What follows belongs to an exercise in optimizing a design on an open flow for small area and a short achievable clock period; a production flow would make more cautious choices.
In this exercise RTL edits were held to simulation tests only and were not proved equivalent to the original.
Not every run is shown, and edits may drop behaviour that the tests do not exercise.
No activity file was given, so power comes from the tool's default toggle rates.

===== design/flow/run.sh =====
#!/bin/bash
# synth_recipe.tcl (not shown) runs the flow's synth.tcl, then flattens the netlist and writes it again
# the make line also repeats each setting of config.mk as NAME=value (left out here)
make -C /OpenROAD-flow-scripts/flow DESIGN_CONFIG=/design/flow/config.mk WORK_HOME=/design/flow/orfs CLKGATE_MAP_FILE= SYNTH_SCRIPT=/design/flow/synth_recipe.tcl finish

===== design/flow/design.v =====
module ALU ( SrcA, SrcB, ALUControl, Zero, ALUResult, sign_flag);
    input [31:0] SrcA, SrcB;
    input [2:0]ALUControl;
    output reg Zero, sign_flag;
    output reg [31:0]ALUResult;
    always @(*) begin
        case (ALUControl)
            3'b000: ALUResult=SrcA+SrcB;
            3'b001: ALUResult=SrcA<<SrcB;
            3'b010: ALUResult=SrcA-SrcB;
            3'b100: ALUResult=SrcA^SrcB;
            3'b101: ALUResult=SrcA>>SrcB;
            3'b110: ALUResult=SrcA|SrcB;
            3'b111: ALUResult=SrcA&SrcB;
            default: ALUResult=0;
        endcase
        Zero =~|ALUResult;
        sign_flag=ALUResult[31];
    end
endmodule
module ALU_Decoder (
    input [1:0] ALUOP, 
    input [2:0]Funct3, 
    input Op5,
    input Funct7,
    output reg [2:0] ALUcontrol
);
 wire [6:0]sel={ALUOP,Funct3,Op5,Funct7};
 localparam [2:0]   ADD = 3'b000,
                    SUB = 3'b010,
                    SHL = 3'b001,
                    XOR = 3'b100,
                    SHR = 3'b101,
                    OR = 3'b110,
                    AND = 3'b111,
                    Default = 3'b000;
 always @(*) begin
casex (sel)
    7'b00_???_??, 7'b10_000_00, 7'b10_000_01, 7'b10_000_10: ALUcontrol =ADD;
    7'b01_000_??, 7'b01_001_??, 7'b01_100_??, 7'b10_000_11: ALUcontrol =SUB;
    7'b10_001_??: ALUcontrol =SHL;
    7'b10_101_??: ALUcontrol =SHR;
    7'b10_100_??: ALUcontrol =XOR;
    7'b10_110_??: ALUcontrol =OR;
    7'b10_111_??: ALUcontrol =AND;
    default: ALUcontrol =Default;
endcase
 end
endmodule
module Main_Decoder ( 
    input [6:0] Opcode,
    output reg RegWrite,ALUSrc,MemWrite,ResultSrc,Branch, load,
    output reg [1:0] ImmSrc,ALUOp
);
localparam Load =7'b000_0011 ,
           Store =7'b010_0011 ,
           R_Type =7'b011_0011 ,
           I_Type =7'b001_0011 ,
           Branch_if =7'b110_0011,
           halt = 7'b000_0000;
always @(*) begin
    RegWrite=0; 
    ImmSrc=2'b00; 
    ALUSrc=0;
    MemWrite=0;
    ResultSrc=0;
    Branch=0;
    ALUOp=2'b00;
    load = 1;
    case (Opcode)
        Load: 
        begin
            RegWrite=1; 
            ImmSrc=2'b00; 
            ALUSrc=1;
            MemWrite=0;
            ResultSrc=1;
            Branch=0;
            ALUOp=2'b00;
        end
        Store:
        begin
             RegWrite=0;
             ImmSrc=2'b01;
             ALUSrc=1;
             MemWrite=1;
             Branch=0;
             ALUOp=2'b00;
        end
        R_Type: 
        begin
            RegWrite=1;
            ALUSrc=0;
            MemWrite=0;
            ResultSrc=0;
            Branch=0;
            ALUOp=2'b10;
        end
        I_Type: 
        begin
            RegWrite=1;
            ImmSrc=2'b00;
            ALUSrc=1;
            MemWrite=0;
            ResultSrc=0;
            Branch=0;  
        ALUOp=2'b10;
        end
        Branch_if: 
        begin
            RegWrite=0;
            ImmSrc=2'b10;
            ALUSrc=0;
            MemWrite=0;
            Branch=1;
            ALUOp=2'b01;
        end
        halt:
        load=0;
        default:
        begin
            RegWrite=0;
            ImmSrc=2'b00;
            ALUSrc=0;
            MemWrite=0;
            ResultSrc=0;
            Branch=0;
            ALUOp=2'b00; 
        end
    endcase
end
endmodule
module Control_unit (
    input Zero, funct7,Sign_Flag,
    input [6:0] OP,
    input [2:0]  funct3,
    output ResultSrc,MemWrite,ALUSrc,RegWrite, load,
    output [1:0] ImmSrc,
    output [2:0] ALUControl,
    output reg PCSrc
);
wire Branch;
wire [1:0] ALUOp;
ALU_Decoder U1 (
.Op5(OP[5]),.Funct3(funct3),.Funct7(funct7),
.ALUOP(ALUOp),.ALUcontrol(ALUControl)
);
Main_Decoder U2(
    .Opcode(OP),.RegWrite(RegWrite),.ALUSrc(ALUSrc),
    .MemWrite(MemWrite),.ResultSrc(ResultSrc),
    .Branch(Branch),.ImmSrc(ImmSrc),.ALUOp(ALUOp),.load(load)
);
reg beq,bnq,blt;
always @(*) begin
    beq=Zero&Branch;
    bnq=~Zero&Branch;
    blt=Sign_Flag&Branch;
    case (funct3)
       3'b000 : PCSrc=beq;
       3'b001 : PCSrc=bnq;
       3'b100 : PCSrc=blt;
        default: PCSrc=0;
    endcase
end
endmodule
module Register_file #(
    parameter Adress_width =5,
                Data_width = 32
) (
    input [4:0] A1,A2,A3,
    input [31:0] WD3,
    input CLK , WE3,reset,
    output reg [31:0] RD1,RD2
);
    reg [31:0] REG_FILE[0:31];   
    integer i;
    always @(posedge CLK or negedge reset) begin
        if (reset==0) begin
            for (i=0  ; i<=31; i=i+1) begin
                REG_FILE[i]<=0;
            end
        end
        else if (WE3==1) begin
            REG_FILE[A3]<=WD3;
        end
    end
    always @(*) begin
        RD1=REG_FILE[A1];        
        RD2=REG_FILE[A2];        
    end
endmodule 
module Data_Path (
    input [4:0] A1_DP,A2_DP,A3_DP,
    input [31:0]WD3_DP,ImmExt_DP,
    input [2:0]ALUControl_DP,
    input CLK_DP,WE3_DP,reset_DP,ALUSrc,
    output Zero_DP, sign_flag_DP,
    output [31:0] ALUResult_DP,RD2_DP
);
wire [31:0]RD1_DP;
reg [31:0]SrcB_DP;
ALU U1(
.SrcA(RD1_DP),.SrcB(SrcB_DP),.ALUControl(ALUControl_DP),
.Zero(Zero_DP),.sign_flag(sign_flag_DP),
.ALUResult(ALUResult_DP)
);
Register_file U2 (
.A1(A1_DP),.A2(A2_DP),.A3(A3_DP),
.WD3(WD3_DP),.CLK(CLK_DP),.WE3(WE3_DP),.reset(reset_DP),
.RD1(RD1_DP),.RD2(RD2_DP)
);
always @(*) begin
if (ALUSrc) begin
    SrcB_DP=ImmExt_DP;
end else begin
   SrcB_DP=RD2_DP; 
end
end
endmodule
module Extender (
    input [1:0]ImmSrc,
    input [31:7]INPUT,
    output reg [31:0] ImmExt
);
localparam I_Type =2'b00,
           S_Type =2'b01,
           B_Type =2'b10;
 always @(*) begin
    case (ImmSrc)
        I_Type:ImmExt={{ 20{INPUT[31] }},INPUT[31:20]};
        S_Type:ImmExt={{ 20{INPUT[31] }},INPUT[31:25],INPUT[11:7]};
        B_Type:ImmExt={{ 20{INPUT[31] }},INPUT[7],INPUT[30:25],INPUT[11:8],1'b0};
         default: ImmExt=0;
    endcase
 end   
endmodule
module PC_Next (
    PCSrc,immExt,PC_next,PC
);
 input PCSrc;
 input [31:0]  immExt,PC;
 output reg [31:0] PC_next;
 always @(*) begin
    if (PCSrc==0) begin
        PC_next=PC+4;
    end else begin
        PC_next=PC+immExt;
    end
 end
endmodule
module PC_Register (
    PC_next,areset,clk,load,PC
);
    input [31:0]PC_next;
    input areset,clk,load;
    output reg [31:0]PC;
    always @(posedge clk or negedge areset ) begin
        if (areset==0) begin
            PC<=0;
        end else begin
            if (load==1) begin
               PC<=PC_next;
            end
        end
    end
endmodule
module IFU (
    input PCSrc_IF,
    input [1:0] ImmSrc_IF,
    input [31:7] Instr,
    input areset_IF,clk_IF,load_IF,
    output [31:0]ImmExt_IF,PC_IF
);
  wire [31:0] PC_Next_IF; 
PC_Next U1(
.PCSrc(PCSrc_IF),
.immExt(ImmExt_IF),
.PC(PC_IF),
.PC_next(PC_Next_IF)
);
PC_Register U2(
.areset(areset_IF),
.clk(clk_IF),
.load(load_IF),
.PC_next(PC_Next_IF),
.PC(PC_IF)
);
Extender U3(
.ImmSrc(ImmSrc_IF),
.INPUT(Instr),
.ImmExt(ImmExt_IF)
);
endmodule
module MIPS (
    input[31:0] instr, ReadData,
    input CLK_MIPS,reset_MIPS,
    output [31:0] ALUResult_MIPS,PC_MIPS,
    output [31:0] WriteData_MIPS,
    output MemWrite_MIPS
);
wire ResultSrc_MIPS,ALUSrc_MIPS,RegWrite_MIPS,load_MIPS,PCSrc_MIPS;
wire [31:0] ImmExt_MIPS;
wire [1:0] ImmSrc_MIPS;
wire [2:0] ALUControl_MIPS;
reg [31:0]Result;
wire Zero_MIPS,sign_flag_MIPS;
Control_unit U1(
.Zero(Zero_MIPS),
.Sign_Flag(sign_flag_MIPS),
.funct7(instr[30]),
.OP(instr[6:0]),
.funct3(instr[14:12]),
.ResultSrc(ResultSrc_MIPS),
.MemWrite(MemWrite_MIPS),
.ALUSrc(ALUSrc_MIPS),
.RegWrite(RegWrite_MIPS),
.load(load_MIPS),
.ImmSrc(ImmSrc_MIPS),
.ALUControl(ALUControl_MIPS),
.PCSrc(PCSrc_MIPS)
);
IFU U2(
.areset_IF(reset_MIPS),
.clk_IF(CLK_MIPS),
.load_IF(load_MIPS),
.PCSrc_IF(PCSrc_MIPS),
.ImmSrc_IF(ImmSrc_MIPS),
.Instr(instr[31:7]),
.ImmExt_IF(ImmExt_MIPS),
.PC_IF(PC_MIPS)
);
Data_Path U3(
.A1_DP(instr[19:15]),
.A2_DP(instr[24:20]),
.A3_DP(instr [11:7]),
.WD3_DP(Result),
.ImmExt_DP(ImmExt_MIPS),
.ALUControl_DP(ALUControl_MIPS),
.CLK_DP(CLK_MIPS),
.WE3_DP(RegWrite_MIPS),
.reset_DP(reset_MIPS),
.ALUSrc(ALUSrc_MIPS),
.Zero_DP(Zero_MIPS),
.sign_flag_DP(sign_flag_MIPS),
.ALUResult_DP(ALUResult_MIPS),
.RD2_DP(WriteData_MIPS)
);
always @(*) begin
  if (ResultSrc_MIPS)
Result =ReadData;
else
Result =ALUResult_MIPS;  
end
endmodule

===== design/flow/constraint.sdc =====
create_clock -name core_clock -period 17.0 [get_ports {CLK_MIPS}]
set_input_delay 3.4000 -clock core_clock [delete_from_list [all_inputs] [get_ports {CLK_MIPS}]]
set_output_delay 3.4000 -clock core_clock [all_outputs]
set_load 0.01 [all_outputs]

===== design/flow/config.mk =====
export PLATFORM = sky130hd
export DESIGN_NAME = MIPS
export DESIGN_NICKNAME = MIPS
export VERILOG_FILES = /design/flow/design.v
export SDC_FILE = /design/flow/constraint.sdc
export NUM_CORES = 4
export LEC_CHECK = 0
export CAP_MARGIN = 20
export CORE_MARGIN = 2
export CORE_UTILIZATION = 30
export PLACE_DENSITY = 0.5
export SLEW_MARGIN = 20

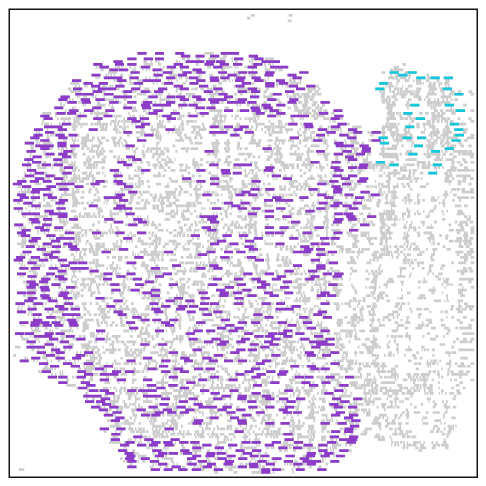
Figure 1: run 1, sequential cells grouped by signal name.
(1 px per um) Other cells in grey.
- U2.U2.PC: cyan (sequential cells 32; where north-east)
- U3.U2.REG_FILE: purple (sequential cells 1024)

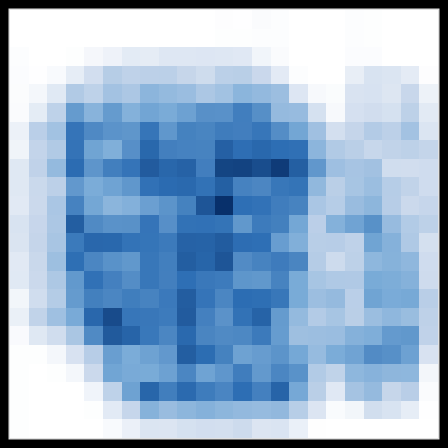
Figure 2: run 1, wiring heat map.
23 x 23 tiles, from white (low) to dark blue (high), scaled to the fullest tile. Values are wire area over tile area, all layers added.
- densest ninth of the die: centre
- nearly empty tiles: 17%
- tiles over half the peak: 37%
Post-Route WL: 428000 um
via count: 71900
average wire per standard cell: 40.1 um
global-route total usage across every layer: 38.2%

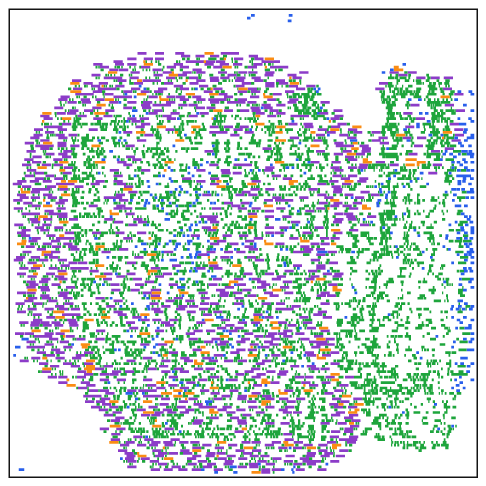
Figure 3: run 1, placement by cell class.
(1 px per um)
- flops: purple (cells 1056; share of their area 37%)
- other buffers and delay cells: blue (cells 503; share of their area 6.0%)
- combinational and other logic: green (cells 6009; share of their area 50%)
- clock drivers and dummy loads: orange (cells 234; share of their area 6.4%)
Final Core Density: 35.1%
register share of the cell area: 35.5%
Core Area: 0.212 mm2

run 1: critical path, delay by kind of cell:
kind | cells | cell delay (ps)
xor+xnor | 2 | 200
buf+inv | 6 | 2220
compound gates | 10 | 2480
fa+ha+maj | 1 | 360
simple gates | 13 | 4100
run 1: per-stage QoR:
step           power, mW  hold slack (ps)  worst slack (ps)  area, um2  std cells
2_1_floorplan       3.54              450              3920      64100       7798
4_1_cts             7.36              491              1200      74300      10619
3_3_place_gp        4.39              468               995      69700      10384
3_5_place_dp        4.39              478              1220      69700      10385
5_1_grt             7.62              522               509      74400      10631
6_report            7.45              485               720      74500      10670
run 1: layout make-up:
cell class / instances / area share [%]
antenna: 47 / 0.158
timing repair buffer: 503 / 5.72
sequential: 1056 / 35.5
clock buffer: 188 / 5.12
clock inverter: 46 / 0.946
multi-input combinational: 5913 / 47.3
inverter: 96 / 0.484
tap: 2821 / 4.74
run 1: registers in the layout (all words and copies together) (netlist names):
signal / flops
U2.U2.PC: 32
U3.U2.REG_FILE: 1024
run 1: routing by layer:
metal | part of all wire (%) | vias to the layer above | GRT usage, %
li1 | - | 28532 | -
met1 | 37 | 35067 | 46.9
met2 | 40 | 6324 | 53.8
met3 | 14 | 1943 | 15.5
met4 | 9.0 | 34 | 27.0
met5 | 0.11 | - | 0.791
run 1: power by group through the flow:
stage,Sequential (mW),Clock [mW],Combinational (mW)
floorplan,2.73,0,0.808
global placement,2.78,0,1.61
global route,2.75,3.11,1.76
CTS,2.74,3.01,1.62
detailed placement,2.78,0,1.61
finish,2.74,3.01,1.70
run 1: worst max-delay path by stage:
| stage | from | to | cells after the start |
|---|---|---|---|
| floorplan | instr[21] | ALUResult_MIPS[28] | 34 |
| global placement | instr[21] | ALUResult_MIPS[31] | 31 |
| detailed placement | instr[24] | ALUResult_MIPS[31] | 32 |
| CTS | instr[24] | ALUResult_MIPS[31] | 32 |
| global route | instr[24] | ALUResult_MIPS[31] | 32 |
| finish | instr[24] | ALUResult_MIPS[31] | 32 |
run 1: cells by family after synthesis:
| family | synth area share, % |
|---|---|
| simple gates | 25.2 |
| buf+inv | 5.39 |
| mux | 2.12 |
| xor+xnor | 1.04 |
| compound gates | 22.5 |
| fa+ha+maj | 2.56 |
| flops | 41.2 |
==> impl_table.tex, run 1 <==
\begin{tabular}{lr}
\hline
Metric & Value \\
\hline
\multicolumn{2}{l}{\textbf{Min path}} \\
\quad End of the worst hold path & U3.U2.REG\_FILE[19][31]\$\_DFFE\_PN0P\_ \\
\quad Hold Path Cell Cnt & 2 \\
\quad Worst hold path startpoint & U3.U2.REG\_FILE[19][31]\$\_DFFE\_PN0P\_ \\
\multicolumn{2}{l}{\textbf{Die}} \\
\quad Height of the die & 466 um \\
\quad Io pins & between 150 and 200 \\
\quad Row Count & 169 \\
\quad Width of the chip & $\sim$470 um \\
\multicolumn{2}{l}{\textbf{CTS}} \\
\quad Worst-path clk slew & 60 ps \\
\quad Number of levels in the clock H-tree & 4 \\
\quad Clock tree sinks & 1056 \\
\quad Cts hold-fix bufs & 0 \\
\quad Buffer type at the clock tree root & sky130\_fd\_sc\_hd\_\_clkbuf\_16 \\
\quad Buffer levels on the longest clock path & 3 \\
\quad TritonCTS clock tree & built \\
\quad Number of CTS-inserted buffers & 130 \\
\multicolumn{2}{l}{\textbf{Timing}} \\
\quad Transition time of the tightest slew-check pin & around 1400 ps \\
\quad Clock period minus final worst setup slack & roughly 16000 ps \\
\quad Post-route setup TNS & 0 ps \\
\quad F\_max & between 60 and 70 MHz \\
\quad Headroom to the max-slew limit & 7.57\% \\
\quad RSZ-0062 raised after global routing & no \\
\quad Final setup violating endpoints & 0 \\
\quad Number of pins exceeding their max-slew limit in the final report & 0 \\
\quad Skew final & 84.2 ps \\
\quad Part of the cycle the worst path needs & 95.8\% \\
\quad Final Hold Vio Count & 0 \\
\multicolumn{2}{l}{\textbf{Global route}} \\
\quad Vias in the first global route & 65914 \\
\quad Antenna violations before repair & 63 \\
\quad First-pass GRT wire length & 578000 um \\
\quad Pin count of the biggest net entering global routing & 153 \\
\multicolumn{2}{l}{\textbf{Final layout}} \\
\quad Most frequent cells in the layout & 1247 x sky130\_fd\_sc\_hd\_\_nand2\_1, 1154 x sky130\_fd\_sc\_hd\_\_o21ai\_0, 1056 x sky130\_fd\_sc\_hd\_\_dfrtp\_1 \\
\quad Fraction of layout cells with a size suffix above 1 & 10.9\% \\
\quad Layout overhead on the synthesized area & 16.1\% \\
\quad Number of fill cells in the layout & 22113 \\
\quad Leading cell type in the layout, fill and taps excluded & sky130\_fd\_sc\_hd\_\_nand2\_1 \\
\multicolumn{2}{l}{\textbf{Critical path}} \\
\quad Launch point of the worst reg-to-reg path & U3.U2.REG\_FILE[24][2]\$\_DFFE\_PN0P\_ \\
\quad Arrival time of data at the critical path endpoint & 12880 ps \\
\quad Worst reg-to-reg setup slack & 6890 ps \\
\quad Worst-path fanout max & 38 \\
\quad Endpoint of the most critical register-to-register path & U2.U2.PC[1]\$\_DFFE\_PN0P\_ \\
\quad Required time of the worst setup path & 13600 ps \\
\quad Critical path endpoint category & output port \\
\quad Crit path top cell by count & sky130\_fd\_sc\_hd\_\_buf\_4 \\
\quad Slowest cell on the critical path & sky130\_fd\_sc\_hd\_\_nor4\_2 \\
\quad Nature of the critical path startpoint & input port \\
\quad Largest stage delay on the critical path & 980 ps \\
\quad Type of the setup path with the least slack & in -> out \\
\multicolumn{2}{l}{\textbf{Power and ir drop}} \\
\quad Static power due to leakage & approximately 33 nW \\
\quad Internal cell power & slightly below 5 mW \\
\quad Clock network fraction of design power & roughly 40\% \\
\quad Fraction of power consumed by sequential logic & 36.8\% \\
\quad Fraction of power spent switching nets & 35.2\% \\
\quad Largest voltage drop on the vdd net & 0.100 mV \\
\quad Total power per unit cell area & 100 mW/mm2 \\
\quad Combinational share of power & approximately 23\% \\
\multicolumn{2}{l}{\textbf{Logic synthesis}} \\
\quad Library cells used by synthesis & 107 \\
\quad Asr flop ratio synth & 100\% \\
\quad Share of Yosys cell area claimed by the top area cell type & about two fifths \\
\quad Seq cells post-synth & 1056 \\
\quad Number of nets produced by synthesis & 7994 \\
\quad Most frequent cell after synthesis & sky130\_fd\_sc\_hd\_\_nand2\_1 \\
\quad Average size of a mapped cell & approximately 8 um2 \\
\quad Fraction of the yosys area taken by sequential cells & 41.2\% \\
\quad Largest cells by area after synthesis & sky130\_fd\_sc\_hd\_\_dfrtp\_1 41\%, sky130\_fd\_sc\_hd\_\_o21ai\_0 9.0\%, sky130\_fd\_sc\_hd\_\_nand2\_1 7.5\% \\
\quad Number of standard cells after synthesis & 7798 \\
\quad Cell type with the largest total area after synthesis & sky130\_fd\_sc\_hd\_\_dfrtp\_1 \\
\quad Number of warnings reported in the yosys synthesis log & 11 \\
\quad Most instantiated cells after synthesis & 1281 x sky130\_fd\_sc\_hd\_\_nand2\_1, 1157 x sky130\_fd\_sc\_hd\_\_o21ai\_0, 1056 x sky130\_fd\_sc\_hd\_\_dfrtp\_1 \\
\quad Post-synthesis instance area & 0.0641 mm2 \\
\multicolumn{2}{l}{\textbf{Place}} \\
\quad Total half-perimeter wirelength after legalization and detailed placement & 292000 um \\
\quad Number of I/O port buffers & between 150 and 200 \\
\quad Gp weighted congestion & 1.09 \\
\multicolumn{2}{l}{\textbf{Routing}} \\
\quad First-pass iteration count of the detailed router & 7 \\
\quad Number of nets with antenna violations after detailed routing & 0 \\
\quad Number of remaining DRC errors & 0 \\
\quad Ratio of routed vias to standard cells & between 6 and 7 \\
\multicolumn{2}{l}{\textbf{Status}} \\
\quad Result of the run & finished clean \\
\multicolumn{2}{l}{\textbf{Job}} \\
\quad Number of maximum-capacitance constraint violations & 0 \\
\hline
\end{tabular}
Figure 4. Metal 3 (run 1).
(1 px per um) Cells faint in the background.
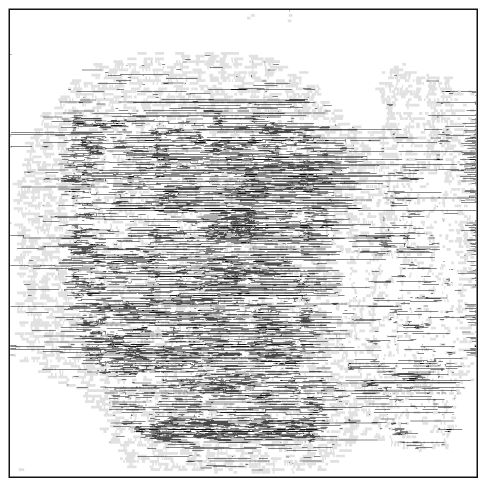

## Run 2: files that changed since run 1, shown whole
==> design/flow/design.v <==
module ALU (
    input  [31:0] SrcA, SrcB,
    input         Sub, IsAlu,
    input  [2:0]  Funct3,
    output [31:0] ALUResult, Sum
);
    wire [31:0] B = SrcB ^ {32{Sub}};
    wire [32:0] S = {SrcA, Sub} + {B, Sub};
    assign Sum = S[32:1];
    wire        Big = |SrcB[31:5];
    wire        Left = ~Funct3[2];
    wire [31:0] ARev;
    genvar i;
    generate
        for (i = 0; i < 32; i = i + 1) begin : rev
            assign ARev[i] = SrcA[31-i];
        end
    endgenerate
    wire [31:0] ShIn = Left ? ARev : SrcA;
    wire [31:0] ShOut = ShIn >> SrcB[4:0];
    wire [31:0] ShRev;
    generate
        for (i = 0; i < 32; i = i + 1) begin : rev2
            assign ShRev[i] = ShOut[31-i];
        end
    endgenerate
    wire selAdd = ~IsAlu | (Funct3 == 3'b000) | (Funct3[2:1] == 2'b01);
    wire selShl = IsAlu & (Funct3 == 3'b001) & ~Big;
    wire selShr = IsAlu & (Funct3 == 3'b101) & ~Big;
    wire selXor = IsAlu & (Funct3 == 3'b100);
    wire selOr  = IsAlu & (Funct3 == 3'b110);
    wire selAnd = IsAlu & (Funct3 == 3'b111);
    assign ALUResult = ({32{selAdd}} & Sum)
                     | ({32{selShl}} & ShRev)
                     | ({32{selShr}} & ShOut)
                     | ({32{selXor}} & (SrcA ^ SrcB))
                     | ({32{selOr}}  & (SrcA | SrcB))
                     | ({32{selAnd}} & (SrcA & SrcB));
endmodule
module Control_unit (
    input  [6:0] OP,
    input  [2:0] funct3,
    input        funct7,
    output       RegWrite, MemWrite, ALUSrc, ResultSrc, Sub, IsAlu, Halt, Branch
);
    assign RegWrite = (OP == 7'b0000011) | (OP == 7'b0110011) | (OP == 7'b0010011);
    assign MemWrite = (OP == 7'b0100011);
    assign Branch   = (OP == 7'b1100011);
    assign Halt     = (OP == 7'b0000000);
    assign ResultSrc = ~OP[4];                     
    assign ALUSrc    = ~OP[5] | (~OP[4] & ~OP[6]);  
    assign IsAlu     = OP[4];                      
    assign Sub       = OP[6] | (OP[5] & OP[4] & (funct3 == 3'b000) & funct7);
endmodule
module Register_file (
    input  [4:0]  A1, A2, A3,
    input  [31:0] WD3,
    input         CLK, WE3, reset,
    output reg [31:0] RD1, RD2
);
    reg [1023:0] regs;
    reg [31:0]   valid;
    wire [31:0]  we = WE3 ? (32'd1 << A3) : 32'd0;
    genvar g;
    generate
        for (g = 0; g < 32; g = g + 1) begin : r
            always @(posedge CLK)
                if (we[g]) regs[32*g +: 32] <= WD3;
            always @(posedge CLK or negedge reset)
                if (!reset)     valid[g] <= 1'b0;
                else if (we[g]) valid[g] <= 1'b1;
        end
    endgenerate
    wire [31:0] s1 = valid & (32'd1 << A1);
    wire [31:0] s2 = valid & (32'd1 << A2);
    integer i;
    always @(*) begin
        RD1 = 32'd0;
        RD2 = 32'd0;
        for (i = 0; i < 32; i = i + 1) begin
            RD1 = RD1 | ({32{s1[i]}} & regs[32*i +: 32]);
            RD2 = RD2 | ({32{s2[i]}} & regs[32*i +: 32]);
        end
    end
endmodule
module PC_Register (
    input         clk, areset, load, PCSrc,
    input  [31:0] ImmB,
    output reg [31:0] PC
);
    wire [31:0] PC_next = PCSrc ? PC + ImmB : PC + 32'd4;
    always @(posedge clk or negedge areset)
        if (!areset)   PC <= 32'd0;
        else if (load) PC <= PC_next;
endmodule
module MIPS (
    input  [31:0] instr, ReadData,
    input         CLK_MIPS, reset_MIPS,
    output [31:0] ALUResult_MIPS, PC_MIPS,
    output [31:0] WriteData_MIPS,
    output        MemWrite_MIPS
);
    wire [6:0] op = instr[6:0];
    wire [2:0] f3 = instr[14:12];
    wire RegWrite, MemWrite, ALUSrc, ResultSrc, Sub, IsAlu, Halt, Branch;
    Control_unit U1 (
        .OP(op), .funct3(f3), .funct7(instr[30]),
        .RegWrite(RegWrite), .MemWrite(MemWrite), .ALUSrc(ALUSrc),
        .ResultSrc(ResultSrc), .Sub(Sub), .IsAlu(IsAlu),
        .Halt(Halt), .Branch(Branch)
    );
    wire [31:0] RD1, RD2, ALUResult, Sum;
    wire [31:0] Result = ResultSrc ? ReadData : ALUResult;
    Register_file U2 (
        .A1(instr[19:15]), .A2(instr[24:20]), .A3(instr[11:7]),
        .WD3(Result), .CLK(CLK_MIPS), .WE3(RegWrite), .reset(reset_MIPS),
        .RD1(RD1), .RD2(RD2)
    );
    wire [31:0] ImmIS = {{20{instr[31]}}, instr[31:25],
                         op[5] ? instr[11:7] : instr[24:20]};
    wire [31:0] SrcB = ALUSrc ? ImmIS : RD2;
    ALU U3 (
        .SrcA(RD1), .SrcB(SrcB), .Sub(Sub), .IsAlu(IsAlu), .Funct3(f3),
        .ALUResult(ALUResult), .Sum(Sum)
    );
    wire Zero = ~|Sum;
    reg PCSrc;
    always @(*) begin
        case (f3)
            3'b000:  PCSrc = Branch & Zero;
            3'b001:  PCSrc = Branch & ~Zero;
            3'b100:  PCSrc = Branch & Sum[31];
            default: PCSrc = 1'b0;
        endcase
    end
    wire [31:0] ImmB = {{20{instr[31]}}, instr[7], instr[30:25], instr[11:8], 1'b0};
    PC_Register U4 (
        .clk(CLK_MIPS), .areset(reset_MIPS), .load(~Halt),
        .PCSrc(PCSrc), .ImmB(ImmB), .PC(PC_MIPS)
    );
    assign ALUResult_MIPS = ALUResult;
    assign WriteData_MIPS = RD2;
    assign MemWrite_MIPS  = MemWrite;
endmodule
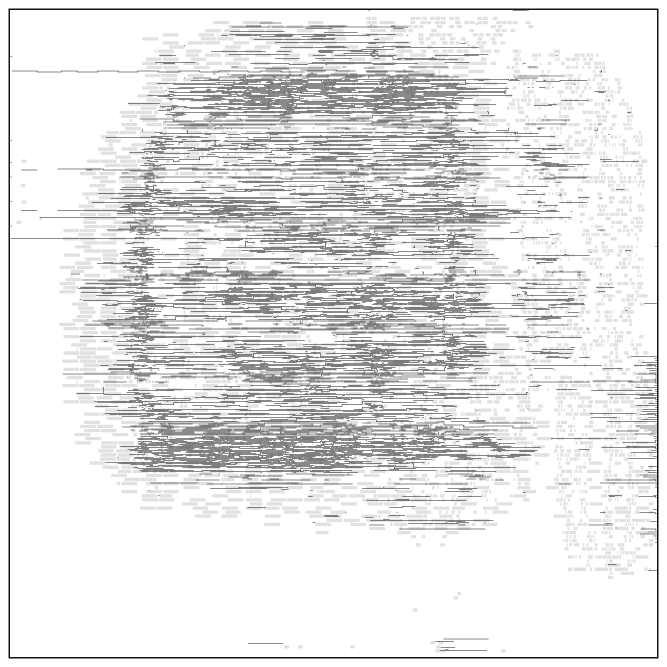
Figure 5: run 2, metal 3.
(1.5 px per um) Cells faint in the background.
- share of all routed wire: 16%
- main direction: horizontal
met3 routing resource usage after global routing: 13.3%
via count: 48597

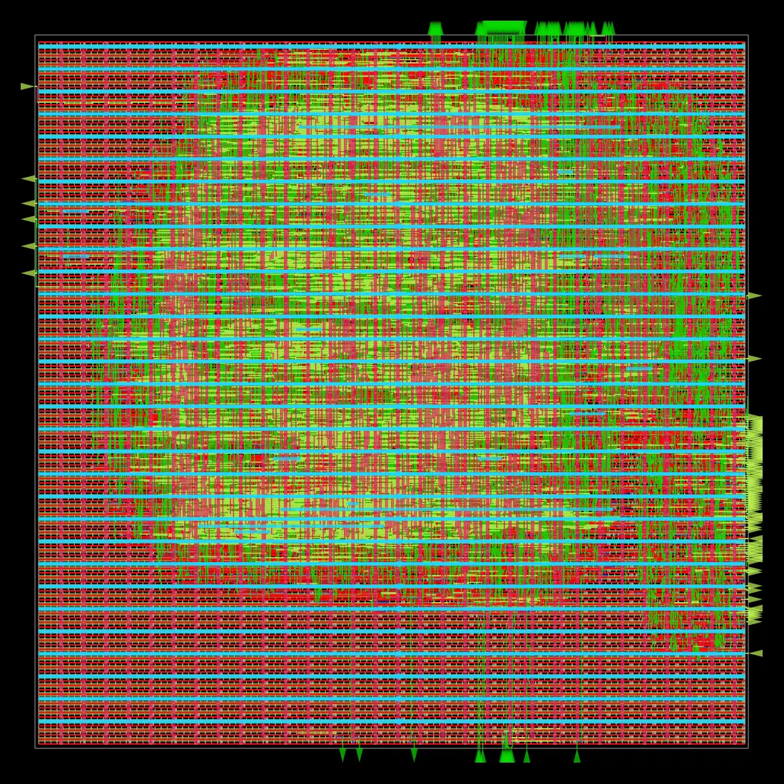
Figure 6: run 2, the whole layout, all layers.
Final Core Density: 35.1%
Row Count: 156
io pins: 163

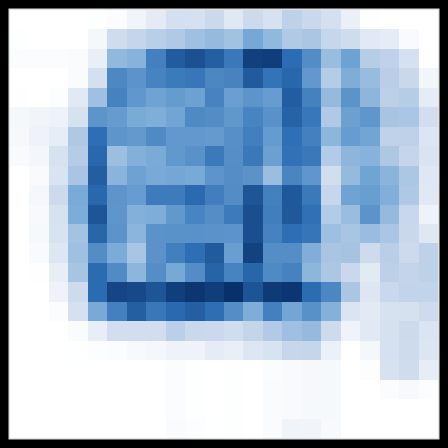
Figure 7: run 2, wiring heat map.
22 x 22 tiles, from white (low) to dark blue (high), scaled to the fullest tile. Values are wire area over tile area, all layers added.
- mean over tiles: 0.30
- emptiest ninth of the die: south-west
- fullest tile: 0.93
- densest ninth of the die: centre
- tiles over half the peak: 32%
global-route total usage across every layer: 31.1%
average wire per standard cell: 42.7 um
Post-Route WL: 300000 um

==> run 2 against run 1 <==
  * Sequential share of layout area grew 15 points
  * Critical path depth fell by 8
  * Non-clock buffer count fell by 182
  * Sequential cell count is 31 higher
  * Critical path type unchanged
==> impl_table.tex, run 2 <==
\begin{tabular}{lr}
\hline
Metric & Value \\
\hline
\multicolumn{2}{l}{\textbf{Timing}} \\
\quad RSZ-0062 raised after global routing & no (unchanged) \\
\quad Final setup violating endpoints & 0 (unchanged) \\
\quad Post-route setup TNS & 0 ps (unchanged) \\
\quad Final Hold Vio Count & 0 (unchanged) \\
\quad Part of the cycle the worst path needs & 91.0\% (was 95.8\%) \\
\quad Transition time of the tightest slew-check pin & 1340 ps (was 1380 ps) \\
\quad Hold Slack & 483 ps (was 485 ps) \\
\quad Headroom to the max-slew limit & 10.8\% (was 7.57\%) \\
\quad Clock period minus final worst setup slack & 15470 ps (was 16280 ps) \\
\quad Skew final & 78.1 ps (was 84.2 ps) \\
\quad F\_max & 64.7 MHz (was 61.4 MHz) \\
\quad Number of pins exceeding their max-slew limit in the final report & 0 (unchanged) \\
\multicolumn{2}{l}{\textbf{CTS}} \\
\quad Cts hold-fix bufs & 0 (unchanged) \\
\quad Buffer type at the clock tree root & sky130\_fd\_sc\_hd\_\_clkbuf\_16 (unchanged) \\
\quad Worst-path clk slew & 60 ps (about the same) \\
\quad Number of levels in the clock H-tree & 3 (was 4) \\
\quad Clock tree sinks & 1087 (was 1056) \\
\quad Number of CTS-inserted buffers & 114 (was 130) \\
\quad Buffer levels on the longest clock path & 3 (unchanged) \\
\quad TritonCTS clock tree & built (unchanged) \\
\multicolumn{2}{l}{\textbf{Critical path}} \\
\quad Cell family with the largest share of critical-path delay & simple AND/OR/NAND/NOR gates (unchanged) \\
\quad Worst reg-to-reg setup slack & 8140 ps (was 6890 ps) \\
\quad Crit path top cell by count & sky130\_fd\_sc\_hd\_\_o21ai\_0 (was sky130\_fd\_sc\_hd\_\_buf\_4) \\
\quad Number of buffer and inverter stages on the critical path & 3 (was 6) \\
\quad Slowest cell on the critical path & sky130\_fd\_sc\_hd\_\_and4\_2 (was sky130\_fd\_sc\_hd\_\_nor4\_2) \\
\quad Type of the setup path with the least slack & in -> out (unchanged) \\
\quad Endpoint of the most critical register-to-register path & U4.PC[23]\$\_DFFE\_PN0P\_ (was U2.U2.PC[1]\$\_DFFE\_PN0P\_) \\
\quad Required time of the worst setup path & 13600 ps (about the same) \\
\quad Worst-path fanout max & 21 (was 38) \\
\quad Total number of cells along the worst setup path & 24 (was 32) \\
\quad Launch point of the worst reg-to-reg path & U2.valid[15]\$\_DFFE\_PN0P\_ (was U3.U2.REG\_FILE[24][2]\$\_DFFE\_PN0P\_) \\
\quad Nature of the critical path startpoint & input port (unchanged) \\
\quad Critical path endpoint category & output port (unchanged) \\
\quad Arrival time of data at the critical path endpoint & 12070 ps (was 12880 ps) \\
\quad Largest stage delay on the critical path & 1260 ps (was 980 ps) \\
\multicolumn{2}{l}{\textbf{Global route}} \\
\quad Antenna violations before repair & 19 (was 63) \\
\quad First-pass GRT wire length & 397000 um (was 578000 um) \\
\quad Vias in the first global route & 45293 (was 65914) \\
\quad Pin count of the biggest net entering global routing & 64 (was 153) \\
\multicolumn{2}{l}{\textbf{Power and ir drop}} \\
\quad Total power per unit cell area & 102 mW/mm2 (was 100 mW/mm2) \\
\quad Static power due to leakage & 21.2 nW (was 32.7 nW) \\
\quad Largest voltage drop on the vdd net & 0.0913 mV (was 0.100 mV) \\
\multicolumn{2}{l}{\textbf{Final layout}} \\
\quad Largest register by flop count & U2.regs (was U3.U2.REG\_FILE) \\
\quad Fraction of layout cells with a size suffix above 1 & 12.2\% (was 10.9\%) \\
\quad Top Registers & U2.regs x1024, U2.valid x32, U4.PC x31 (was U3.U2.REG\_FILE x1024, U2.U2.PC x32) \\
\quad Final cell count without fillers & 7011 (was 10670) \\
\quad Flip-flop count of the largest register after layout & 1024 (unchanged) \\
\quad Leading cell type in the layout, fill and taps excluded & sky130\_fd\_sc\_hd\_\_edfxtp\_1 (was sky130\_fd\_sc\_hd\_\_nand2\_1) \\
\quad Most frequent cells in the layout & 1024 x sky130\_fd\_sc\_hd\_\_edfxtp\_1, 867 x sky130\_fd\_sc\_hd\_\_a22oi\_1, 206 x sky130\_fd\_sc\_hd\_\_nand2\_1 (was 1247 x sky130\_fd\_sc\_hd\_\_nand2\_1, 1154 x sky130\_fd\_sc\_hd\_\_o21ai\_0, 1056 x sky130\_fd\_sc\_hd\_\_dfrtp\_1) \\
\quad Layout overhead on the synthesized area & 16.1\% (about the same) \\
\multicolumn{2}{l}{\textbf{Logic synthesis}} \\
\quad Main combinational cell family by area after synthesis & compound AO/OA/AOI/OAI gates (was simple AND/OR/NAND/NOR gates) \\
\quad Share of Yosys cell area claimed by the top area cell type & 56.1\% (was 41.2\%) \\
\quad Synthesized-area fraction occupied by adder cells & 2.91\% (was 2.56\%) \\
\quad Largest cells by area after synthesis & sky130\_fd\_sc\_hd\_\_edfxtp\_1 56\%, sky130\_fd\_sc\_hd\_\_a22oi\_1 12\%, sky130\_fd\_sc\_hd\_\_dfrtp\_1 2.9\% (was sky130\_fd\_sc\_hd\_\_dfrtp\_1 41\%, sky130\_fd\_sc\_hd\_\_o21ai\_0 9.0\%, sky130\_fd\_sc\_hd\_\_nand2\_1 7.5\%) \\
\quad Average size of a mapped cell & 12.4 um2 (was 8.23 um2) \\
\quad Basic-gate share of the synthesized area counting and, or, nand and nor cells & 10.9\% (was 25.2\%) \\
\quad Post-Synth XOR/XNOR Area & 1.33\% (was 1.04\%) \\
\quad Cell type with the largest total area after synthesis & sky130\_fd\_sc\_hd\_\_edfxtp\_1 (was sky130\_fd\_sc\_hd\_\_dfrtp\_1) \\
\quad Share of the synthesized area in compound gates (AO/OA/AOI/OAI) & 19.3\% (was 22.5\%) \\
\quad Seq cells post-synth & 1087 (was 1056) \\
\quad Number of nets produced by synthesis & 4606 (was 7994) \\
\quad Post-synthesis instance area & 0.0548 mm2 (was 0.0641 mm2) \\
\quad Number of standard cells after synthesis & 4413 (was 7798) \\
\quad Asr flop ratio synth & 5.80\% (was 100\%) \\
\quad Most frequent cell after synthesis & sky130\_fd\_sc\_hd\_\_edfxtp\_1 (was sky130\_fd\_sc\_hd\_\_nand2\_1) \\
\quad Number of warnings reported in the yosys synthesis log & 3 (was 11) \\
\quad Fraction of the yosys area taken by sequential cells & 59.0\% (was 41.2\%) \\
\quad Most instantiated cells after synthesis & 1024 x sky130\_fd\_sc\_hd\_\_edfxtp\_1, 867 x sky130\_fd\_sc\_hd\_\_a22oi\_1, 206 x sky130\_fd\_sc\_hd\_\_nand2\_1 (was 1281 x sky130\_fd\_sc\_hd\_\_nand2\_1, 1157 x sky130\_fd\_sc\_hd\_\_o21ai\_0, 1056 x sky130\_fd\_sc\_hd\_\_dfrtp\_1) \\
\quad Library cells used by synthesis & 94 (was 107) \\
\quad Proportion of synthesized area in mux cells & 3.46\% (was 2.12\%) \\
\multicolumn{2}{l}{\textbf{Place}} \\
\quad Cell total after placement & 6784 (was 10385) \\
\quad Gp weighted congestion & 0.986 (was 1.09) \\
\quad Total half-perimeter wirelength after legalization and detailed placement & 180000 um (was 292000 um) \\
\quad Number of I/O port buffers & 161 (was 162) \\
\multicolumn{2}{l}{\textbf{Routing}} \\
\quad Number of remaining DRC errors & 0 (unchanged) \\
\quad Ratio of routed vias to standard cells & 6.93 (was 6.74) \\
\quad First-pass iteration count of the detailed router & 12 (was 7) \\
\quad Number of nets with antenna violations after detailed routing & 0 (unchanged) \\
\multicolumn{2}{l}{\textbf{Die}} \\
\quad Height of the die & 431 um (was 466 um) \\
\quad Core Area & 0.181 mm2 (was 0.212 mm2) \\
\quad Width of the chip & 431 um (was 466 um) \\
\multicolumn{2}{l}{\textbf{Status}} \\
\quad Result of the run & finished clean (unchanged) \\
\multicolumn{2}{l}{\textbf{Min path}} \\
\quad Hold Path Cell Cnt & 1 (was 2) \\
\quad End of the worst hold path & U4.PC[31]\$\_DFFE\_PN0P\_ (was U3.U2.REG\_FILE[19][31]\$\_DFFE\_PN0P\_) \\
\quad Worst hold path startpoint & U4.PC[31]\$\_DFFE\_PN0P\_ (was U3.U2.REG\_FILE[19][31]\$\_DFFE\_PN0P\_) \\
\multicolumn{2}{l}{\textbf{Job}} \\
\quad Number of maximum-capacitance constraint violations & 0 (unchanged) \\
\hline
\end{tabular}
-- run 2: cell count changes in the layout (fill, tap and decap cells not counted), sizes merged, moves of 58 or more --
cell     delta
nand4      -65
nand2    -1076
edfxtp   +1024
nand3     -527
a22oi     +541
dfrtp     -993
a2111oi   -121
o21ai    -1097
and3      -339
buf       -188
nor2       -58
-- run 2: metrics by stage --
step           utilization (%)  area [um2]  worst slack [ps]  power, mW
2_1_floorplan                -       54800              4880       3.53
3_3_place_gp              32.9       59600              2120       3.84
3_5_place_dp              32.9       59600              2060       3.85
4_1_cts                   35.1       63500              2010       6.45
5_1_grt                   35.1       63600              1510       6.63
6_report                  35.1       63600              1530       6.47
-- run 2: worst max-delay path by stage --
stage	start	end
floorplan	instr[20]	ALUResult_MIPS[28]
global placement	instr[24]	ALUResult_MIPS[3]
detailed placement	instr[24]	ALUResult_MIPS[28]
CTS	instr[24]	ALUResult_MIPS[28]
global route	instr[24]	ALUResult_MIPS[28]
finish	instr[23]	ALUResult_MIPS[28]
-- run 2: routing by layer --
| metal | share of wire [%] | global-route usage, % |
|---|---|---|
| met1 | 35 | 38.7 |
| met2 | 40 | 44.3 |
| met3 | 16 | 13.3 |
| met4 | 8.4 | 19.1 |
| met5 | 0.23 | 1.74 |
-- run 2: logic make-up after synthesis --
family,Yosys count
adders and majority gates,127
xor gates and xnor gates,83
AOI/OAI and AO/OA,1413
other,1
buffers and inverters,413
DFF,1087
and+or+nand+nor,1127
muxes,162
-- run 2: power breakdown --
group	internal [mW]	switching, mW	total, mW
Clock	1.51	1.16	2.66
Sequential	3.01	0.0426	3.05
Combinational	0.265	0.490	0.755
-- run 2: area by class of cell --
cell class	count	area share, %
inverter	95	0.561
sequential	1087	50.8
tap	2370	4.66
timing repair buffer	321	4.46
antenna	11	0.0433
clock buffer	132	4.62
clock inverter	82	1.54
multi-input combinational	2913	33.3
==> run 2 -> run 3 <==
--- a/design/flow/config.mk
+++ b/design/flow/config.mk
@@ -5,8 +5,10 @@
 export SDC_FILE = /design/flow/constraint.sdc
 export NUM_CORES = 4
 export LEC_CHECK = 0
+export ABC_CLOCK_PERIOD_IN_PS = 2500
 export CAP_MARGIN = 20
 export CORE_MARGIN = 2
 export CORE_UTILIZATION = 30
 export PLACE_DENSITY = 0.5
+export SETUP_SLACK_MARGIN = 5
 export SLEW_MARGIN = 20
==> run 3 against run 2 <==
  * Register-to-register slack worse by 560 ps
  * Sequential power about the same
  * Hold slack worse by 17 ps
  * Worst setup slack improved by 3300 ps
  * Critical path depth is 1 lower
  * Utilization rose by 3.3 points
  * Highest routed layer unchanged
  * Critical path type unchanged
  * Clock power barely moved
  * Synthesized cell count unchanged
==> impl_table.tex, run 3 <==
\begin{tabular}{lr}
\hline
Metric & Value \\
\hline
\multicolumn{2}{l}{\textbf{Logic synthesis}} \\
\quad Largest cells by area after synthesis & sky130\_fd\_sc\_hd\_\_edfxtp\_1 56\%, sky130\_fd\_sc\_hd\_\_a22oi\_1 12\%, sky130\_fd\_sc\_hd\_\_dfrtp\_1 2.9\% (unchanged) \\
\quad Most frequent cell after synthesis & sky130\_fd\_sc\_hd\_\_edfxtp\_1 (unchanged) \\
\quad Cell type with the largest total area after synthesis & sky130\_fd\_sc\_hd\_\_edfxtp\_1 (unchanged) \\
\quad Seq cells post-synth & 1087 (unchanged) \\
\quad Number of warnings reported in the yosys synthesis log & 3 (unchanged) \\
\quad Post-synthesis instance area & 0.0548 mm2 (unchanged) \\
\quad Most instantiated cells after synthesis & 1024 x sky130\_fd\_sc\_hd\_\_edfxtp\_1, 867 x sky130\_fd\_sc\_hd\_\_a22oi\_1, 206 x sky130\_fd\_sc\_hd\_\_nand2\_1 (unchanged) \\
\quad Share of Yosys cell area claimed by the top area cell type & 56.1\% (unchanged) \\
\quad Fraction of the yosys area taken by sequential cells & 59.0\% (unchanged) \\
\quad Asr flop ratio synth & 5.80\% (unchanged) \\
\quad Average size of a mapped cell & 12.4 um2 (unchanged) \\
\quad Library cells used by synthesis & 94 (unchanged) \\
\quad Number of nets produced by synthesis & 4606 (unchanged) \\
\quad Number of standard cells after synthesis & 4413 (unchanged) \\
\quad Post-synth EDFFs & 1024 (unchanged) \\
\multicolumn{2}{l}{\textbf{Die}} \\
\quad Io pins & 163 (unchanged) \\
\quad Core Area & 0.181 mm2 (unchanged) \\
\quad Row Count & 156 (unchanged) \\
\multicolumn{2}{l}{\textbf{Critical path}} \\
\quad Number of buffer and inverter stages on the critical path & 3 (unchanged) \\
\quad Largest stage delay on the critical path & 620 ps (was 1260 ps) \\
\quad Arrival time of data at the critical path endpoint & 8740 ps (was 12070 ps) \\
\quad Slowest cell on the critical path & sky130\_fd\_sc\_hd\_\_and3\_2 (was sky130\_fd\_sc\_hd\_\_and4\_2) \\
\quad Type of the setup path with the least slack & in -> out (unchanged) \\
\quad Required time of the worst setup path & 13600 ps (about the same) \\
\quad Crit path top cell by count & sky130\_fd\_sc\_hd\_\_nand2\_1 (was sky130\_fd\_sc\_hd\_\_o21ai\_0) \\
\quad Worst-path fanout max & 16 (was 21) \\
\quad Nature of the critical path startpoint & input port (unchanged) \\
\quad Launch point of the worst reg-to-reg path & U2.valid[4]\$\_DFFE\_PN0P\_ (was U2.valid[15]\$\_DFFE\_PN0P\_) \\
\quad Startpoint of the worst setup timing path & instr[21] (was instr[23]) \\
\quad Critical path endpoint category & output port (unchanged) \\
\quad Cell family with the largest share of critical-path delay & simple AND/OR/NAND/NOR gates (unchanged) \\
\multicolumn{2}{l}{\textbf{CTS}} \\
\quad Cts hold-fix bufs & 0 (unchanged) \\
\quad Worst-path clk slew & 60 ps (about the same) \\
\quad Number of CTS-inserted buffers & 116 (was 114) \\
\quad Buffer type at the clock tree root & sky130\_fd\_sc\_hd\_\_clkbuf\_16 (unchanged) \\
\quad TritonCTS clock tree & built (unchanged) \\
\quad Buffer levels on the longest clock path & 3 (unchanged) \\
\quad Clock tree sinks & 1087 (unchanged) \\
\quad Number of levels in the clock H-tree & 3 (unchanged) \\
\multicolumn{2}{l}{\textbf{Routing}} \\
\quad First-pass iteration count of the detailed router & 13 (was 12) \\
\quad Via count & 51423 (was 48597) \\
\quad Number of remaining DRC errors & 0 (unchanged) \\
\quad Average wire per standard cell & 43.2 um (was 42.7 um) \\
\quad Post-Route WL & 320000 um (was 300000 um) \\
\quad Ratio of routed vias to standard cells & 6.95 (was 6.93) \\
\quad Number of nets with antenna violations after detailed routing & 0 (unchanged) \\
\multicolumn{2}{l}{\textbf{Job}} \\
\quad Number of maximum-capacitance constraint violations & 0 (unchanged) \\
\multicolumn{2}{l}{\textbf{Power and ir drop}} \\
\quad Combinational share of power & 13.5\% (was 11.7\%) \\
\quad Net switching power figure & 1.77 mW (was 1.69 mW) \\
\quad Static power due to leakage & 24.0 nW (was 21.2 nW) \\
\quad Fraction of power consumed by sequential logic & 46.2\% (was 47.2\%) \\
\quad Largest voltage drop on the vdd net & 0.0938 mV (was 0.0913 mV) \\
\quad Fraction of power spent switching nets & 26.7\% (was 26.1\%) \\
\quad Total power per unit cell area & 95.2 mW/mm2 (was 102 mW/mm2) \\
\quad Internal cell power & 4.85 mW (was 4.78 mW) \\
\quad Clock network fraction of design power & 40.3\% (was 41.1\%) \\
\multicolumn{2}{l}{\textbf{Timing}} \\
\quad Final Hold Vio Count & 0 (unchanged) \\
\quad Post-route setup TNS & 0 ps (unchanged) \\
\quad Headroom to the max-slew limit & 19.0\% (was 10.8\%) \\
\quad Part of the cycle the worst path needs & 71.4\% (was 91.0\%) \\
\quad Final setup violating endpoints & 0 (unchanged) \\
\quad Transition time of the tightest slew-check pin & 1220 ps (was 1340 ps) \\
\quad Skew final & 112 ps (was 78.1 ps) \\
\quad Clock period minus final worst setup slack & 12140 ps (was 15470 ps) \\
\quad RSZ-0062 raised after global routing & yes (was no) \\
\quad Number of pins exceeding their max-slew limit in the final report & 0 (unchanged) \\
\quad F\_max & 82.3 MHz (was 64.7 MHz) \\
\multicolumn{2}{l}{\textbf{Final layout}} \\
\quad Final Core Density & 38.4\% (was 35.1\%) \\
\quad Flip-flop count of the largest register after layout & 1024 (unchanged) \\
\quad Fraction of layout cells with a size suffix above 1 & 24.7\% (was 12.2\%) \\
\quad Leading cell type in the layout, fill and taps excluded & sky130\_fd\_sc\_hd\_\_edfxtp\_1 (unchanged) \\
\quad Layout overhead on the synthesized area & 27.0\% (was 16.1\%) \\
\quad Most frequent cells in the layout & 1024 x sky130\_fd\_sc\_hd\_\_edfxtp\_1, 853 x sky130\_fd\_sc\_hd\_\_a22oi\_1, 414 x sky130\_fd\_sc\_hd\_\_buf\_4 (was 1024 x sky130\_fd\_sc\_hd\_\_edfxtp\_1, 867 x sky130\_fd\_sc\_hd\_\_a22oi\_1, 206 x sky130\_fd\_sc\_hd\_\_nand2\_1) \\
\quad Top Registers & U2.regs x1024, U2.valid x32, U4.PC x31 (unchanged) \\
\quad Number of fill cells in the layout & 17293 (was 17534) \\
\quad Largest register by flop count & U2.regs (unchanged) \\
\multicolumn{2}{l}{\textbf{Status}} \\
\quad Result of the run & finished clean (unchanged) \\
\multicolumn{2}{l}{\textbf{Place}} \\
\quad Gp weighted congestion & 0.985 (was 0.986) \\
\quad Total half-perimeter wirelength after legalization and detailed placement & 181000 um (was 180000 um) \\
\quad Number of I/O port buffers & 161 (unchanged) \\
\multicolumn{2}{l}{\textbf{Global route}} \\
\quad Vias in the first global route & 47705 (was 45293) \\
\quad Global-route total usage across every layer & 32.9\% (was 31.1\%) \\
\quad Antenna violations before repair & 25 (was 19) \\
\quad First-pass GRT wire length & 419000 um (was 397000 um) \\
\quad Pin count of the biggest net entering global routing & 64 (unchanged) \\
\multicolumn{2}{l}{\textbf{Min path}} \\
\quad Worst hold-check path type & reg -> reg (unchanged) \\
\quad Worst hold path startpoint & U4.PC[31]\$\_DFFE\_PN0P\_ (unchanged) \\
\hline
\end{tabular}
## run 3: cell type report
cell class,count,area [um2],area share [%]
flip-flops and latches,1087,32300,46.5
multi-input cells,2920,23100,33.2
repair buffers,688,6800,9.77
well taps,2370,2970,4.26
clock buffers,131,2960,4.25
clock inverters,89,1000,1.44
inverters,95,364,0.523
diodes,13,32.5,0.0468
repair inverters,1,5.00,0.00720
## run 3: power by group through the flow
stage | combinational, mW | sequential (mW) | clock, mW
final | 0.893 | 3.06 | 2.67
after global routing | 0.947 | 3.06 | 2.77
after CTS | 0.836 | 3.06 | 2.67
after detailed placement | 0.742 | 3.11 | 0
after global placement | 0.736 | 3.11 | 0
after floorplan | 0.428 | 3.10 | 0
## run 3: final timing paths
path                                             to  cells after the start  slack (ps)
min in group asynchronous     U4.PC[17]$_DFFE_PN0P_                      2        2830
min reg2reg                   U4.PC[31]$_DFFE_PN0P_                      1         470
max                              ALUResult_MIPS[27]                     23        4860
max reg2reg                    U4.PC[5]$_DFFE_PN0P_                     51        7580
max in group asynchronous  U2.valid[18]$_DFFE_PN0P_                      2       13500
min                           U4.PC[31]$_DFFE_PN0P_                      1         470
## run 3: what timing repair did
action                                  in CTS  in global routing
endpoints found under the setup margin      54                 63
endpoints found under the hold margin        0                  0
gates cloned                                20                  6
pin swaps                                  150                122
gates resized for setup                    528                156
setup buffers                              269                 73
## run 3: layer usage
layer / part of all wire [%] / GRT usage (%)
met1: 34 / 39.3
met2: 39 / 46.4
met3: 17 / 15.5
met4: 10 / 23.3
met5: 0.20 / 0.911
## run 3: per-stage QoR
| step | setup slack [ps] | hold WS, ps | cell area, um2 | power, mW | std cells |
|---|---|---|---|---|---|
| floorplan | 5010 | 461 | 54800 | 3.53 | 4413 |
| finish | 4860 | 466 | 69600 | 6.62 | 7394 |
| global placement | 2410 | 469 | 59700 | 3.85 | 6793 |
| global route | 4750 | 478 | 69500 | 6.78 | 7384 |
| detailed placement | 2310 | 468 | 59700 | 3.85 | 6793 |
| CTS | 5000 | 477 | 68100 | 6.56 | 7302 |
## run 3: cells by family after synthesis
group	synth area share, %
and+or+nand+nor	10.9
DFF	59.0
AOI/OAI and AO/OA	19.3
buffers and inverters	3.08
other	0.00685
adders and majority gates	2.91
xor gates and xnor gates	1.33
muxes	3.46
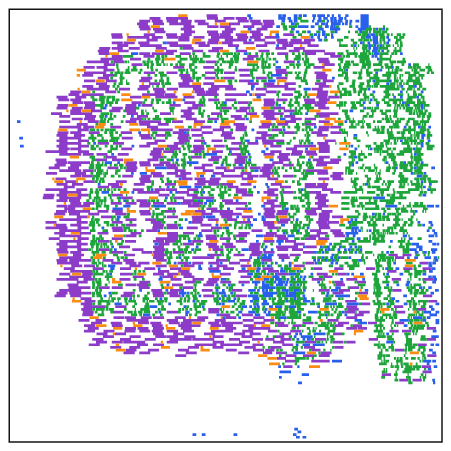
Figure 8: run 3, placement by cell class.
(1 px per um)
- flops: purple (cells 1087; share of their area 49%)
- clock drivers and dummy loads: orange (cells 220; share of their area 5.9%)
- other buffers and delay cells: blue (cells 688; share of their area 10%)
- combinational and other logic: green (cells 3016; share of their area 35%)

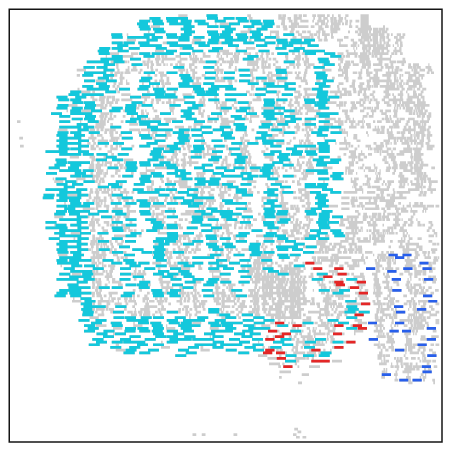
Figure 9: run 3, sequential cells grouped by signal name.
(1 px per um) Other cells in grey.
power in sequential cells: 3.06 mW
register share of the cell area: 46.5%
Sequential Area: 0.0323 mm2

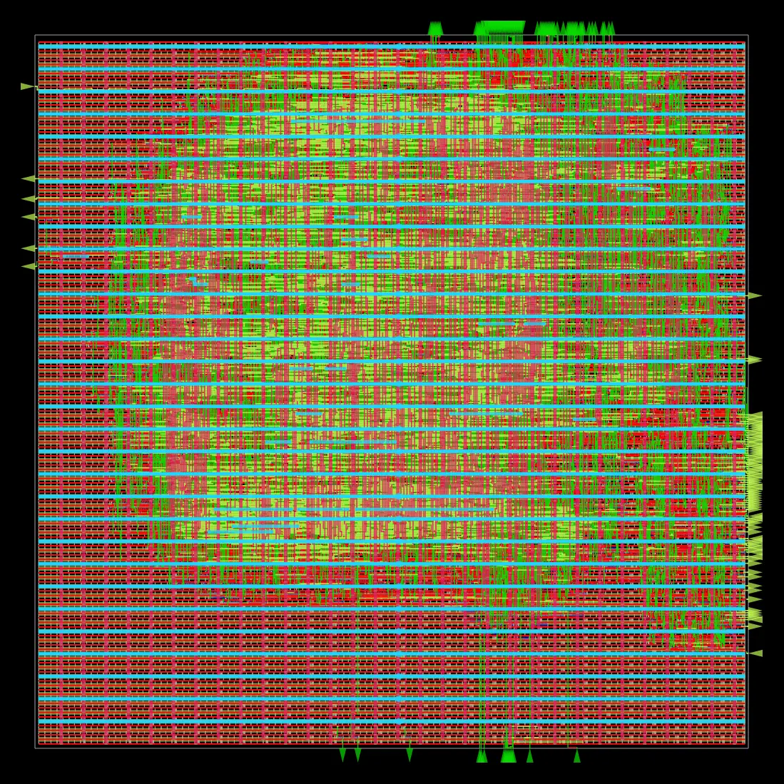
Figure 10: run 3, the whole layout, all layers.
final cell count without fillers: 7394
width of the chip: 431 um

==> run 3 -> run 4 <==
--- a/design/flow/design.v
+++ b/design/flow/design.v
@@ -88,7 +88,15 @@
     input  [31:0] ImmB,
     output reg [31:0] PC
 );
-    wire [31:0] PC_next = PCSrc ? PC + ImmB : PC + 32'd4;
+    wire [18:0] Hi   = PC[31:13];
+    wire [18:0] HiP1 = Hi + 19'd1;
+    wire [18:0] HiM1 = Hi - 19'd1;
+    wire [13:0] Lo4  = {1'b0, PC[12:0]} + 14'd4;
+    wire [13:0] LoB  = {1'b0, PC[12:0]} + {1'b0, ImmB[12:0]};
+    wire        Sign = ImmB[12];
+    wire [18:0] HiB  = Sign ? (LoB[13] ? Hi : HiM1) : (LoB[13] ? HiP1 : Hi);
+    wire [18:0] Hi4  = Lo4[13] ? HiP1 : Hi;
+    wire [31:0] PC_next = PCSrc ? {HiB, LoB[12:0]} : {Hi4, Lo4[12:0]};
     always @(posedge clk or negedge areset)
         if (!areset)   PC <= 32'd0;
         else if (load) PC <= PC_next;
==> design/flow/flow/run.sh (new file) <==
#!/bin/bash
# Own flow: the standard layout (standard.sh), with these make settings
# given after the standard flow's own so that they take precedence:
#  - synthesis: no full/half-adder cells (ADDER_MAP_FILE empty), so that abc
#    sees the adders' timing, and abc's mapping script replaced by
#    flow/abc_speed.script (delay-targeted map with area recovery). The flow
#    scripts are copied unchanged apart from that one abc script.
#  - port buffers are buf_2 (the default pick is a delay cell), and the
#    resizer may change a cell's footprint, so it can size them up
#  - CTS without dummy loads, with clkbuf_16 clusters of up to 32 sinks
#    within 70 um
set -euo pipefail
cd "$(dirname "$0")/.."
W=$(pwd)
rm -rf "$W/scripts_mod"
cp -r "$FLOW_HOME/scripts" "$W/scripts_mod"
cp "$W/flow/abc_speed.script" "$W/scripts_mod/abc_speed.script"
bash standard.sh \
  "SCRIPTS_DIR=$W/scripts_mod" \
  "ADDER_MAP_FILE=" \
  "BUFFER_PORTS_ARGS=-buffer_cell sky130_fd_sc_hd__buf_2" \
  "MATCH_CELL_FOOTPRINT=0" \
  "CTS_ARGS=-sink_clustering_enable -repair_clock_nets -dont_use_dummy_load -buf_list sky130_fd_sc_hd__clkbuf_16 -sink_clustering_size 32 -sink_clustering_max_diameter 70" \
  finish > flow_standard.log 2>&1
==> design/flow/flow/abc_speed.script (new file) <==
strash
dch -f
map -D 3500
topo
stime -c
buffer -c
upsize -c -D 3500
dnsize -c -D 3500
==> design/flow/standard.sh (new file) <==
#!/bin/bash
# synth_recipe.tcl (not shown) runs the flow's synth.tcl, then flattens the netlist and writes it again
# the make line also repeats each setting of config.mk as NAME=value (left out here)
make -C /OpenROAD-flow-scripts/flow DESIGN_CONFIG=/design/flow/config.mk WORK_HOME=/design/flow/orfs CLKGATE_MAP_FILE= SYNTH_SCRIPT=/design/flow/synth_recipe.tcl "${@:-finish}"
==> design/flow/config.mk (replaced) <==
export PLATFORM = sky130hd
export DESIGN_NAME = MIPS
export DESIGN_NICKNAME = MIPS
export VERILOG_FILES = /design/flow/design.v
export SDC_FILE = /design/flow/constraint.sdc
export NUM_CORES = 4
export LEC_CHECK = 0
export CAP_MARGIN = 20
export CORE_MARGIN = 2
export CORE_UTILIZATION = 35
export PLACE_DENSITY = 0.55
export SETUP_SLACK_MARGIN = 5
export SLEW_MARGIN = 20
removed: design/flow/run.sh
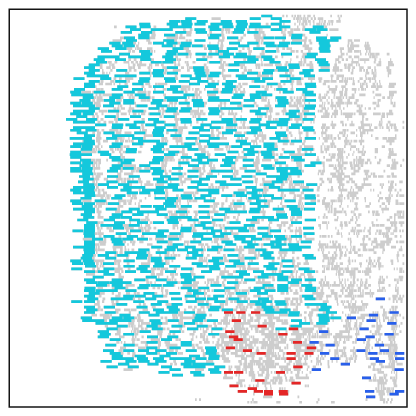
Figure 11: run 4, sequential cells grouped by signal name.
(1 px per um) Other cells in grey.
power in sequential cells: 3.10 mW
Final Core Density: 40.9%
register share of the cell area: 51.9%

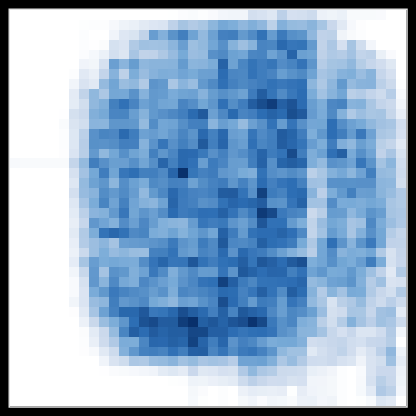
Figure 12: run 4, wiring heat map.
(1 px per um) 40 x 40 tiles, from white (low) to dark blue (high), scaled to the fullest tile. Values are wire area over tile area, all layers added.
- densest ninth of the die: centre
- tiles over half the peak: 42%
- fullest tile: 0.93
- nearly empty tiles: 22%
Post-Route WL: 296000 um
global-route total usage across every layer: 36.4%
via count: 50068

==> run 4 against run 3 <==
  * Still clean
  * Utilization is 2.5 points higher
  * Non-clock buffer count is 212 lower
  * Area after synthesis is 1.7% lower
  * First-iteration DRC count is 16% lower
  * Global-route usage is 3.4 points higher
  * Synthesized cell count is 13% higher
  * Maximum frequency is 0.28% higher
  * Die area is 16% lower
  * Sequential power is 1% higher
  * Clock-buffer cell count is 58 lower
  * Critical path type unchanged
  * Critical endpoint is now ALUResult_MIPS[21]
==> impl_table.tex, run 4 <==
\begin{tabular}{lr}
\hline
Metric & Value \\
\hline
\multicolumn{2}{l}{\textbf{Status}} \\
\quad Result of the run & finished clean (unchanged) \\
\multicolumn{2}{l}{\textbf{CTS}} \\
\quad Buffer type at the clock tree root & sky130\_fd\_sc\_hd\_\_clkbuf\_16 (unchanged) \\
\quad Number of levels in the clock H-tree & 3 (unchanged) \\
\quad Number of CTS-inserted buffers & 73 (was 116) \\
\quad Clock tree sinks & 1087 (unchanged) \\
\quad TritonCTS clock tree & built (unchanged) \\
\multicolumn{2}{l}{\textbf{Critical path}} \\
\quad Worst-path fanout max & 17 (was 16) \\
\quad R2r worst-path depth & 27 (was 51) \\
\quad Arrival time of data at the critical path endpoint & 8710 ps (was 8740 ps) \\
\quad Launch point of the worst reg-to-reg path & U2.valid[13]\$\_DFFE\_PN0P\_ (was U2.valid[4]\$\_DFFE\_PN0P\_) \\
\quad Endpoint of the most critical register-to-register path & U4.PC[29]\$\_DFFE\_PN0P\_ (was U4.PC[5]\$\_DFFE\_PN0P\_) \\
\quad Required time of the worst setup path & 13600 ps (about the same) \\
\quad Startpoint of the worst setup timing path & instr[18] (was instr[21]) \\
\quad Slowest cell on the critical path & sky130\_fd\_sc\_hd\_\_nor3\_2 (was sky130\_fd\_sc\_hd\_\_and3\_2) \\
\quad Crit path top cell by count & sky130\_fd\_sc\_hd\_\_o21ai\_0 (was sky130\_fd\_sc\_hd\_\_nand2\_1) \\
\quad Nature of the critical path startpoint & input port (unchanged) \\
\quad Total number of cells along the worst setup path & 24 (was 23) \\
\quad Largest stage delay on the critical path & 510 ps (was 620 ps) \\
\quad Type of the setup path with the least slack & in -> out (unchanged) \\
\multicolumn{2}{l}{\textbf{Global route}} \\
\quad First-pass GRT wire length & 391000 um (was 419000 um) \\
\quad Antenna violations before repair & 26 (was 25) \\
\quad Vias in the first global route & 46317 (was 47705) \\
\quad Pin count of the biggest net entering global routing & 64 (unchanged) \\
\multicolumn{2}{l}{\textbf{Place}} \\
\quad Gp weighted congestion & 1.02 (was 0.985) \\
\quad Total half-perimeter wirelength after legalization and detailed placement & 178000 um (was 181000 um) \\
\quad Number of I/O port buffers & 161 (unchanged) \\
\multicolumn{2}{l}{\textbf{Final layout}} \\
\quad Flip-flop count of the largest register after layout & 1024 (unchanged) \\
\quad Fraction of layout cells with a size suffix above 1 & 16.8\% (was 24.7\%) \\
\quad Layout overhead on the synthesized area & 15.7\% (was 27.0\%) \\
\quad Leading cell type in the layout, fill and taps excluded & sky130\_fd\_sc\_hd\_\_edfxtp\_1 (unchanged) \\
\quad Most frequent cells in the layout & 1024 x sky130\_fd\_sc\_hd\_\_edfxtp\_1, 809 x sky130\_fd\_sc\_hd\_\_nand2\_1, 696 x sky130\_fd\_sc\_hd\_\_a22oi\_1 (was 1024 x sky130\_fd\_sc\_hd\_\_edfxtp\_1, 853 x sky130\_fd\_sc\_hd\_\_a22oi\_1, 414 x sky130\_fd\_sc\_hd\_\_buf\_4) \\
\multicolumn{2}{l}{\textbf{Timing}} \\
\quad Skew final & 110 ps (was 112 ps) \\
\quad Clock period minus final worst setup slack & 12110 ps (was 12140 ps) \\
\quad Final setup violating endpoints & 0 (unchanged) \\
\quad Transition time of the tightest slew-check pin & 1200 ps (was 1220 ps) \\
\quad Number of pins exceeding their max-slew limit in the final report & 0 (unchanged) \\
\quad Final Hold Vio Count & 0 (unchanged) \\
\quad Post-route setup TNS & 0 ps (unchanged) \\
\quad RSZ-0062 raised after global routing & yes (unchanged) \\
\quad Headroom to the max-slew limit & 20.0\% (was 19.0\%) \\
\quad Hold Slack & 502 ps (was 466 ps) \\
\multicolumn{2}{l}{\textbf{Die}} \\
\quad Io pins & 163 (unchanged) \\
\quad Width of the chip & 396 um (was 431 um) \\
\quad Core Area & 0.152 mm2 (was 0.181 mm2) \\
\quad Height of the die & 396 um (was 431 um) \\
\multicolumn{2}{l}{\textbf{Routing}} \\
\quad First-pass iteration count of the detailed router & 7 (was 13) \\
\quad Average wire per standard cell & 40.5 um (was 43.2 um) \\
\quad Ratio of routed vias to standard cells & 6.85 (was 6.95) \\
\quad Number of nets with antenna violations after detailed routing & 0 (unchanged) \\
\quad Number of remaining DRC errors & 0 (unchanged) \\
\multicolumn{2}{l}{\textbf{Logic synthesis}} \\
\quad Number of warnings reported in the yosys synthesis log & 3 (unchanged) \\
\quad Most instantiated cells after synthesis & 1024 x sky130\_fd\_sc\_hd\_\_edfxtp\_1, 821 x sky130\_fd\_sc\_hd\_\_nand2\_1, 700 x sky130\_fd\_sc\_hd\_\_a22oi\_1 (was 1024 x sky130\_fd\_sc\_hd\_\_edfxtp\_1, 867 x sky130\_fd\_sc\_hd\_\_a22oi\_1, 206 x sky130\_fd\_sc\_hd\_\_nand2\_1) \\
\quad Share of Yosys cell area claimed by the top area cell type & 57.1\% (was 56.1\%) \\
\quad Library cells used by synthesis & 82 (was 94) \\
\quad Average size of a mapped cell & 10.8 um2 (was 12.4 um2) \\
\quad Largest cells by area after synthesis & sky130\_fd\_sc\_hd\_\_edfxtp\_1 57\%, sky130\_fd\_sc\_hd\_\_a22oi\_1 9.8\%, sky130\_fd\_sc\_hd\_\_nand2\_1 5.7\% (was sky130\_fd\_sc\_hd\_\_edfxtp\_1 56\%, sky130\_fd\_sc\_hd\_\_a22oi\_1 12\%, sky130\_fd\_sc\_hd\_\_dfrtp\_1 2.9\%) \\
\quad Fraction of the yosys area taken by sequential cells & 60.0\% (was 59.0\%) \\
\quad Post-synthesis instance area & 0.0539 mm2 (was 0.0548 mm2) \\
\quad Number of standard cells after synthesis & 4989 (was 4413) \\
\multicolumn{2}{l}{\textbf{Power and ir drop}} \\
\quad Total power per unit cell area & 100 mW/mm2 (was 95.2 mW/mm2) \\
\quad Static power due to leakage & 21.8 nW (was 24.0 nW) \\
\quad Largest voltage drop on the vdd net & 0.0709 mV (was 0.0938 mV) \\
\multicolumn{2}{l}{\textbf{Min path}} \\
\quad Hold Path Cell Cnt & 1 (unchanged) \\
\quad End of the worst hold path & U4.PC[1]\$\_DFFE\_PN0P\_ (was U4.PC[31]\$\_DFFE\_PN0P\_) \\
\quad Worst hold path startpoint & U4.PC[1]\$\_DFFE\_PN0P\_ (was U4.PC[31]\$\_DFFE\_PN0P\_) \\
\quad Worst hold-check path type & reg -> reg (unchanged) \\
\multicolumn{2}{l}{\textbf{Job}} \\
\quad Number of maximum-capacitance constraint violations & 0 (unchanged) \\
\hline
\end{tabular}
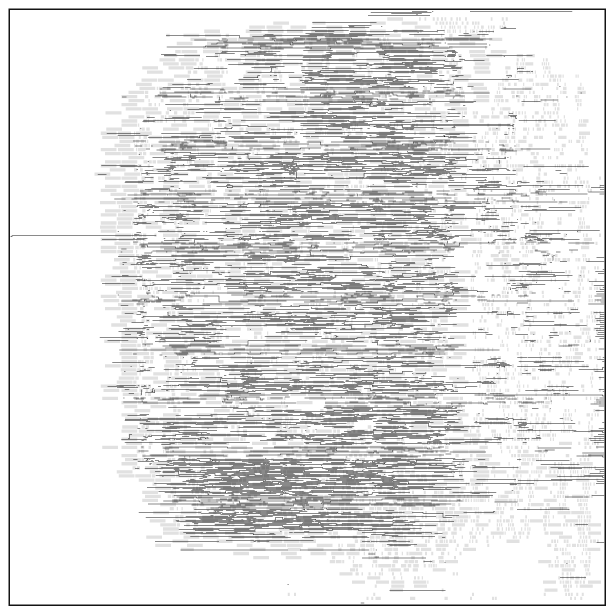
Figure 13: run 4, metal 3.
(1.5 px per um) Cells faint in the background.
- share of all routed wire: 15%
- longest straight run: 196 um
- nets with wire on the layer: 912
- wire length on this layer: 45.1 mm
met3 routing resource usage after global routing: 13.4%

[run 4: worst max-delay path by stage]
stage                          to  slack [ps]
2_1_floorplan  ALUResult_MIPS[13]        6480
3_3_place_gp   ALUResult_MIPS[15]        3090
3_5_place_dp   ALUResult_MIPS[17]        3120
4_1_cts        ALUResult_MIPS[15]        4950
5_1_grt        ALUResult_MIPS[29]        4900
6_report       ALUResult_MIPS[21]        4890
[run 4: metrics by stage]
| stage | util [%] | area [um2] | setup slack, ps | instances |
|---|---|---|---|---|
| 6_report | 40.9 | 62300 | 4890 | 7313 |
| 5_1_grt | 40.9 | 62300 | 4900 | 7296 |
| 4_1_cts | 40.0 | 61000 | 4950 | 7234 |
| 3_5_place_dp | 37.9 | 57800 | 3120 | 7087 |
| 3_3_place_gp | 37.9 | 57800 | 3090 | 7084 |
| 2_1_floorplan | - | 53900 | 6480 | 4989 |
[run 4: area by class of cell]
type	count	area (um2)	area share, %
diodes	20	50.0	0.0803
repair buffers	476	3870	6.21
inverters	349	1540	2.46
clock buffers	73	1830	2.93
repair inverters	1	8.76	0.0140
well taps	2030	2540	4.07
multi-input cells	3277	20200	32.4
flip-flops and latches	1087	32300	51.9
[run 4: cell families after synthesis]
logic type               Yosys count  share of synthesized area, %
AO/OA/AOI/OAI                   1490                          19.3
buffers and inverters            626                          4.89
XOR/XNOR                          91                          1.59
flip-flops                      1087                          60.0
multiplexers                       1                        0.0186
other                              1                       0.00696
adder cells (fa/ha/maj)            1                        0.0186
AND/OR/NAND/NOR                 1692                          14.2
[run 4: timing repair]
item,in CTS,in global routing
setup buffers,72,51
gates resized for setup,209,191
pin swaps,36,30
hold buffers,0,0
endpoints found under the hold margin,0,0
gates cloned,2,4
setup endpoints to repair,50,30
[run 4: routing by layer]
metal / routed length, um / up-vias / global-route usage [%] / share of wire, %
met5: 138 / - / 0 / 0.047
met4: 31100 / 22 / 29.1 / 10
met3: 45100 / 1528 / 13.4 / 15
met2: 125000 / 4885 / 54.6 / 42
met1: 95400 / 24250 / 41.7 / 32
li1: - / 19383 / - / -
[run 4: power breakdown]
part / total, mW / switching [mW] / internal, mW
combinational: 1.47 / 1.09 / 0.381
clock: 1.67 / 0.910 / 0.762
sequential: 3.10 / 0.0133 / 3.08
==> run 4 -> run 5 <==
--- a/design/flow/design.v
+++ b/design/flow/design.v
@@ -71,15 +71,23 @@
                 else if (we[g]) valid[g] <= 1'b1;
         end
     endgenerate
-    wire [31:0] s1 = valid & (32'd1 << A1);
-    wire [31:0] s2 = valid & (32'd1 << A2);
-    integer i;
+    wire [7:0] lo1 = 8'd1 << A1[2:0], lo2 = 8'd1 << A2[2:0];
+    wire [3:0] hi1 = 4'd1 << A1[4:3], hi2 = 4'd1 << A2[4:3];
+    reg  [31:0] g1 [0:3];
+    reg  [31:0] g2 [0:3];
+    integer h, l;
     always @(*) begin
         RD1 = 32'd0;
         RD2 = 32'd0;
-        for (i = 0; i < 32; i = i + 1) begin
-            RD1 = RD1 | ({32{s1[i]}} & regs[32*i +: 32]);
-            RD2 = RD2 | ({32{s2[i]}} & regs[32*i +: 32]);
+        for (h = 0; h < 4; h = h + 1) begin
+            g1[h] = 32'd0;
+            g2[h] = 32'd0;
+            for (l = 0; l < 8; l = l + 1) begin
+                g1[h] = g1[h] | ({32{lo1[l] & valid[8*h+l]}} & regs[32*(8*h+l) +: 32]);
+                g2[h] = g2[h] | ({32{lo2[l] & valid[8*h+l]}} & regs[32*(8*h+l) +: 32]);
+            end
+            RD1 = RD1 | ({32{hi1[h]}} & g1[h]);
+            RD2 = RD2 | ({32{hi2[h]}} & g2[h]);
         end
     end
 endmodule
--- a/design/flow/flow/run.sh
+++ b/design/flow/flow/run.sh
@@ -8,7 +8,8 @@
 #  - port buffers are buf_2 (the default pick is a delay cell), and the
 #    resizer may change a cell's footprint, so it can size them up
 #  - CTS without dummy loads, with clkbuf_16 clusters of up to 32 sinks
-#    within 70 um
+#    within 60 um
+#  - setup margin 5.5 ns for the resizer's timing repair
 set -euo pipefail
 cd "$(dirname "$0")/.."
 W=$(pwd)
@@ -20,5 +21,6 @@
   "ADDER_MAP_FILE=" \
   "BUFFER_PORTS_ARGS=-buffer_cell sky130_fd_sc_hd__buf_2" \
   "MATCH_CELL_FOOTPRINT=0" \
-  "CTS_ARGS=-sink_clustering_enable -repair_clock_nets -dont_use_dummy_load -buf_list sky130_fd_sc_hd__clkbuf_16 -sink_clustering_size 32 -sink_clustering_max_diameter 70" \
+  "SETUP_SLACK_MARGIN=5.5" \
+  "CTS_ARGS=-sink_clustering_enable -repair_clock_nets -dont_use_dummy_load -buf_list sky130_fd_sc_hd__clkbuf_16 -sink_clustering_size 32 -sink_clustering_max_diameter 60" \
   finish > flow_standard.log 2>&1
==> run 5 against run 4 <==
  * Still clean
  * Total power rose by 2.6%
  * Utilization fell by 0.067 points
  * Sequential power barely moved
  * Combinational power rose by 3%
  * Final area fell by 0.52%
  * Non-clock buffer count fell by 64
  * Clock power rose by 8%
  * Worst setup slack improved by 550 ps
  * Hold slack improved by 24 ps
  * Largest power group unchanged
  * Highest routed layer is now met4
==> impl_table.tex, run 5 <==
\begin{tabular}{lr}
\hline
Metric & Value \\
\hline
\multicolumn{2}{l}{\textbf{Logic synthesis}} \\
\quad Largest cells by area after synthesis & sky130\_fd\_sc\_hd\_\_edfxtp\_1 57\%, sky130\_fd\_sc\_hd\_\_a22oi\_1 15\%, sky130\_fd\_sc\_hd\_\_nand2\_1 4.3\% (was sky130\_fd\_sc\_hd\_\_edfxtp\_1 57\%, sky130\_fd\_sc\_hd\_\_a22oi\_1 9.8\%, sky130\_fd\_sc\_hd\_\_nand2\_1 5.7\%) \\
\quad Number of nets produced by synthesis & 4825 (was 5055) \\
\quad Seq cells post-synth & 1087 (unchanged) \\
\quad Number of warnings reported in the yosys synthesis log & 5 (was 3) \\
\quad Most instantiated cells after synthesis & 1099 x sky130\_fd\_sc\_hd\_\_a22oi\_1, 1024 x sky130\_fd\_sc\_hd\_\_edfxtp\_1, 615 x sky130\_fd\_sc\_hd\_\_nand2\_1 (was 1024 x sky130\_fd\_sc\_hd\_\_edfxtp\_1, 821 x sky130\_fd\_sc\_hd\_\_nand2\_1, 700 x sky130\_fd\_sc\_hd\_\_a22oi\_1) \\
\quad Post-synth EDFFs & 1024 (unchanged) \\
\quad Share of Yosys cell area claimed by the top area cell type & 57.5\% (was 57.1\%) \\
\quad Number of standard cells after synthesis & 4759 (was 4989) \\
\quad Fraction of the yosys area taken by sequential cells & 60.4\% (was 60.0\%) \\
\quad Cell type with the largest total area after synthesis & sky130\_fd\_sc\_hd\_\_edfxtp\_1 (unchanged) \\
\multicolumn{2}{l}{\textbf{CTS}} \\
\quad TritonCTS clock tree & built (unchanged) \\
\quad Buffer levels on the longest clock path & 3 (unchanged) \\
\quad Cts hold-fix bufs & 0 (unchanged) \\
\quad Worst-path clk slew & 40 ps (was 60 ps) \\
\multicolumn{2}{l}{\textbf{Timing}} \\
\quad Final setup violating endpoints & 0 (unchanged) \\
\quad Clock period minus final worst setup slack & 11560 ps (was 12110 ps) \\
\quad Headroom to the max-slew limit & 27.0\% (was 20.0\%) \\
\quad Final Hold Vio Count & 0 (unchanged) \\
\multicolumn{2}{l}{\textbf{Min path}} \\
\quad Hold Path Cell Cnt & 2 (was 1) \\
\multicolumn{2}{l}{\textbf{Place}} \\
\quad DP Worst Slack & 4150 ps (was 3120 ps) \\
\quad Gp weighted congestion & 0.999 (was 1.02) \\
\multicolumn{2}{l}{\textbf{Critical path}} \\
\quad Required time of the worst setup path & 13600 ps (about the same) \\
\quad Nature of the critical path startpoint & input port (unchanged) \\
\quad Type of the setup path with the least slack & in -> out (unchanged) \\
\quad Worst-path fanout max & 32 (was 17) \\
\quad Largest stage delay on the critical path & 360 ps (was 510 ps) \\
\quad R2r worst-path depth & 32 (was 27) \\
\quad Slowest cell on the critical path & sky130\_fd\_sc\_hd\_\_o21ai\_1 (was sky130\_fd\_sc\_hd\_\_nor3\_2) \\
\quad Worst reg-to-reg setup slack & 9730 ps (was 8780 ps) \\
\quad Critical path endpoint category & output port (unchanged) \\
\quad Launch point of the worst reg-to-reg path & U2.valid[13]\$\_DFFE\_PN0P\_ (unchanged) \\
\multicolumn{2}{l}{\textbf{Global route}} \\
\quad Global Route met1 Usage & 40.2\% (was 41.7\%) \\
\quad First-pass GRT wire length & 328000 um (was 391000 um) \\
\multicolumn{2}{l}{\textbf{Die}} \\
\quad Io pins & 163 (unchanged) \\
\quad Height of the die & 395 um (was 396 um) \\
\multicolumn{2}{l}{\textbf{Power and ir drop}} \\
\quad Total power per unit cell area & 103 mW/mm2 (was 100 mW/mm2) \\
\multicolumn{2}{l}{\textbf{Status}} \\
\quad Result of the run & finished clean (unchanged) \\
\multicolumn{2}{l}{\textbf{Final layout}} \\
\quad Fraction of layout cells with a size suffix above 1 & 17.6\% (was 16.8\%) \\
\quad Layout overhead on the synthesized area & 16.0\% (was 15.7\%) \\
\multicolumn{2}{l}{\textbf{Routing}} \\
\quad Ratio of routed vias to standard cells & 6.58 (was 6.85) \\
\hline
\end{tabular}
run 5: changes by cell type in the layout (fill, tap and decap cells not counted), sizes merged, moves of 63 or more:
| cell | delta |
|---|---|
| a221oi | -72 |
| a22oi | +398 |
| buf | -64 |
| inv | -89 |
| nand2 | -201 |
| nand4 | +63 |
| nor3 | -73 |
| o21ai | -75 |
run 5: power breakdown:
part / switching (mW) / internal (mW) / leakage (nW) / total (mW)
clock network: 0.898 / 0.898 / 1.07 / 1.80
registers: 0.0196 / 3.07 / 9.88 / 3.09
logic: 1.10 / 0.417 / 9.66 / 1.51
total: 2.01 / 4.39 / 20.6 / 6.40
run 5: metal layers:
layer	vias up	routed length [um]
met5	-	0
met4	0	12300
met3	671	31600
met2	3819	101000
met1	22594	91600
li1	18865	-
run 5: kinds of logic after synthesis:
logic type / Yosys count / synth area share, %
other: 1 / 0.00701
AND/OR/NAND/NOR: 1412 / 11.9
multiplexers: 8 / 0.150
AO/OA/AOI/OAI: 1603 / 21.5
XOR/XNOR: 93 / 1.54
buffers and inverters: 555 / 4.48
flip-flops: 1087 / 60.4
run 5: final cells by class:
class | instances | area, um2 | share of cell area [%]
inverters | 250 | 993 | 1.60
well taps | 2030 | 2540 | 4.10
repair inverters | 3 | 20.0 | 0.0323
diodes | 2 | 5.00 | 0.00807
repair buffers | 412 | 3410 | 5.49
flip-flops and latches | 1087 | 32300 | 52.1
multi-input cells | 3117 | 20600 | 33.1
clock buffers | 87 | 2180 | 3.51
run 5: repair_timing:
item                                    in CTS  in global routing
resized for setup                          224                214
buffers inserted                            48                 50
pin swaps                                   34                 56
cloned                                       3                  4
endpoints found under the setup margin      32                 31
hold endpoints to repair                     0                  0
run 5: worst max path at each step:
stage	from	end	slack (ps)	depth (start not counted)
after floorplan	instr[22]	ALUResult_MIPS[31]	6820	22
final	instr[17]	ALUResult_MIPS[26]	5440	23
after detailed placement	instr[22]	ALUResult_MIPS[28]	4150	26
after global placement	instr[22]	ALUResult_MIPS[23]	4060	23
after CTS	instr[17]	ALUResult_MIPS[29]	5500	24
after global routing	instr[16]	ALUResult_MIPS[29]	5380	23
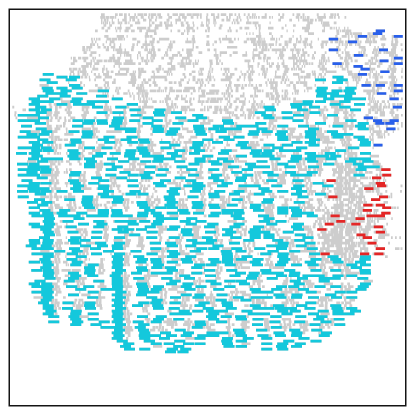
Figure 14: run 5, sequential cells grouped by signal name.
(1 px per um) Other cells in grey.
Final Core Density: 40.8%
power in sequential cells: 3.09 mW

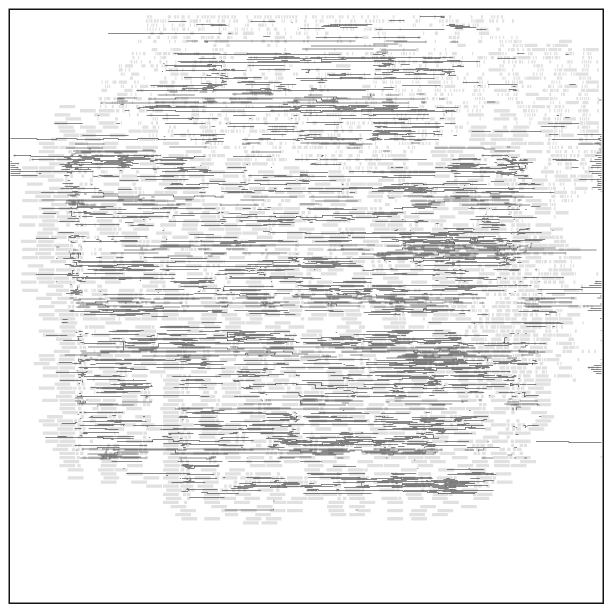
Figure 15: run 5, metal 3.
(1.5 px per um) Cells faint in the background.
- share of all routed wire: 13%
- longest straight run: 202 um
- nets with wire on the layer: 781

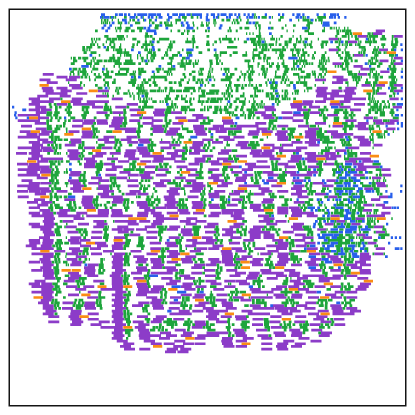
Figure 16: run 5, placement by cell class.
(1 px per um)
Row Count: 143
summed area of non-filler cells in the final layout: 0.0620 mm2
Core Area: 0.152 mm2

==> run 5 -> run 6 <==
--- a/design/flow/design.v
+++ b/design/flow/design.v
@@ -30,12 +30,12 @@
     wire selXor = IsAlu & (Funct3 == 3'b100);
     wire selOr  = IsAlu & (Funct3 == 3'b110);
     wire selAnd = IsAlu & (Funct3 == 3'b111);
-    assign ALUResult = ({32{selAdd}} & Sum)
-                     | ({32{selShl}} & ShRev)
-                     | ({32{selShr}} & ShOut)
-                     | ({32{selXor}} & (SrcA ^ SrcB))
-                     | ({32{selOr}}  & (SrcA | SrcB))
-                     | ({32{selAnd}} & (SrcA & SrcB));
+    wire [31:0] Other = ({32{selShl}} & ShRev)
+                      | ({32{selShr}} & ShOut)
+                      | ({32{selXor}} & (SrcA ^ SrcB))
+                      | ({32{selOr}}  & (SrcA | SrcB))
+                      | ({32{selAnd}} & (SrcA & SrcB));
+    assign ALUResult = selAdd ? Sum : Other;
 endmodule
 module Control_unit (
     input  [6:0] OP,
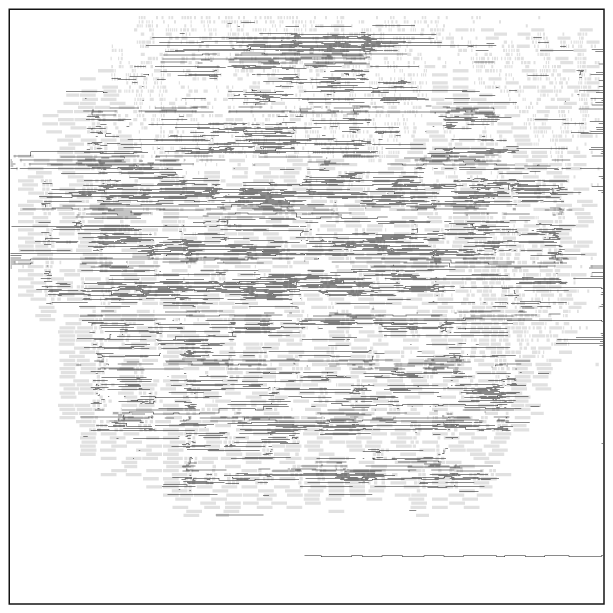
Figure 17: run 6, metal 3.
(1.5 px per um) Cells faint in the background.
- main direction: horizontal
- share of all routed wire: 14%
- wire length on this layer: 33.5 mm
- nets with wire on the layer: 772

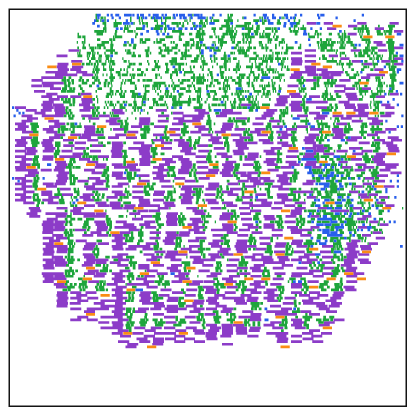
Figure 18: run 6, placement by cell class.
(1 px per um)
Final Core Density: 40.1%
summed area of non-filler cells in the final layout: 0.0611 mm2

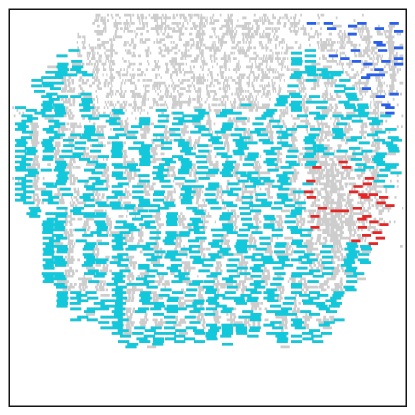
Figure 19: run 6, sequential cells grouped by signal name.
(1 px per um) Other cells in grey.
- U2.regs: cyan (sequential cells 1024)
- U2.valid: red (sequential cells 32; where east)
- U4.PC: blue (sequential cells 31; where north-east)
register share of the cell area: 52.9%

==> run 6 against run 5 <==
  * Register-to-register slack improved by 550 ps
  * Sequential power about the same
  * Clock skew grew 23 ps
  * Combinational power down 4%
  * Largest cell class unchanged
  * Die area increased by 0.26%
  * Final area shrank 1.6%
  * Highest routed layer is now met5
==> impl_table.tex, run 6 <==
\begin{tabular}{lr}
\hline
Metric & Value \\
\hline
\multicolumn{2}{l}{\textbf{Status}} \\
\quad Result of the run & finished clean (unchanged) \\
\multicolumn{2}{l}{\textbf{Routing}} \\
\quad Ratio of routed vias to standard cells & 6.64 (was 6.58) \\
\quad Post-Route WL & 234000 um (was 237000 um) \\
\quad Number of remaining DRC errors & 0 (unchanged) \\
\quad Number of nets with antenna violations after detailed routing & 0 (unchanged) \\
\quad DRC marker count from the first detailed-route iteration & 7744 (was 7467) \\
\quad First-pass iteration count of the detailed router & 8 (was 9) \\
\quad Average wire per standard cell & 33.6 um (was 33.9 um) \\
\quad Via count & 46230 (was 45949) \\
\multicolumn{2}{l}{\textbf{CTS}} \\
\quad Number of levels in the clock H-tree & 3 (unchanged) \\
\quad Number of CTS-inserted buffers & 87 (unchanged) \\
\quad Buffer type at the clock tree root & sky130\_fd\_sc\_hd\_\_clkbuf\_16 (unchanged) \\
\quad Worst-path clk slew & 70 ps (was 40 ps) \\
\quad TritonCTS clock tree & built (unchanged) \\
\quad Buffer levels on the longest clock path & 3 (unchanged) \\
\quad Clock tree sinks & 1087 (unchanged) \\
\quad Clock network latency to the later pin of the worst-skew pair & 740 ps (was 730 ps) \\
\multicolumn{2}{l}{\textbf{Final layout}} \\
\quad Sequential Area & 0.0323 mm2 (unchanged) \\
\quad Largest register by flop count & U2.regs (unchanged) \\
\quad Top Registers & U2.regs x1024, U2.valid x32, U4.PC x31 (unchanged) \\
\quad Leading cell type in the layout, fill and taps excluded & sky130\_fd\_sc\_hd\_\_a22oi\_1 (unchanged) \\
\quad Most frequent cells in the layout & 1053 x sky130\_fd\_sc\_hd\_\_a22oi\_1, 1024 x sky130\_fd\_sc\_hd\_\_edfxtp\_1, 603 x sky130\_fd\_sc\_hd\_\_nand2\_1 (was 1061 x sky130\_fd\_sc\_hd\_\_a22oi\_1, 1024 x sky130\_fd\_sc\_hd\_\_edfxtp\_1, 580 x sky130\_fd\_sc\_hd\_\_nand2\_1) \\
\quad Final cell count without fillers & 6967 (was 6988) \\
\quad Fraction of layout cells with a size suffix above 1 & 16.0\% (was 17.6\%) \\
\quad Flip-flop count of the largest register after layout & 1024 (unchanged) \\
\quad Area used by multi-input combinational logic & 0.0203 mm2 (was 0.0206 mm2) \\
\quad Number of fill cells in the layout & 14568 (was 14296) \\
\quad Layout overhead on the synthesized area & 13.8\% (was 16.0\%) \\
\quad Final nets & 5003 (was 5024) \\
\multicolumn{2}{l}{\textbf{Job}} \\
\quad Number of maximum-capacitance constraint violations & 0 (unchanged) \\
\multicolumn{2}{l}{\textbf{Global route}} \\
\quad Antenna violations before repair & 2 (was 4) \\
\quad First-pass GRT wire length & 324000 um (was 328000 um) \\
\quad Total congestion overflow after global routing & 0 (unchanged) \\
\quad Pin count of the biggest net entering global routing & 64 (was 48) \\
\quad Global-route total usage across every layer & 28.8\% (was 29.2\%) \\
\quad Vias in the first global route & 43136 (was 43444) \\
\multicolumn{2}{l}{\textbf{Timing}} \\
\quad Clock period minus final worst setup slack & 11500 ps (was 11560 ps) \\
\quad Final setup violating endpoints & 0 (unchanged) \\
\quad Final Hold Vio Count & 0 (unchanged) \\
\quad Headroom to the max-slew limit & 26.6\% (was 27.0\%) \\
\quad Transition time of the tightest slew-check pin & 1100 ps (was 1090 ps) \\
\quad Post-route setup TNS & 0 ps (unchanged) \\
\quad Number of pins exceeding their max-slew limit in the final report & 0 (unchanged) \\
\quad Skew final & 111 ps (was 88.0 ps) \\
\quad RSZ-0062 raised after global routing & yes (unchanged) \\
\quad F\_max & 87.0 MHz (was 86.5 MHz) \\
\quad Part of the cycle the worst path needs & 67.6\% (was 68.0\%) \\
\multicolumn{2}{l}{\textbf{Critical path}} \\
\quad Largest stage delay on the critical path & 610 ps (was 360 ps) \\
\quad Nature of the critical path startpoint & input port (unchanged) \\
\quad Number of buffer and inverter stages on the critical path & 6 (was 5) \\
\quad Arrival time of data at the critical path endpoint & 8100 ps (was 8160 ps) \\
\quad Critical path endpoint category & output port (unchanged) \\
\quad Type of the setup path with the least slack & in -> out (unchanged) \\
\quad Cell family with the largest share of critical-path delay & simple AND/OR/NAND/NOR gates (was compound AO/OA/AOI/OAI gates) \\
\quad Worst-path fanout max & 32 (unchanged) \\
\quad Slowest cell on the critical path & sky130\_fd\_sc\_hd\_\_a22oi\_1 (was sky130\_fd\_sc\_hd\_\_o21ai\_1) \\
\quad Required time of the worst setup path & 13600 ps (about the same) \\
\quad Cell-by-cell trace of the critical path & buf\_2, nor2\_2, nand2\_2, nor2\_4, buf\_12, a22oi\_1, nand4\_1, a22oi\_1, nand2\_1, nand2\_1, nand4\_1, or4\_4, nor2\_1, buf\_6, clkinvlp\_4, buf\_4, nor3\_2, a221oi\_1, o2111ai\_1, buf\_2 (was clkbuf\_4, clkinvlp\_4, nand2\_4, nor2\_4, buf\_4, a22oi\_1, nand4\_1, nand2\_1, nand3\_2, nand2\_1, o21ai\_0, o21ai\_1, buf\_4, nand2\_1, nand2\_1, nor2\_1, a31oi\_1, nand2\_1, o21ai\_0, nand2\_1, o21ai\_1, o211ai\_1, buf\_2) \\
\multicolumn{2}{l}{\textbf{Logic synthesis}} \\
\quad Share of Yosys cell area claimed by the top area cell type & 57.3\% (was 57.5\%) \\
\quad Average size of a mapped cell & 11.2 um2 (about the same) \\
\quad Post-Synth XOR/XNOR Area & 1.53\% (was 1.54\%) \\
\quad Share of the synthesized area in compound gates (AO/OA/AOI/OAI) & 20.8\% (was 21.5\%) \\
\quad Synthesized-area fraction occupied by adder cells & 0\% (unchanged) \\
\quad Seq cells post-synth & 1087 (unchanged) \\
\quad Number of nets produced by synthesis & 4851 (was 4825) \\
\quad Most frequent cell after synthesis & sky130\_fd\_sc\_hd\_\_a22oi\_1 (unchanged) \\
\quad Number of standard cells after synthesis & 4785 (was 4759) \\
\quad Number of warnings reported in the yosys synthesis log & 5 (unchanged) \\
\quad Main combinational cell family by area after synthesis & compound AO/OA/AOI/OAI gates (unchanged) \\
\quad Post-synth EDFFs & 1024 (unchanged) \\
\quad Post-synthesis instance area & 0.0536 mm2 (was 0.0535 mm2) \\
\quad Largest cells by area after synthesis & sky130\_fd\_sc\_hd\_\_edfxtp\_1 57\%, sky130\_fd\_sc\_hd\_\_a22oi\_1 15\%, sky130\_fd\_sc\_hd\_\_nand2\_1 4.4\% (was sky130\_fd\_sc\_hd\_\_edfxtp\_1 57\%, sky130\_fd\_sc\_hd\_\_a22oi\_1 15\%, sky130\_fd\_sc\_hd\_\_nand2\_1 4.3\%) \\
\quad Most instantiated cells after synthesis & 1080 x sky130\_fd\_sc\_hd\_\_a22oi\_1, 1024 x sky130\_fd\_sc\_hd\_\_edfxtp\_1, 632 x sky130\_fd\_sc\_hd\_\_nand2\_1 (was 1099 x sky130\_fd\_sc\_hd\_\_a22oi\_1, 1024 x sky130\_fd\_sc\_hd\_\_edfxtp\_1, 615 x sky130\_fd\_sc\_hd\_\_nand2\_1) \\
\quad Cell type with the largest total area after synthesis & sky130\_fd\_sc\_hd\_\_edfxtp\_1 (unchanged) \\
\quad Basic-gate share of the synthesized area counting and, or, nand and nor cells & 12.9\% (was 11.9\%) \\
\quad Library cells used by synthesis & 68 (was 67) \\
\quad Most used DFF post-synth & sky130\_fd\_sc\_hd\_\_edfxtp\_1 (unchanged) \\
\quad Fraction of the yosys area taken by sequential cells & 60.3\% (was 60.4\%) \\
\quad Proportion of synthesized area in mux cells & 0.0560\% (was 0.150\%) \\
\quad Asr flop ratio synth & 5.80\% (unchanged) \\
\multicolumn{2}{l}{\textbf{Die}} \\
\quad Height of the die & 395 um (about the same) \\
\quad Row Count & 143 (unchanged) \\
\quad Initial Util & 35.3\% (was 35.2\%) \\
\quad Width of the chip & 395 um (about the same) \\
\quad Die outline area & 0.156 mm2 (about the same) \\
\quad Io pins & 163 (unchanged) \\
\quad Core Area & 0.152 mm2 (about the same) \\
\multicolumn{2}{l}{\textbf{Place}} \\
\quad Total half-perimeter wirelength after legalization and detailed placement & 145000 um (was 149000 um) \\
\quad Cell total after placement & 6826 (was 6793) \\
\quad Number of I/O port buffers & 161 (unchanged) \\
\quad Cell Area, Placed & 0.0572 mm2 (was 0.0571 mm2) \\
\quad Gp weighted congestion & 0.989 (was 0.999) \\
\multicolumn{2}{l}{\textbf{Power and ir drop}} \\
\quad Static power due to leakage & 20.1 nW (was 20.6 nW) \\
\quad Total power per unit cell area & 104 mW/mm2 (was 103 mW/mm2) \\
\quad Total design power & 6.34 mW (was 6.40 mW) \\
\quad Largest voltage drop on the vdd net & 0.0832 mV (was 0.0775 mV) \\
\multicolumn{2}{l}{\textbf{Min path}} \\
\quad Worst hold-check path type & reg -> reg (unchanged) \\
\hline
\end{tabular}
## run 6: where the power goes
group / total, mW / internal [mW] / switching (mW)
Clock: 1.80 / 0.898 / 0.898
Sequential: 3.09 / 3.07 / 0.0248
Combinational: 1.45 / 0.390 / 1.06
Total: 6.34 / 4.36 / 1.98
## run 6: cells by family after synthesis
kind of cell,after synthesis
other cells,1
mux,3
flops,1087
compound gates,1569
buf+inv,535
simple gates,1500
xor+xnor,90
## run 6: final cells by class
class | count | share of cell area [%]
Tap cell | 2030 | 4.16
Antenna cell | 2 | 0.00820
Timing Repair inverter | 2 | 0.0205
Sequential cell | 1087 | 52.9
Timing Repair Buffer | 367 | 4.59
Clock buffer | 87 | 3.57
Multi-Input combinational cell | 3163 | 33.2
Inverter | 229 | 1.49
## run 6: path summary, 6_finish.rpt
check / startpoint / to / slack [ps] / cells past startpoint
setup / recovery: instr[21] / ALUResult_MIPS[21] / 5500 / 20
hold / removal: U4.PC[1]$_DFFE_PN0P_ / U4.PC[1]$_DFFE_PN0P_ / 510 / 1
setup reg to reg: U2.valid[30]$_DFFE_PN0P_ / U4.PC[26]$_DFFE_PN0P_ / 10280 / 29
hold reg to reg: U4.PC[1]$_DFFE_PN0P_ / U4.PC[1]$_DFFE_PN0P_ / 510 / 1
max in group asynchronous: reset_MIPS / U4.PC[8]$_DFFE_PN0P_ / 13540 / 1
min in group asynchronous: reset_MIPS / U2.valid[22]$_DFFE_PN0P_ / 2820 / 1
## run 6: stage by stage
step | hold WS (ps) | utilization (%) | setup slack (ps)
after floorplan | 449 | - | 6680
after global placement | 495 | 37.6 | 4320
after detailed placement | 503 | 37.6 | 4350
after CTS | 514 | 39.5 | 5490
after global routing | 535 | 40.1 | 5390
final | 506 | 40.1 | 5500
## run 6: layer usage
| metal | track usage, % | wire (um) | up-vias |
|---|---|---|---|
| li1 | - | - | 18819 |
| met1 | 39.1 | 89400 | 22741 |
| met2 | 40.8 | 97000 | 3966 |
| met3 | 9.21 | 33500 | 702 |
| met4 | 14.8 | 14500 | 2 |
| met5 | 0 | 8 | - |
## run 6: what timing repair did
item,4_1_cts,5_1_grt
setup endpoints to repair,32,31
hold buffers,0,0
gates resized for setup,122,212
cloned,1,3
setup buffers,19,29
pin swaps,13,35
==> run 6 -> run 7 <==
--- a/design/flow/flow/run.sh
+++ b/design/flow/flow/run.sh
@@ -9,7 +9,7 @@
 #    resizer may change a cell's footprint, so it can size them up
 #  - CTS without dummy loads, with clkbuf_16 clusters of up to 32 sinks
 #    within 60 um
-#  - setup margin 5.5 ns for the resizer's timing repair
+#  - setup margin 5.75 ns for the resizer's timing repair
 set -euo pipefail
 cd "$(dirname "$0")/.."
 W=$(pwd)
@@ -21,6 +21,6 @@
   "ADDER_MAP_FILE=" \
   "BUFFER_PORTS_ARGS=-buffer_cell sky130_fd_sc_hd__buf_2" \
   "MATCH_CELL_FOOTPRINT=0" \
-  "SETUP_SLACK_MARGIN=5.5" \
+  "SETUP_SLACK_MARGIN=5.75" \
   "CTS_ARGS=-sink_clustering_enable -repair_clock_nets -dont_use_dummy_load -buf_list sky130_fd_sc_hd__clkbuf_16 -sink_clustering_size 32 -sink_clustering_max_diameter 60" \
   finish > flow_standard.log 2>&1
==> run 7 against run 6 <==
  * Still clean
  * Total power up 2.1%
  * Sequential power about the same
  * Clock-buffer cell count unchanged
  * Wire length up 4.2%
  * Clock skew down 6.2 ps
  * Register-to-register slack better by 210 ps
  * Worst setup slack better by 130 ps
==> impl_table.tex, run 7 <==
\begin{tabular}{lr}
\hline
Metric & Value \\
\hline
\multicolumn{2}{l}{\textbf{CTS}} \\
\quad Buffer levels on the longest clock path & 3 (unchanged) \\
\quad TritonCTS clock tree & built (unchanged) \\
\quad Buffer type at the clock tree root & sky130\_fd\_sc\_hd\_\_clkbuf\_16 (unchanged) \\
\quad Number of levels in the clock H-tree & 3 (unchanged) \\
\quad Clock tree sinks & 1087 (unchanged) \\
\multicolumn{2}{l}{\textbf{Critical path}} \\
\quad Critical path endpoint category & output port (unchanged) \\
\quad Launch point of the worst reg-to-reg path & U2.valid[20]\$\_DFFE\_PN0P\_ (was U2.valid[30]\$\_DFFE\_PN0P\_) \\
\quad Type of the setup path with the least slack & in -> out (unchanged) \\
\quad Arrival time of data at the critical path endpoint & 7970 ps (was 8100 ps) \\
\quad Startpoint of the worst setup timing path & instr[20] (was instr[21]) \\
\quad Nature of the critical path startpoint & input port (unchanged) \\
\quad Endpoint of the most critical register-to-register path & U4.PC[26]\$\_DFFE\_PN0P\_ (unchanged) \\
\multicolumn{2}{l}{\textbf{Die}} \\
\quad Row Count & 143 (unchanged) \\
\quad Width of the chip & 395 um (unchanged) \\
\quad Core Area & 0.152 mm2 (unchanged) \\
\quad Io pins & 163 (unchanged) \\
\quad Die outline area & 0.156 mm2 (unchanged) \\
\multicolumn{2}{l}{\textbf{Logic synthesis}} \\
\quad Asr flop ratio synth & 5.80\% (unchanged) \\
\quad Cell type with the largest total area after synthesis & sky130\_fd\_sc\_hd\_\_edfxtp\_1 (unchanged) \\
\quad Main combinational cell family by area after synthesis & compound AO/OA/AOI/OAI gates (unchanged) \\
\quad Number of standard cells after synthesis & 4785 (unchanged) \\
\quad Most instantiated cells after synthesis & 1080 x sky130\_fd\_sc\_hd\_\_a22oi\_1, 1024 x sky130\_fd\_sc\_hd\_\_edfxtp\_1, 632 x sky130\_fd\_sc\_hd\_\_nand2\_1 (unchanged) \\
\quad Post-synthesis instance area & 0.0536 mm2 (unchanged) \\
\quad Seq cells post-synth & 1087 (unchanged) \\
\quad Most used DFF post-synth & sky130\_fd\_sc\_hd\_\_edfxtp\_1 (unchanged) \\
\quad Basic-gate share of the synthesized area counting and, or, nand and nor cells & 12.9\% (unchanged) \\
\quad Average size of a mapped cell & 11.2 um2 (unchanged) \\
\quad Most frequent cell after synthesis & sky130\_fd\_sc\_hd\_\_a22oi\_1 (unchanged) \\
\quad Fraction of the yosys area taken by sequential cells & 60.3\% (unchanged) \\
\quad Share of Yosys cell area claimed by the top area cell type & 57.3\% (unchanged) \\
\quad Share of the synthesized area in compound gates (AO/OA/AOI/OAI) & 20.8\% (unchanged) \\
\multicolumn{2}{l}{\textbf{Routing}} \\
\quad Number of nets with antenna violations after detailed routing & 0 (unchanged) \\
\quad Post-Route WL & 244000 um (was 234000 um) \\
\quad First-pass iteration count of the detailed router & 9 (was 8) \\
\quad Number of remaining DRC errors & 0 (unchanged) \\
\multicolumn{2}{l}{\textbf{Final layout}} \\
\quad Layout overhead on the synthesized area & 18.3\% (was 13.8\%) \\
\quad Final nets & 5107 (was 5003) \\
\quad Leading cell type in the layout, fill and taps excluded & sky130\_fd\_sc\_hd\_\_a22oi\_1 (unchanged) \\
\quad Flip-flop count of the largest register after layout & 1024 (unchanged) \\
\quad Most frequent cells in the layout & 1029 x sky130\_fd\_sc\_hd\_\_a22oi\_1, 1024 x sky130\_fd\_sc\_hd\_\_edfxtp\_1, 573 x sky130\_fd\_sc\_hd\_\_nand2\_1 (was 1053 x sky130\_fd\_sc\_hd\_\_a22oi\_1, 1024 x sky130\_fd\_sc\_hd\_\_edfxtp\_1, 603 x sky130\_fd\_sc\_hd\_\_nand2\_1) \\
\multicolumn{2}{l}{\textbf{Status}} \\
\quad Result of the run & finished clean (unchanged) \\
\multicolumn{2}{l}{\textbf{Power and ir drop}} \\
\quad Fraction of power spent switching nets & 31.7\% (was 31.3\%) \\
\quad Combinational share of power & 24.4\% (was 22.9\%) \\
\quad Static power due to leakage & 21.1 nW (was 20.1 nW) \\
\quad Total power per unit cell area & 102 mW/mm2 (was 104 mW/mm2) \\
\multicolumn{2}{l}{\textbf{Global route}} \\
\quad Total congestion overflow after global routing & 0 (unchanged) \\
\quad Pin count of the biggest net entering global routing & 64 (unchanged) \\
\multicolumn{2}{l}{\textbf{Timing}} \\
\quad Transition time of the tightest slew-check pin & 1100 ps (about the same) \\
\quad Clock period minus final worst setup slack & 11370 ps (was 11500 ps) \\
\quad Skew final & 105 ps (was 111 ps) \\
\quad F\_max & 87.9 MHz (was 87.0 MHz) \\
\quad Part of the cycle the worst path needs & 66.9\% (was 67.6\%) \\
\quad Headroom to the max-slew limit & 26.2\% (was 26.6\%) \\
\multicolumn{2}{l}{\textbf{Place}} \\
\quad DP Worst Slack & 4350 ps (unchanged) \\
\quad Gp weighted congestion & 0.989 (unchanged) \\
\quad Total half-perimeter wirelength after legalization and detailed placement & 145000 um (unchanged) \\
\multicolumn{2}{l}{\textbf{Min path}} \\
\quad Worst hold-check path type & reg -> reg (unchanged) \\
\quad Worst hold path startpoint & U4.PC[1]\$\_DFFE\_PN0P\_ (unchanged) \\
\multicolumn{2}{l}{\textbf{Job}} \\
\quad Number of maximum-capacitance constraint violations & 0 (unchanged) \\
\hline
\end{tabular}
## run 7: critical path, stage by stage
cell and delay, ps:
sky130_fd_sc_hd__clkbuf_4 160, sky130_fd_sc_hd__inv_4 100, sky130_fd_sc_hd__nor2_4 50, sky130_fd_sc_hd__nand2_4 150, sky130_fd_sc_hd__nor2_4 100, sky130_fd_sc_hd__buf_12 180, sky130_fd_sc_hd__buf_4 180, sky130_fd_sc_hd__a22oi_1 160
sky130_fd_sc_hd__nand4_1 240, sky130_fd_sc_hd__a22oi_1 320, sky130_fd_sc_hd__nand2_1 310, sky130_fd_sc_hd__nand2_1 130, sky130_fd_sc_hd__nand2_1 160, sky130_fd_sc_hd__nor4_4 280, sky130_fd_sc_hd__nand4_1 140, sky130_fd_sc_hd__or4_4 570
sky130_fd_sc_hd__nor2_4 110, sky130_fd_sc_hd__buf_6 130, sky130_fd_sc_hd__clkinvlp_4 110, sky130_fd_sc_hd__buf_12 170, sky130_fd_sc_hd__o22ai_4 290, sky130_fd_sc_hd__nor4_2 60, sky130_fd_sc_hd__mux2i_1 240, sky130_fd_sc_hd__buf_2 180
## run 7: stage by stage
step	power, mW	instances	area, um2	hold WS, ps
final	6.47	7073	63400	507
after global routing	6.64	7069	63400	535
after CTS	6.27	6941	60500	514
after detailed placement	4.46	6826	57200	503
after global placement	4.46	6826	57200	495
after floorplan	3.89	4785	53600	449
## run 7: final cells by class
cell class              instances  area (um2)  area share, %
flip-flops and latches       1087       32300           51.0
multi-input cells            3163       21200           33.4
repair buffers                471        4260           6.72
well taps                    2030        2540           4.00
clock buffers                  87        2180           3.43
inverters                     229         936           1.48
repair inverters                2        12.5         0.0197
diodes                          4        10.0         0.0158
## run 7: layer usage
layer,track usage (%),vias up,routed length [um]
li1,-,19048,-
met1,39.2,23206,90800
met2,40.9,4130,101000
met3,9.32,714,37500
met4,15.0,8,14600
met5,0,-,73
## run 7: repair_timing
item                       in CTS  in global routing
resized for setup             241                406
buffers inserted               26                105
setup endpoints to repair      32                 32
cloned                          2                 23
hold buffers                    0                  0
pin swaps                      25                125
## run 7: power groups by stage
stage                     Sequential [mW]  Combinational, mW  Clock, mW
after detailed placement             3.15               1.31          0
after global routing                 3.09               1.65       1.90
after floorplan                      3.15              0.740          0
after global placement               3.15               1.31          0
after CTS                            3.09               1.37       1.81
final                                3.09               1.58       1.80
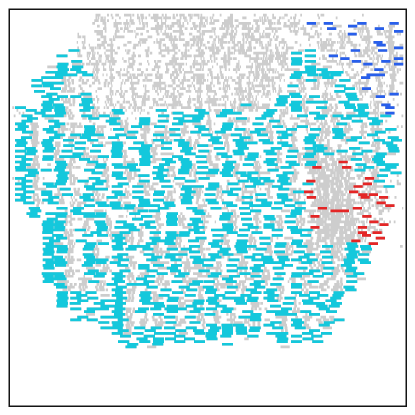
Figure 20: run 7, sequential cells grouped by signal name.
(1 px per um) Other cells in grey.
- U2.regs: cyan (sequential cells 1024)
- U2.valid: red (sequential cells 32; where east)
- U4.PC: blue (sequential cells 31; where north-east)

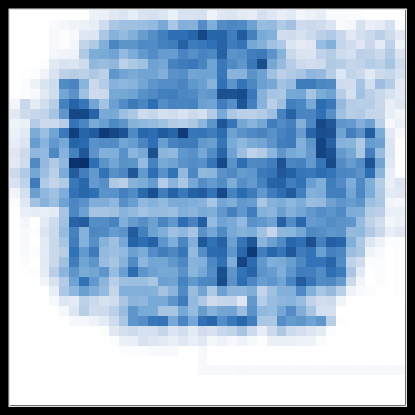
Figure 21: run 7, wiring heat map.
(1 px per um) 40 x 40 tiles, from white (low) to dark blue (high), scaled to the fullest tile. Values are wire area over tile area, all layers added.
global-route total usage across every layer: 28.8%
average wire per standard cell: 34.5 um
via count: 47106

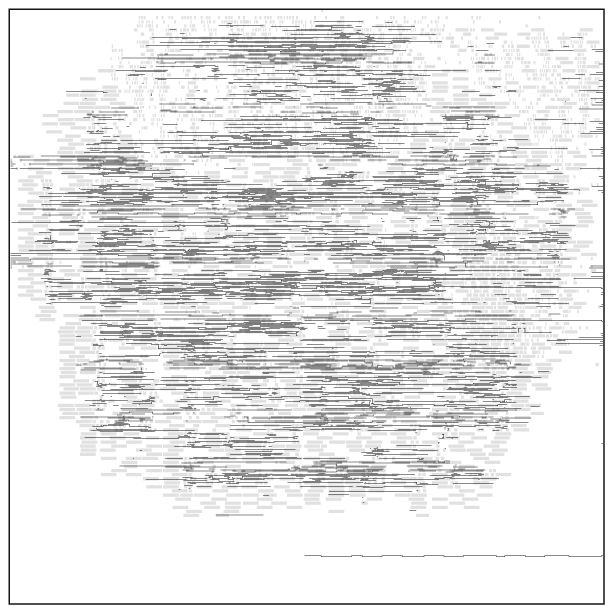
Figure 22: run 7, metal 3.
(1.5 px per um) Cells faint in the background.
- longest straight run: 139 um
- share of all routed wire: 15%
- main direction: horizontal
- wire length on this layer: 37.5 mm
- nets with wire on the layer: 862

==> run 7 -> run 8 <==
--- a/design/flow/flow/run.sh
+++ b/design/flow/flow/run.sh
@@ -9,7 +9,8 @@
 #    resizer may change a cell's footprint, so it can size them up
 #  - CTS without dummy loads, with clkbuf_16 clusters of up to 32 sinks
 #    within 60 um
-#  - setup margin 5.75 ns for the resizer's timing repair
+#  - setup margin 5.75 ns for the resizer's timing repair, which works on
+#    the worst path only (TNS_END_PERCENT 0)
 set -euo pipefail
 cd "$(dirname "$0")/.."
 W=$(pwd)
@@ -22,5 +23,6 @@
   "BUFFER_PORTS_ARGS=-buffer_cell sky130_fd_sc_hd__buf_2" \
   "MATCH_CELL_FOOTPRINT=0" \
   "SETUP_SLACK_MARGIN=5.75" \
+  "TNS_END_PERCENT=0" \
   "CTS_ARGS=-sink_clustering_enable -repair_clock_nets -dont_use_dummy_load -buf_list sky130_fd_sc_hd__clkbuf_16 -sink_clustering_size 32 -sink_clustering_max_diameter 60" \
   finish > flow_standard.log 2>&1
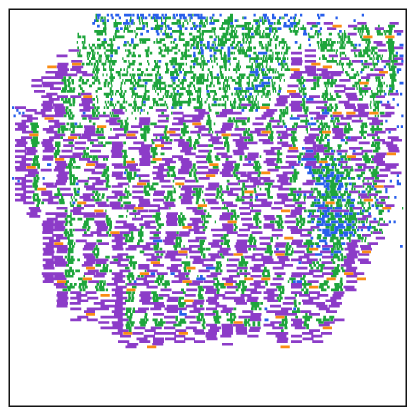
Figure 23: run 8, placement by cell class.
(1 px per um)
- other buffers and delay cells: blue (cells 431; share of their area 6.0%)
- combinational and other logic: green (cells 3394; share of their area 36%)
- flops: purple (cells 1087; share of their area 54%)
- clock drivers: orange (cells 87; share of their area 3.6%)
Final Core Density: 41.1%
register share of the cell area: 51.7%
Core Area: 0.152 mm2

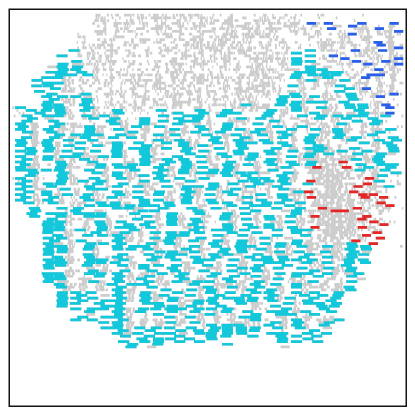
Figure 24: run 8, sequential cells grouped by signal name.
(1 px per um) Other cells in grey.
- U2.valid: red (sequential cells 32; where east)
- U4.PC: blue (sequential cells 31; where north-east)
- U2.regs: cyan (sequential cells 1024)

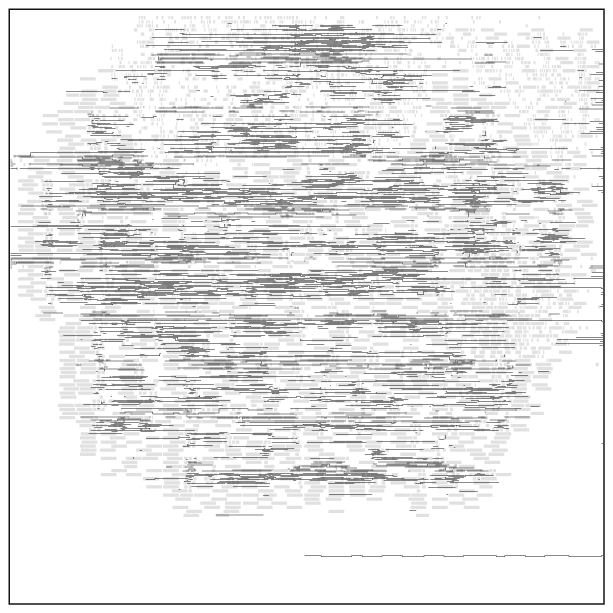
Figure 25: run 8, metal 3.
(1.5 px per um) Cells faint in the background.
- wire length on this layer: 35.1 mm
- share of all routed wire: 15%

==> run 8 against run 7 <==
  * Sequential power about the same
  * Critical path depth unchanged
  * First-iteration DRC count decreased by 5.7%
  * Global-route usage about the same
  * Clock power about the same
  * Sequential share of layout area increased by 0.79 points
==> impl_table.tex, run 8 <==
\begin{tabular}{lr}
\hline
Metric & Value \\
\hline
\multicolumn{2}{l}{\textbf{Power and ir drop}} \\
\quad Static power due to leakage & 20.7 nW (was 21.1 nW) \\
\quad Largest voltage drop on the vdd net & 0.0835 mV (was 0.0823 mV) \\
\multicolumn{2}{l}{\textbf{Logic synthesis}} \\
\quad Library cells used by synthesis & 68 (unchanged) \\
\quad Average size of a mapped cell & 11.2 um2 (unchanged) \\
\quad Most used DFF post-synth & sky130\_fd\_sc\_hd\_\_edfxtp\_1 (unchanged) \\
\quad Fraction of the yosys area taken by sequential cells & 60.3\% (unchanged) \\
\quad Number of standard cells after synthesis & 4785 (unchanged) \\
\quad Seq cells post-synth & 1087 (unchanged) \\
\quad Post-synthesis instance area & 0.0536 mm2 (unchanged) \\
\quad Number of nets produced by synthesis & 4851 (unchanged) \\
\quad Asr flop ratio synth & 5.80\% (unchanged) \\
\quad Cell type with the largest total area after synthesis & sky130\_fd\_sc\_hd\_\_edfxtp\_1 (unchanged) \\
\quad Most frequent cell after synthesis & sky130\_fd\_sc\_hd\_\_a22oi\_1 (unchanged) \\
\quad Most instantiated cells after synthesis & 1080 x sky130\_fd\_sc\_hd\_\_a22oi\_1, 1024 x sky130\_fd\_sc\_hd\_\_edfxtp\_1, 632 x sky130\_fd\_sc\_hd\_\_nand2\_1 (unchanged) \\
\quad Share of Yosys cell area claimed by the top area cell type & 57.3\% (unchanged) \\
\multicolumn{2}{l}{\textbf{Global route}} \\
\quad Total congestion overflow after global routing & 0 (unchanged) \\
\quad Antenna violations before repair & 3 (was 4) \\
\quad Pin count of the biggest net entering global routing & 64 (unchanged) \\
\quad First-pass GRT wire length & 325000 um (about the same) \\
\quad Global-route total usage across every layer & 28.8\% (about the same) \\
\quad Vias in the first global route & 43187 (was 43226) \\
\multicolumn{2}{l}{\textbf{Critical path}} \\
\quad Cell-by-cell trace of the critical path & buf\_2, inv\_4, nor2\_4, nand2\_4, nor2\_4, buf\_12, a22oi\_1, nand4\_1, nand2\_2, nand4\_4, nand2\_1, o21ai\_4, nor4\_4, nand4\_1, or4\_4, nor2\_4, buf\_6, clkinvlp\_4, buf\_4, buf\_4, o211ai\_1, a21oi\_1, o221ai\_1, buf\_2 (was clkbuf\_4, inv\_4, nor2\_4, nand2\_4, nor2\_4, buf\_12, buf\_4, a22oi\_1, nand4\_1, a22oi\_1, nand2\_1, nand2\_1, nand2\_1, nor4\_4, nand4\_1, or4\_4, nor2\_4, buf\_6, clkinvlp\_4, buf\_12, o22ai\_4, nor4\_2, mux2i\_1, buf\_2) \\
\quad Largest stage delay on the critical path & 570 ps (about the same) \\
\quad Required time of the worst setup path & 13600 ps (about the same) \\
\quad Cell family with the largest share of critical-path delay & simple AND/OR/NAND/NOR gates (unchanged) \\
\quad Worst reg-to-reg setup slack & 10490 ps (about the same) \\
\quad Arrival time of data at the critical path endpoint & 7940 ps (was 7970 ps) \\
\quad R2r worst-path depth & 33 (was 31) \\
\quad Launch point of the worst reg-to-reg path & U2.valid[22]\$\_DFFE\_PN0P\_ (was U2.valid[20]\$\_DFFE\_PN0P\_) \\
\quad Worst-path fanout max & 32 (was 14) \\
\quad Nature of the critical path startpoint & input port (unchanged) \\
\quad Endpoint of the most critical register-to-register path & U4.PC[26]\$\_DFFE\_PN0P\_ (unchanged) \\
\quad Number of buffer and inverter stages on the critical path & 8 (unchanged) \\
\quad Type of the setup path with the least slack & in -> out (unchanged) \\
\quad Crit path top cell by count & sky130\_fd\_sc\_hd\_\_nor2\_4 \\
\multicolumn{2}{l}{\textbf{Timing}} \\
\quad Transition time of the tightest slew-check pin & 1100 ps (about the same) \\
\quad Final Hold Vio Count & 0 (unchanged) \\
\quad Headroom to the max-slew limit & 26.5\% (was 26.2\%) \\
\quad Clock period minus final worst setup slack & 11340 ps (was 11370 ps) \\
\quad Hold Slack & 507 ps (about the same) \\
\quad Final setup violating endpoints & 0 (unchanged) \\
\quad RSZ-0062 raised after global routing & yes (unchanged) \\
\quad Post-route setup TNS & 0 ps (unchanged) \\
\quad Part of the cycle the worst path needs & 66.7\% (was 66.9\%) \\
\quad Skew final & 107 ps (was 105 ps) \\
\quad Number of pins exceeding their max-slew limit in the final report & 0 (unchanged) \\
\multicolumn{2}{l}{\textbf{Final layout}} \\
\quad Number of fill cells in the layout & 14481 (was 14354) \\
\quad Leading cell type in the layout, fill and taps excluded & sky130\_fd\_sc\_hd\_\_a22oi\_1 (unchanged) \\
\quad Layout overhead on the synthesized area & 16.5\% (was 18.3\%) \\
\quad Final cell count without fillers & 7030 (was 7073) \\
\quad Top Registers & U2.regs x1024, U2.valid x32, U4.PC x31 (unchanged) \\
\quad Largest register by flop count & U2.regs (unchanged) \\
\quad Flip-flop count of the largest register after layout & 1024 (unchanged) \\
\quad Fraction of layout cells with a size suffix above 1 & 19.2\% (was 20.5\%) \\
\multicolumn{2}{l}{\textbf{Min path}} \\
\quad Worst hold-check path type & reg -> reg (unchanged) \\
\quad End of the worst hold path & U4.PC[1]\$\_DFFE\_PN0P\_ (unchanged) \\
\quad Worst hold path startpoint & U4.PC[1]\$\_DFFE\_PN0P\_ (unchanged) \\
\quad Hold Path Cell Cnt & 1 (unchanged) \\
\multicolumn{2}{l}{\textbf{Routing}} \\
\quad Average wire per standard cell & 33.9 um (was 34.5 um) \\
\quad Via count & 46533 (was 47106) \\
\quad Number of nets with antenna violations after detailed routing & 0 (unchanged) \\
\quad Post-Route WL & 238000 um (was 244000 um) \\
\quad First-pass iteration count of the detailed router & 8 (was 9) \\
\quad Ratio of routed vias to standard cells & 6.62 (was 6.66) \\
\multicolumn{2}{l}{\textbf{Die}} \\
\quad Io pins & 163 (unchanged) \\
\quad Die outline area & 0.156 mm2 (unchanged) \\
\quad Row Count & 143 (unchanged) \\
\quad Height of the die & 395 um (unchanged) \\
\multicolumn{2}{l}{\textbf{CTS}} \\
\quad Number of levels in the clock H-tree & 3 (unchanged) \\
\quad Number of CTS-inserted buffers & 87 (unchanged) \\
\quad TritonCTS clock tree & built (unchanged) \\
\quad Buffer type at the clock tree root & sky130\_fd\_sc\_hd\_\_clkbuf\_16 (unchanged) \\
\quad Clock tree sinks & 1087 (unchanged) \\
\quad Buffer levels on the longest clock path & 3 (unchanged) \\
\multicolumn{2}{l}{\textbf{Place}} \\
\quad Number of I/O port buffers & 161 (unchanged) \\
\quad Gp weighted congestion & 0.989 (unchanged) \\
\quad Cell total after placement & 6826 (unchanged) \\
\quad Total half-perimeter wirelength after legalization and detailed placement & 145000 um (unchanged) \\
\multicolumn{2}{l}{\textbf{Status}} \\
\quad Result of the run & finished clean (unchanged) \\
\hline
\end{tabular}
run 8: cell counts after synthesis:
Identical to the previous run, type by type.
run 8: cell type report:
class / count / area, um2 / share of cell area, %
sequential: 1087 / 32300 / 51.7
multi-input combinational: 3163 / 20900 / 33.5
timing repair buffer: 431 / 3570 / 5.72
tap: 2030 / 2540 / 4.07
clock buffer: 87 / 2180 / 3.49
inverter: 229 / 920 / 1.47
timing repair inverter: 2 / 12.5 / 0.0200
antenna: 1 / 2.50 / 0.00401
run 8: logic make-up (layout without fill, tap and decap cells):
kind of cell | after synthesis | count (layout) | synth area share [%]
xor+xnor | 90 | 90 | 1.53
other cells | 1 | 2 | 0.00699
compound gates | 1569 | 1569 | 20.8
simple gates | 1500 | 1500 | 12.9
flops | 1087 | 1087 | 60.3
buf+inv | 535 | 749 | 4.53
mux | 3 | 3 | 0.0560
run 8: how the worst max path moves through the flow:
| stage | startpoint | endpoint | slack (ps) | cells past startpoint |
|---|---|---|---|---|
| floorplan | instr[22] | ALUResult_MIPS[28] | 6680 | 22 |
| global placement | instr[20] | ALUResult_MIPS[21] | 4320 | 22 |
| detailed placement | instr[22] | ALUResult_MIPS[21] | 4350 | 21 |
| CTS | instr[20] | ALUResult_MIPS[19] | 5700 | 25 |
| global route | instr[4] | ALUResult_MIPS[30] | 5680 | 23 |
| finish | instr[20] | ALUResult_MIPS[15] | 5660 | 24 |
run 8: layer usage:
layer	part of all wire [%]	up-vias	track usage [%]	wire length (um)
li1	-	18963	-	-
met4	5.8	2	15.1	13900
met5	0.0055	-	0	13
met2	42	3994	40.8	99400
met3	15	685	9.03	35100
met1	38	22889	39.3	89800
run 8: stage by stage:
| stage | power, mW | setup WS, ps | cell area (um2) |
|---|---|---|---|
| detailed placement | 4.46 | 4350 | 57200 |
| finish | 6.43 | 5660 | 62500 |
| global route | 6.61 | 5680 | 62500 |
| global placement | 4.46 | 4320 | 57200 |
| CTS | 6.26 | 5700 | 60400 |
| floorplan | 3.89 | 6680 | 53600 |
run 8: where the power goes:
group	internal (mW)	switching, mW
Clock	0.898	0.900
Combinational	0.441	1.10
Sequential	3.07	0.0244
Total	4.41	2.03
run 8: repair_timing:
action,CTS,global route
resized for setup,217,320
cloned,2,11
endpoints found under the setup margin,32,32
pin swaps,21,87
setup buffers,25,78

==> layout pictures side by side <==
Wiring heat map.
image #1
22 x 22 tiles, from white (low) to dark blue (high), scaled to the fullest tile. Values are wire area over tile area, all layers added.
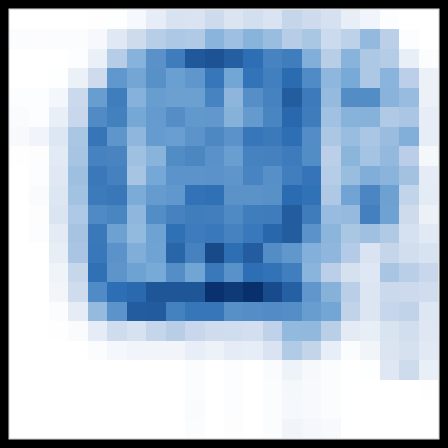
image #2
(1 px per um) 40 x 40 tiles, from white (low) to dark blue (high), scaled to the fullest tile. Values are wire area over tile area, all layers added.
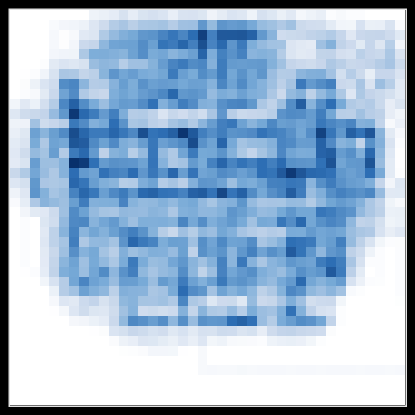
Image #2 comes from run 6.
Image #1 comes from run 3.

Key to image #2:
- tiles over half the peak: 30%
- nearly empty tiles: 24%
- mean over tiles: 0.27
- fullest tile: 0.82
- emptiest ninth of the die: south-west


==> screenshots <==
The whole layout, all layers.
(a)
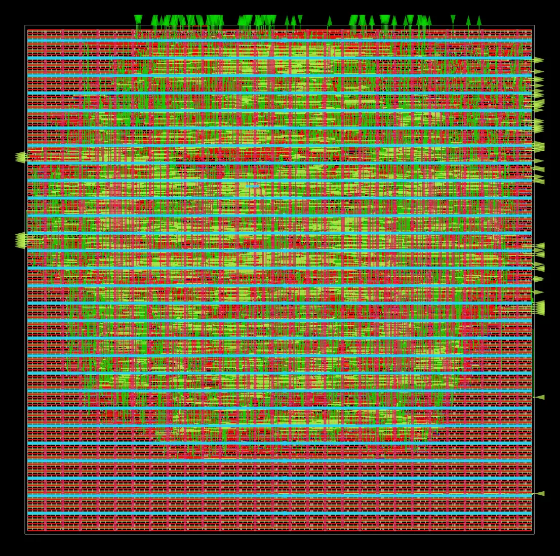
(b)
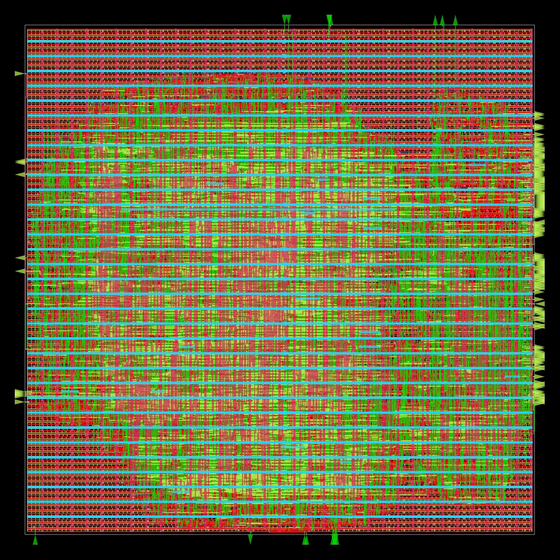
(c)
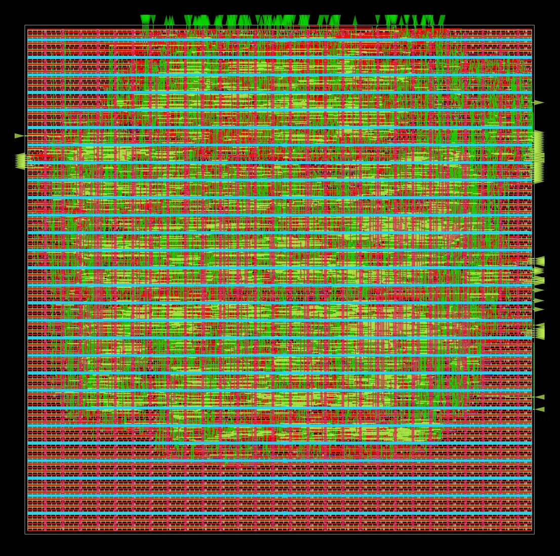
(d)
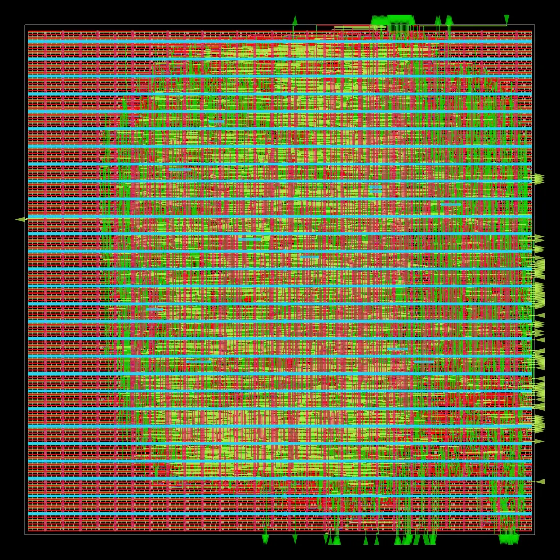
| picture | from |
|---|---|
| (d) | run 4 |
| (c) | run 5 |
| (a) | run 6 |
| (b) | run 1 |
- most cells: (b)
- largest die: (b)

## re-timing with driven ports
The results above use ideal ports. As a check the final layouts listed here were re-extracted and re-timed, cells and wires unchanged.
Step 1, drivers: a clkbuf_16 drives CLK_MIPS and a buf_2 each remaining input, both assumed.
Step 2, shift: input delay + t, output delay - t, t = (earliest + latest rising clock arrival at the registers) / 2. This alone moves slack from input paths to output paths.
a / b / c = no drivers / after step 1 / after step 2; a / b = the first two.
| run | shift t [ns] | setup WS [ns] | worst register clock-pin slew, ns |
|---|---|---|---|
| run 1 | 0.909 | 0.720 / 0.698 / 0.698 | 0.07 / 0.07 |
| run 2 | 0.857 | 1.534 / 1.468 / 1.468 | 0.07 / 0.07 |
| run 3 | 0.849 | 4.855 / 4.743 / 4.333 | 0.07 / 0.07 |
| run 4 | 0.768 | 4.889 / 4.869 / 4.869 | 0.12 / 0.12 |
| run 5 | 0.759 | 5.442 / 5.396 / 5.396 | 0.10 / 0.10 |
| run 6 | 0.769 | 5.499 / 5.442 / 5.442 | 0.10 / 0.10 |
| run 7 | 0.775 | 5.626 / 5.582 / 5.582 | 0.10 / 0.10 |
| run 8 | 0.774 | 5.657 / 5.624 / 5.624 | 0.10 / 0.10 |
After both steps every run listed still meets setup and hold. For run 3, which loses most, drivers alone change the setup slack by -0.112 ns; drivers and shift together by -0.522 ns.
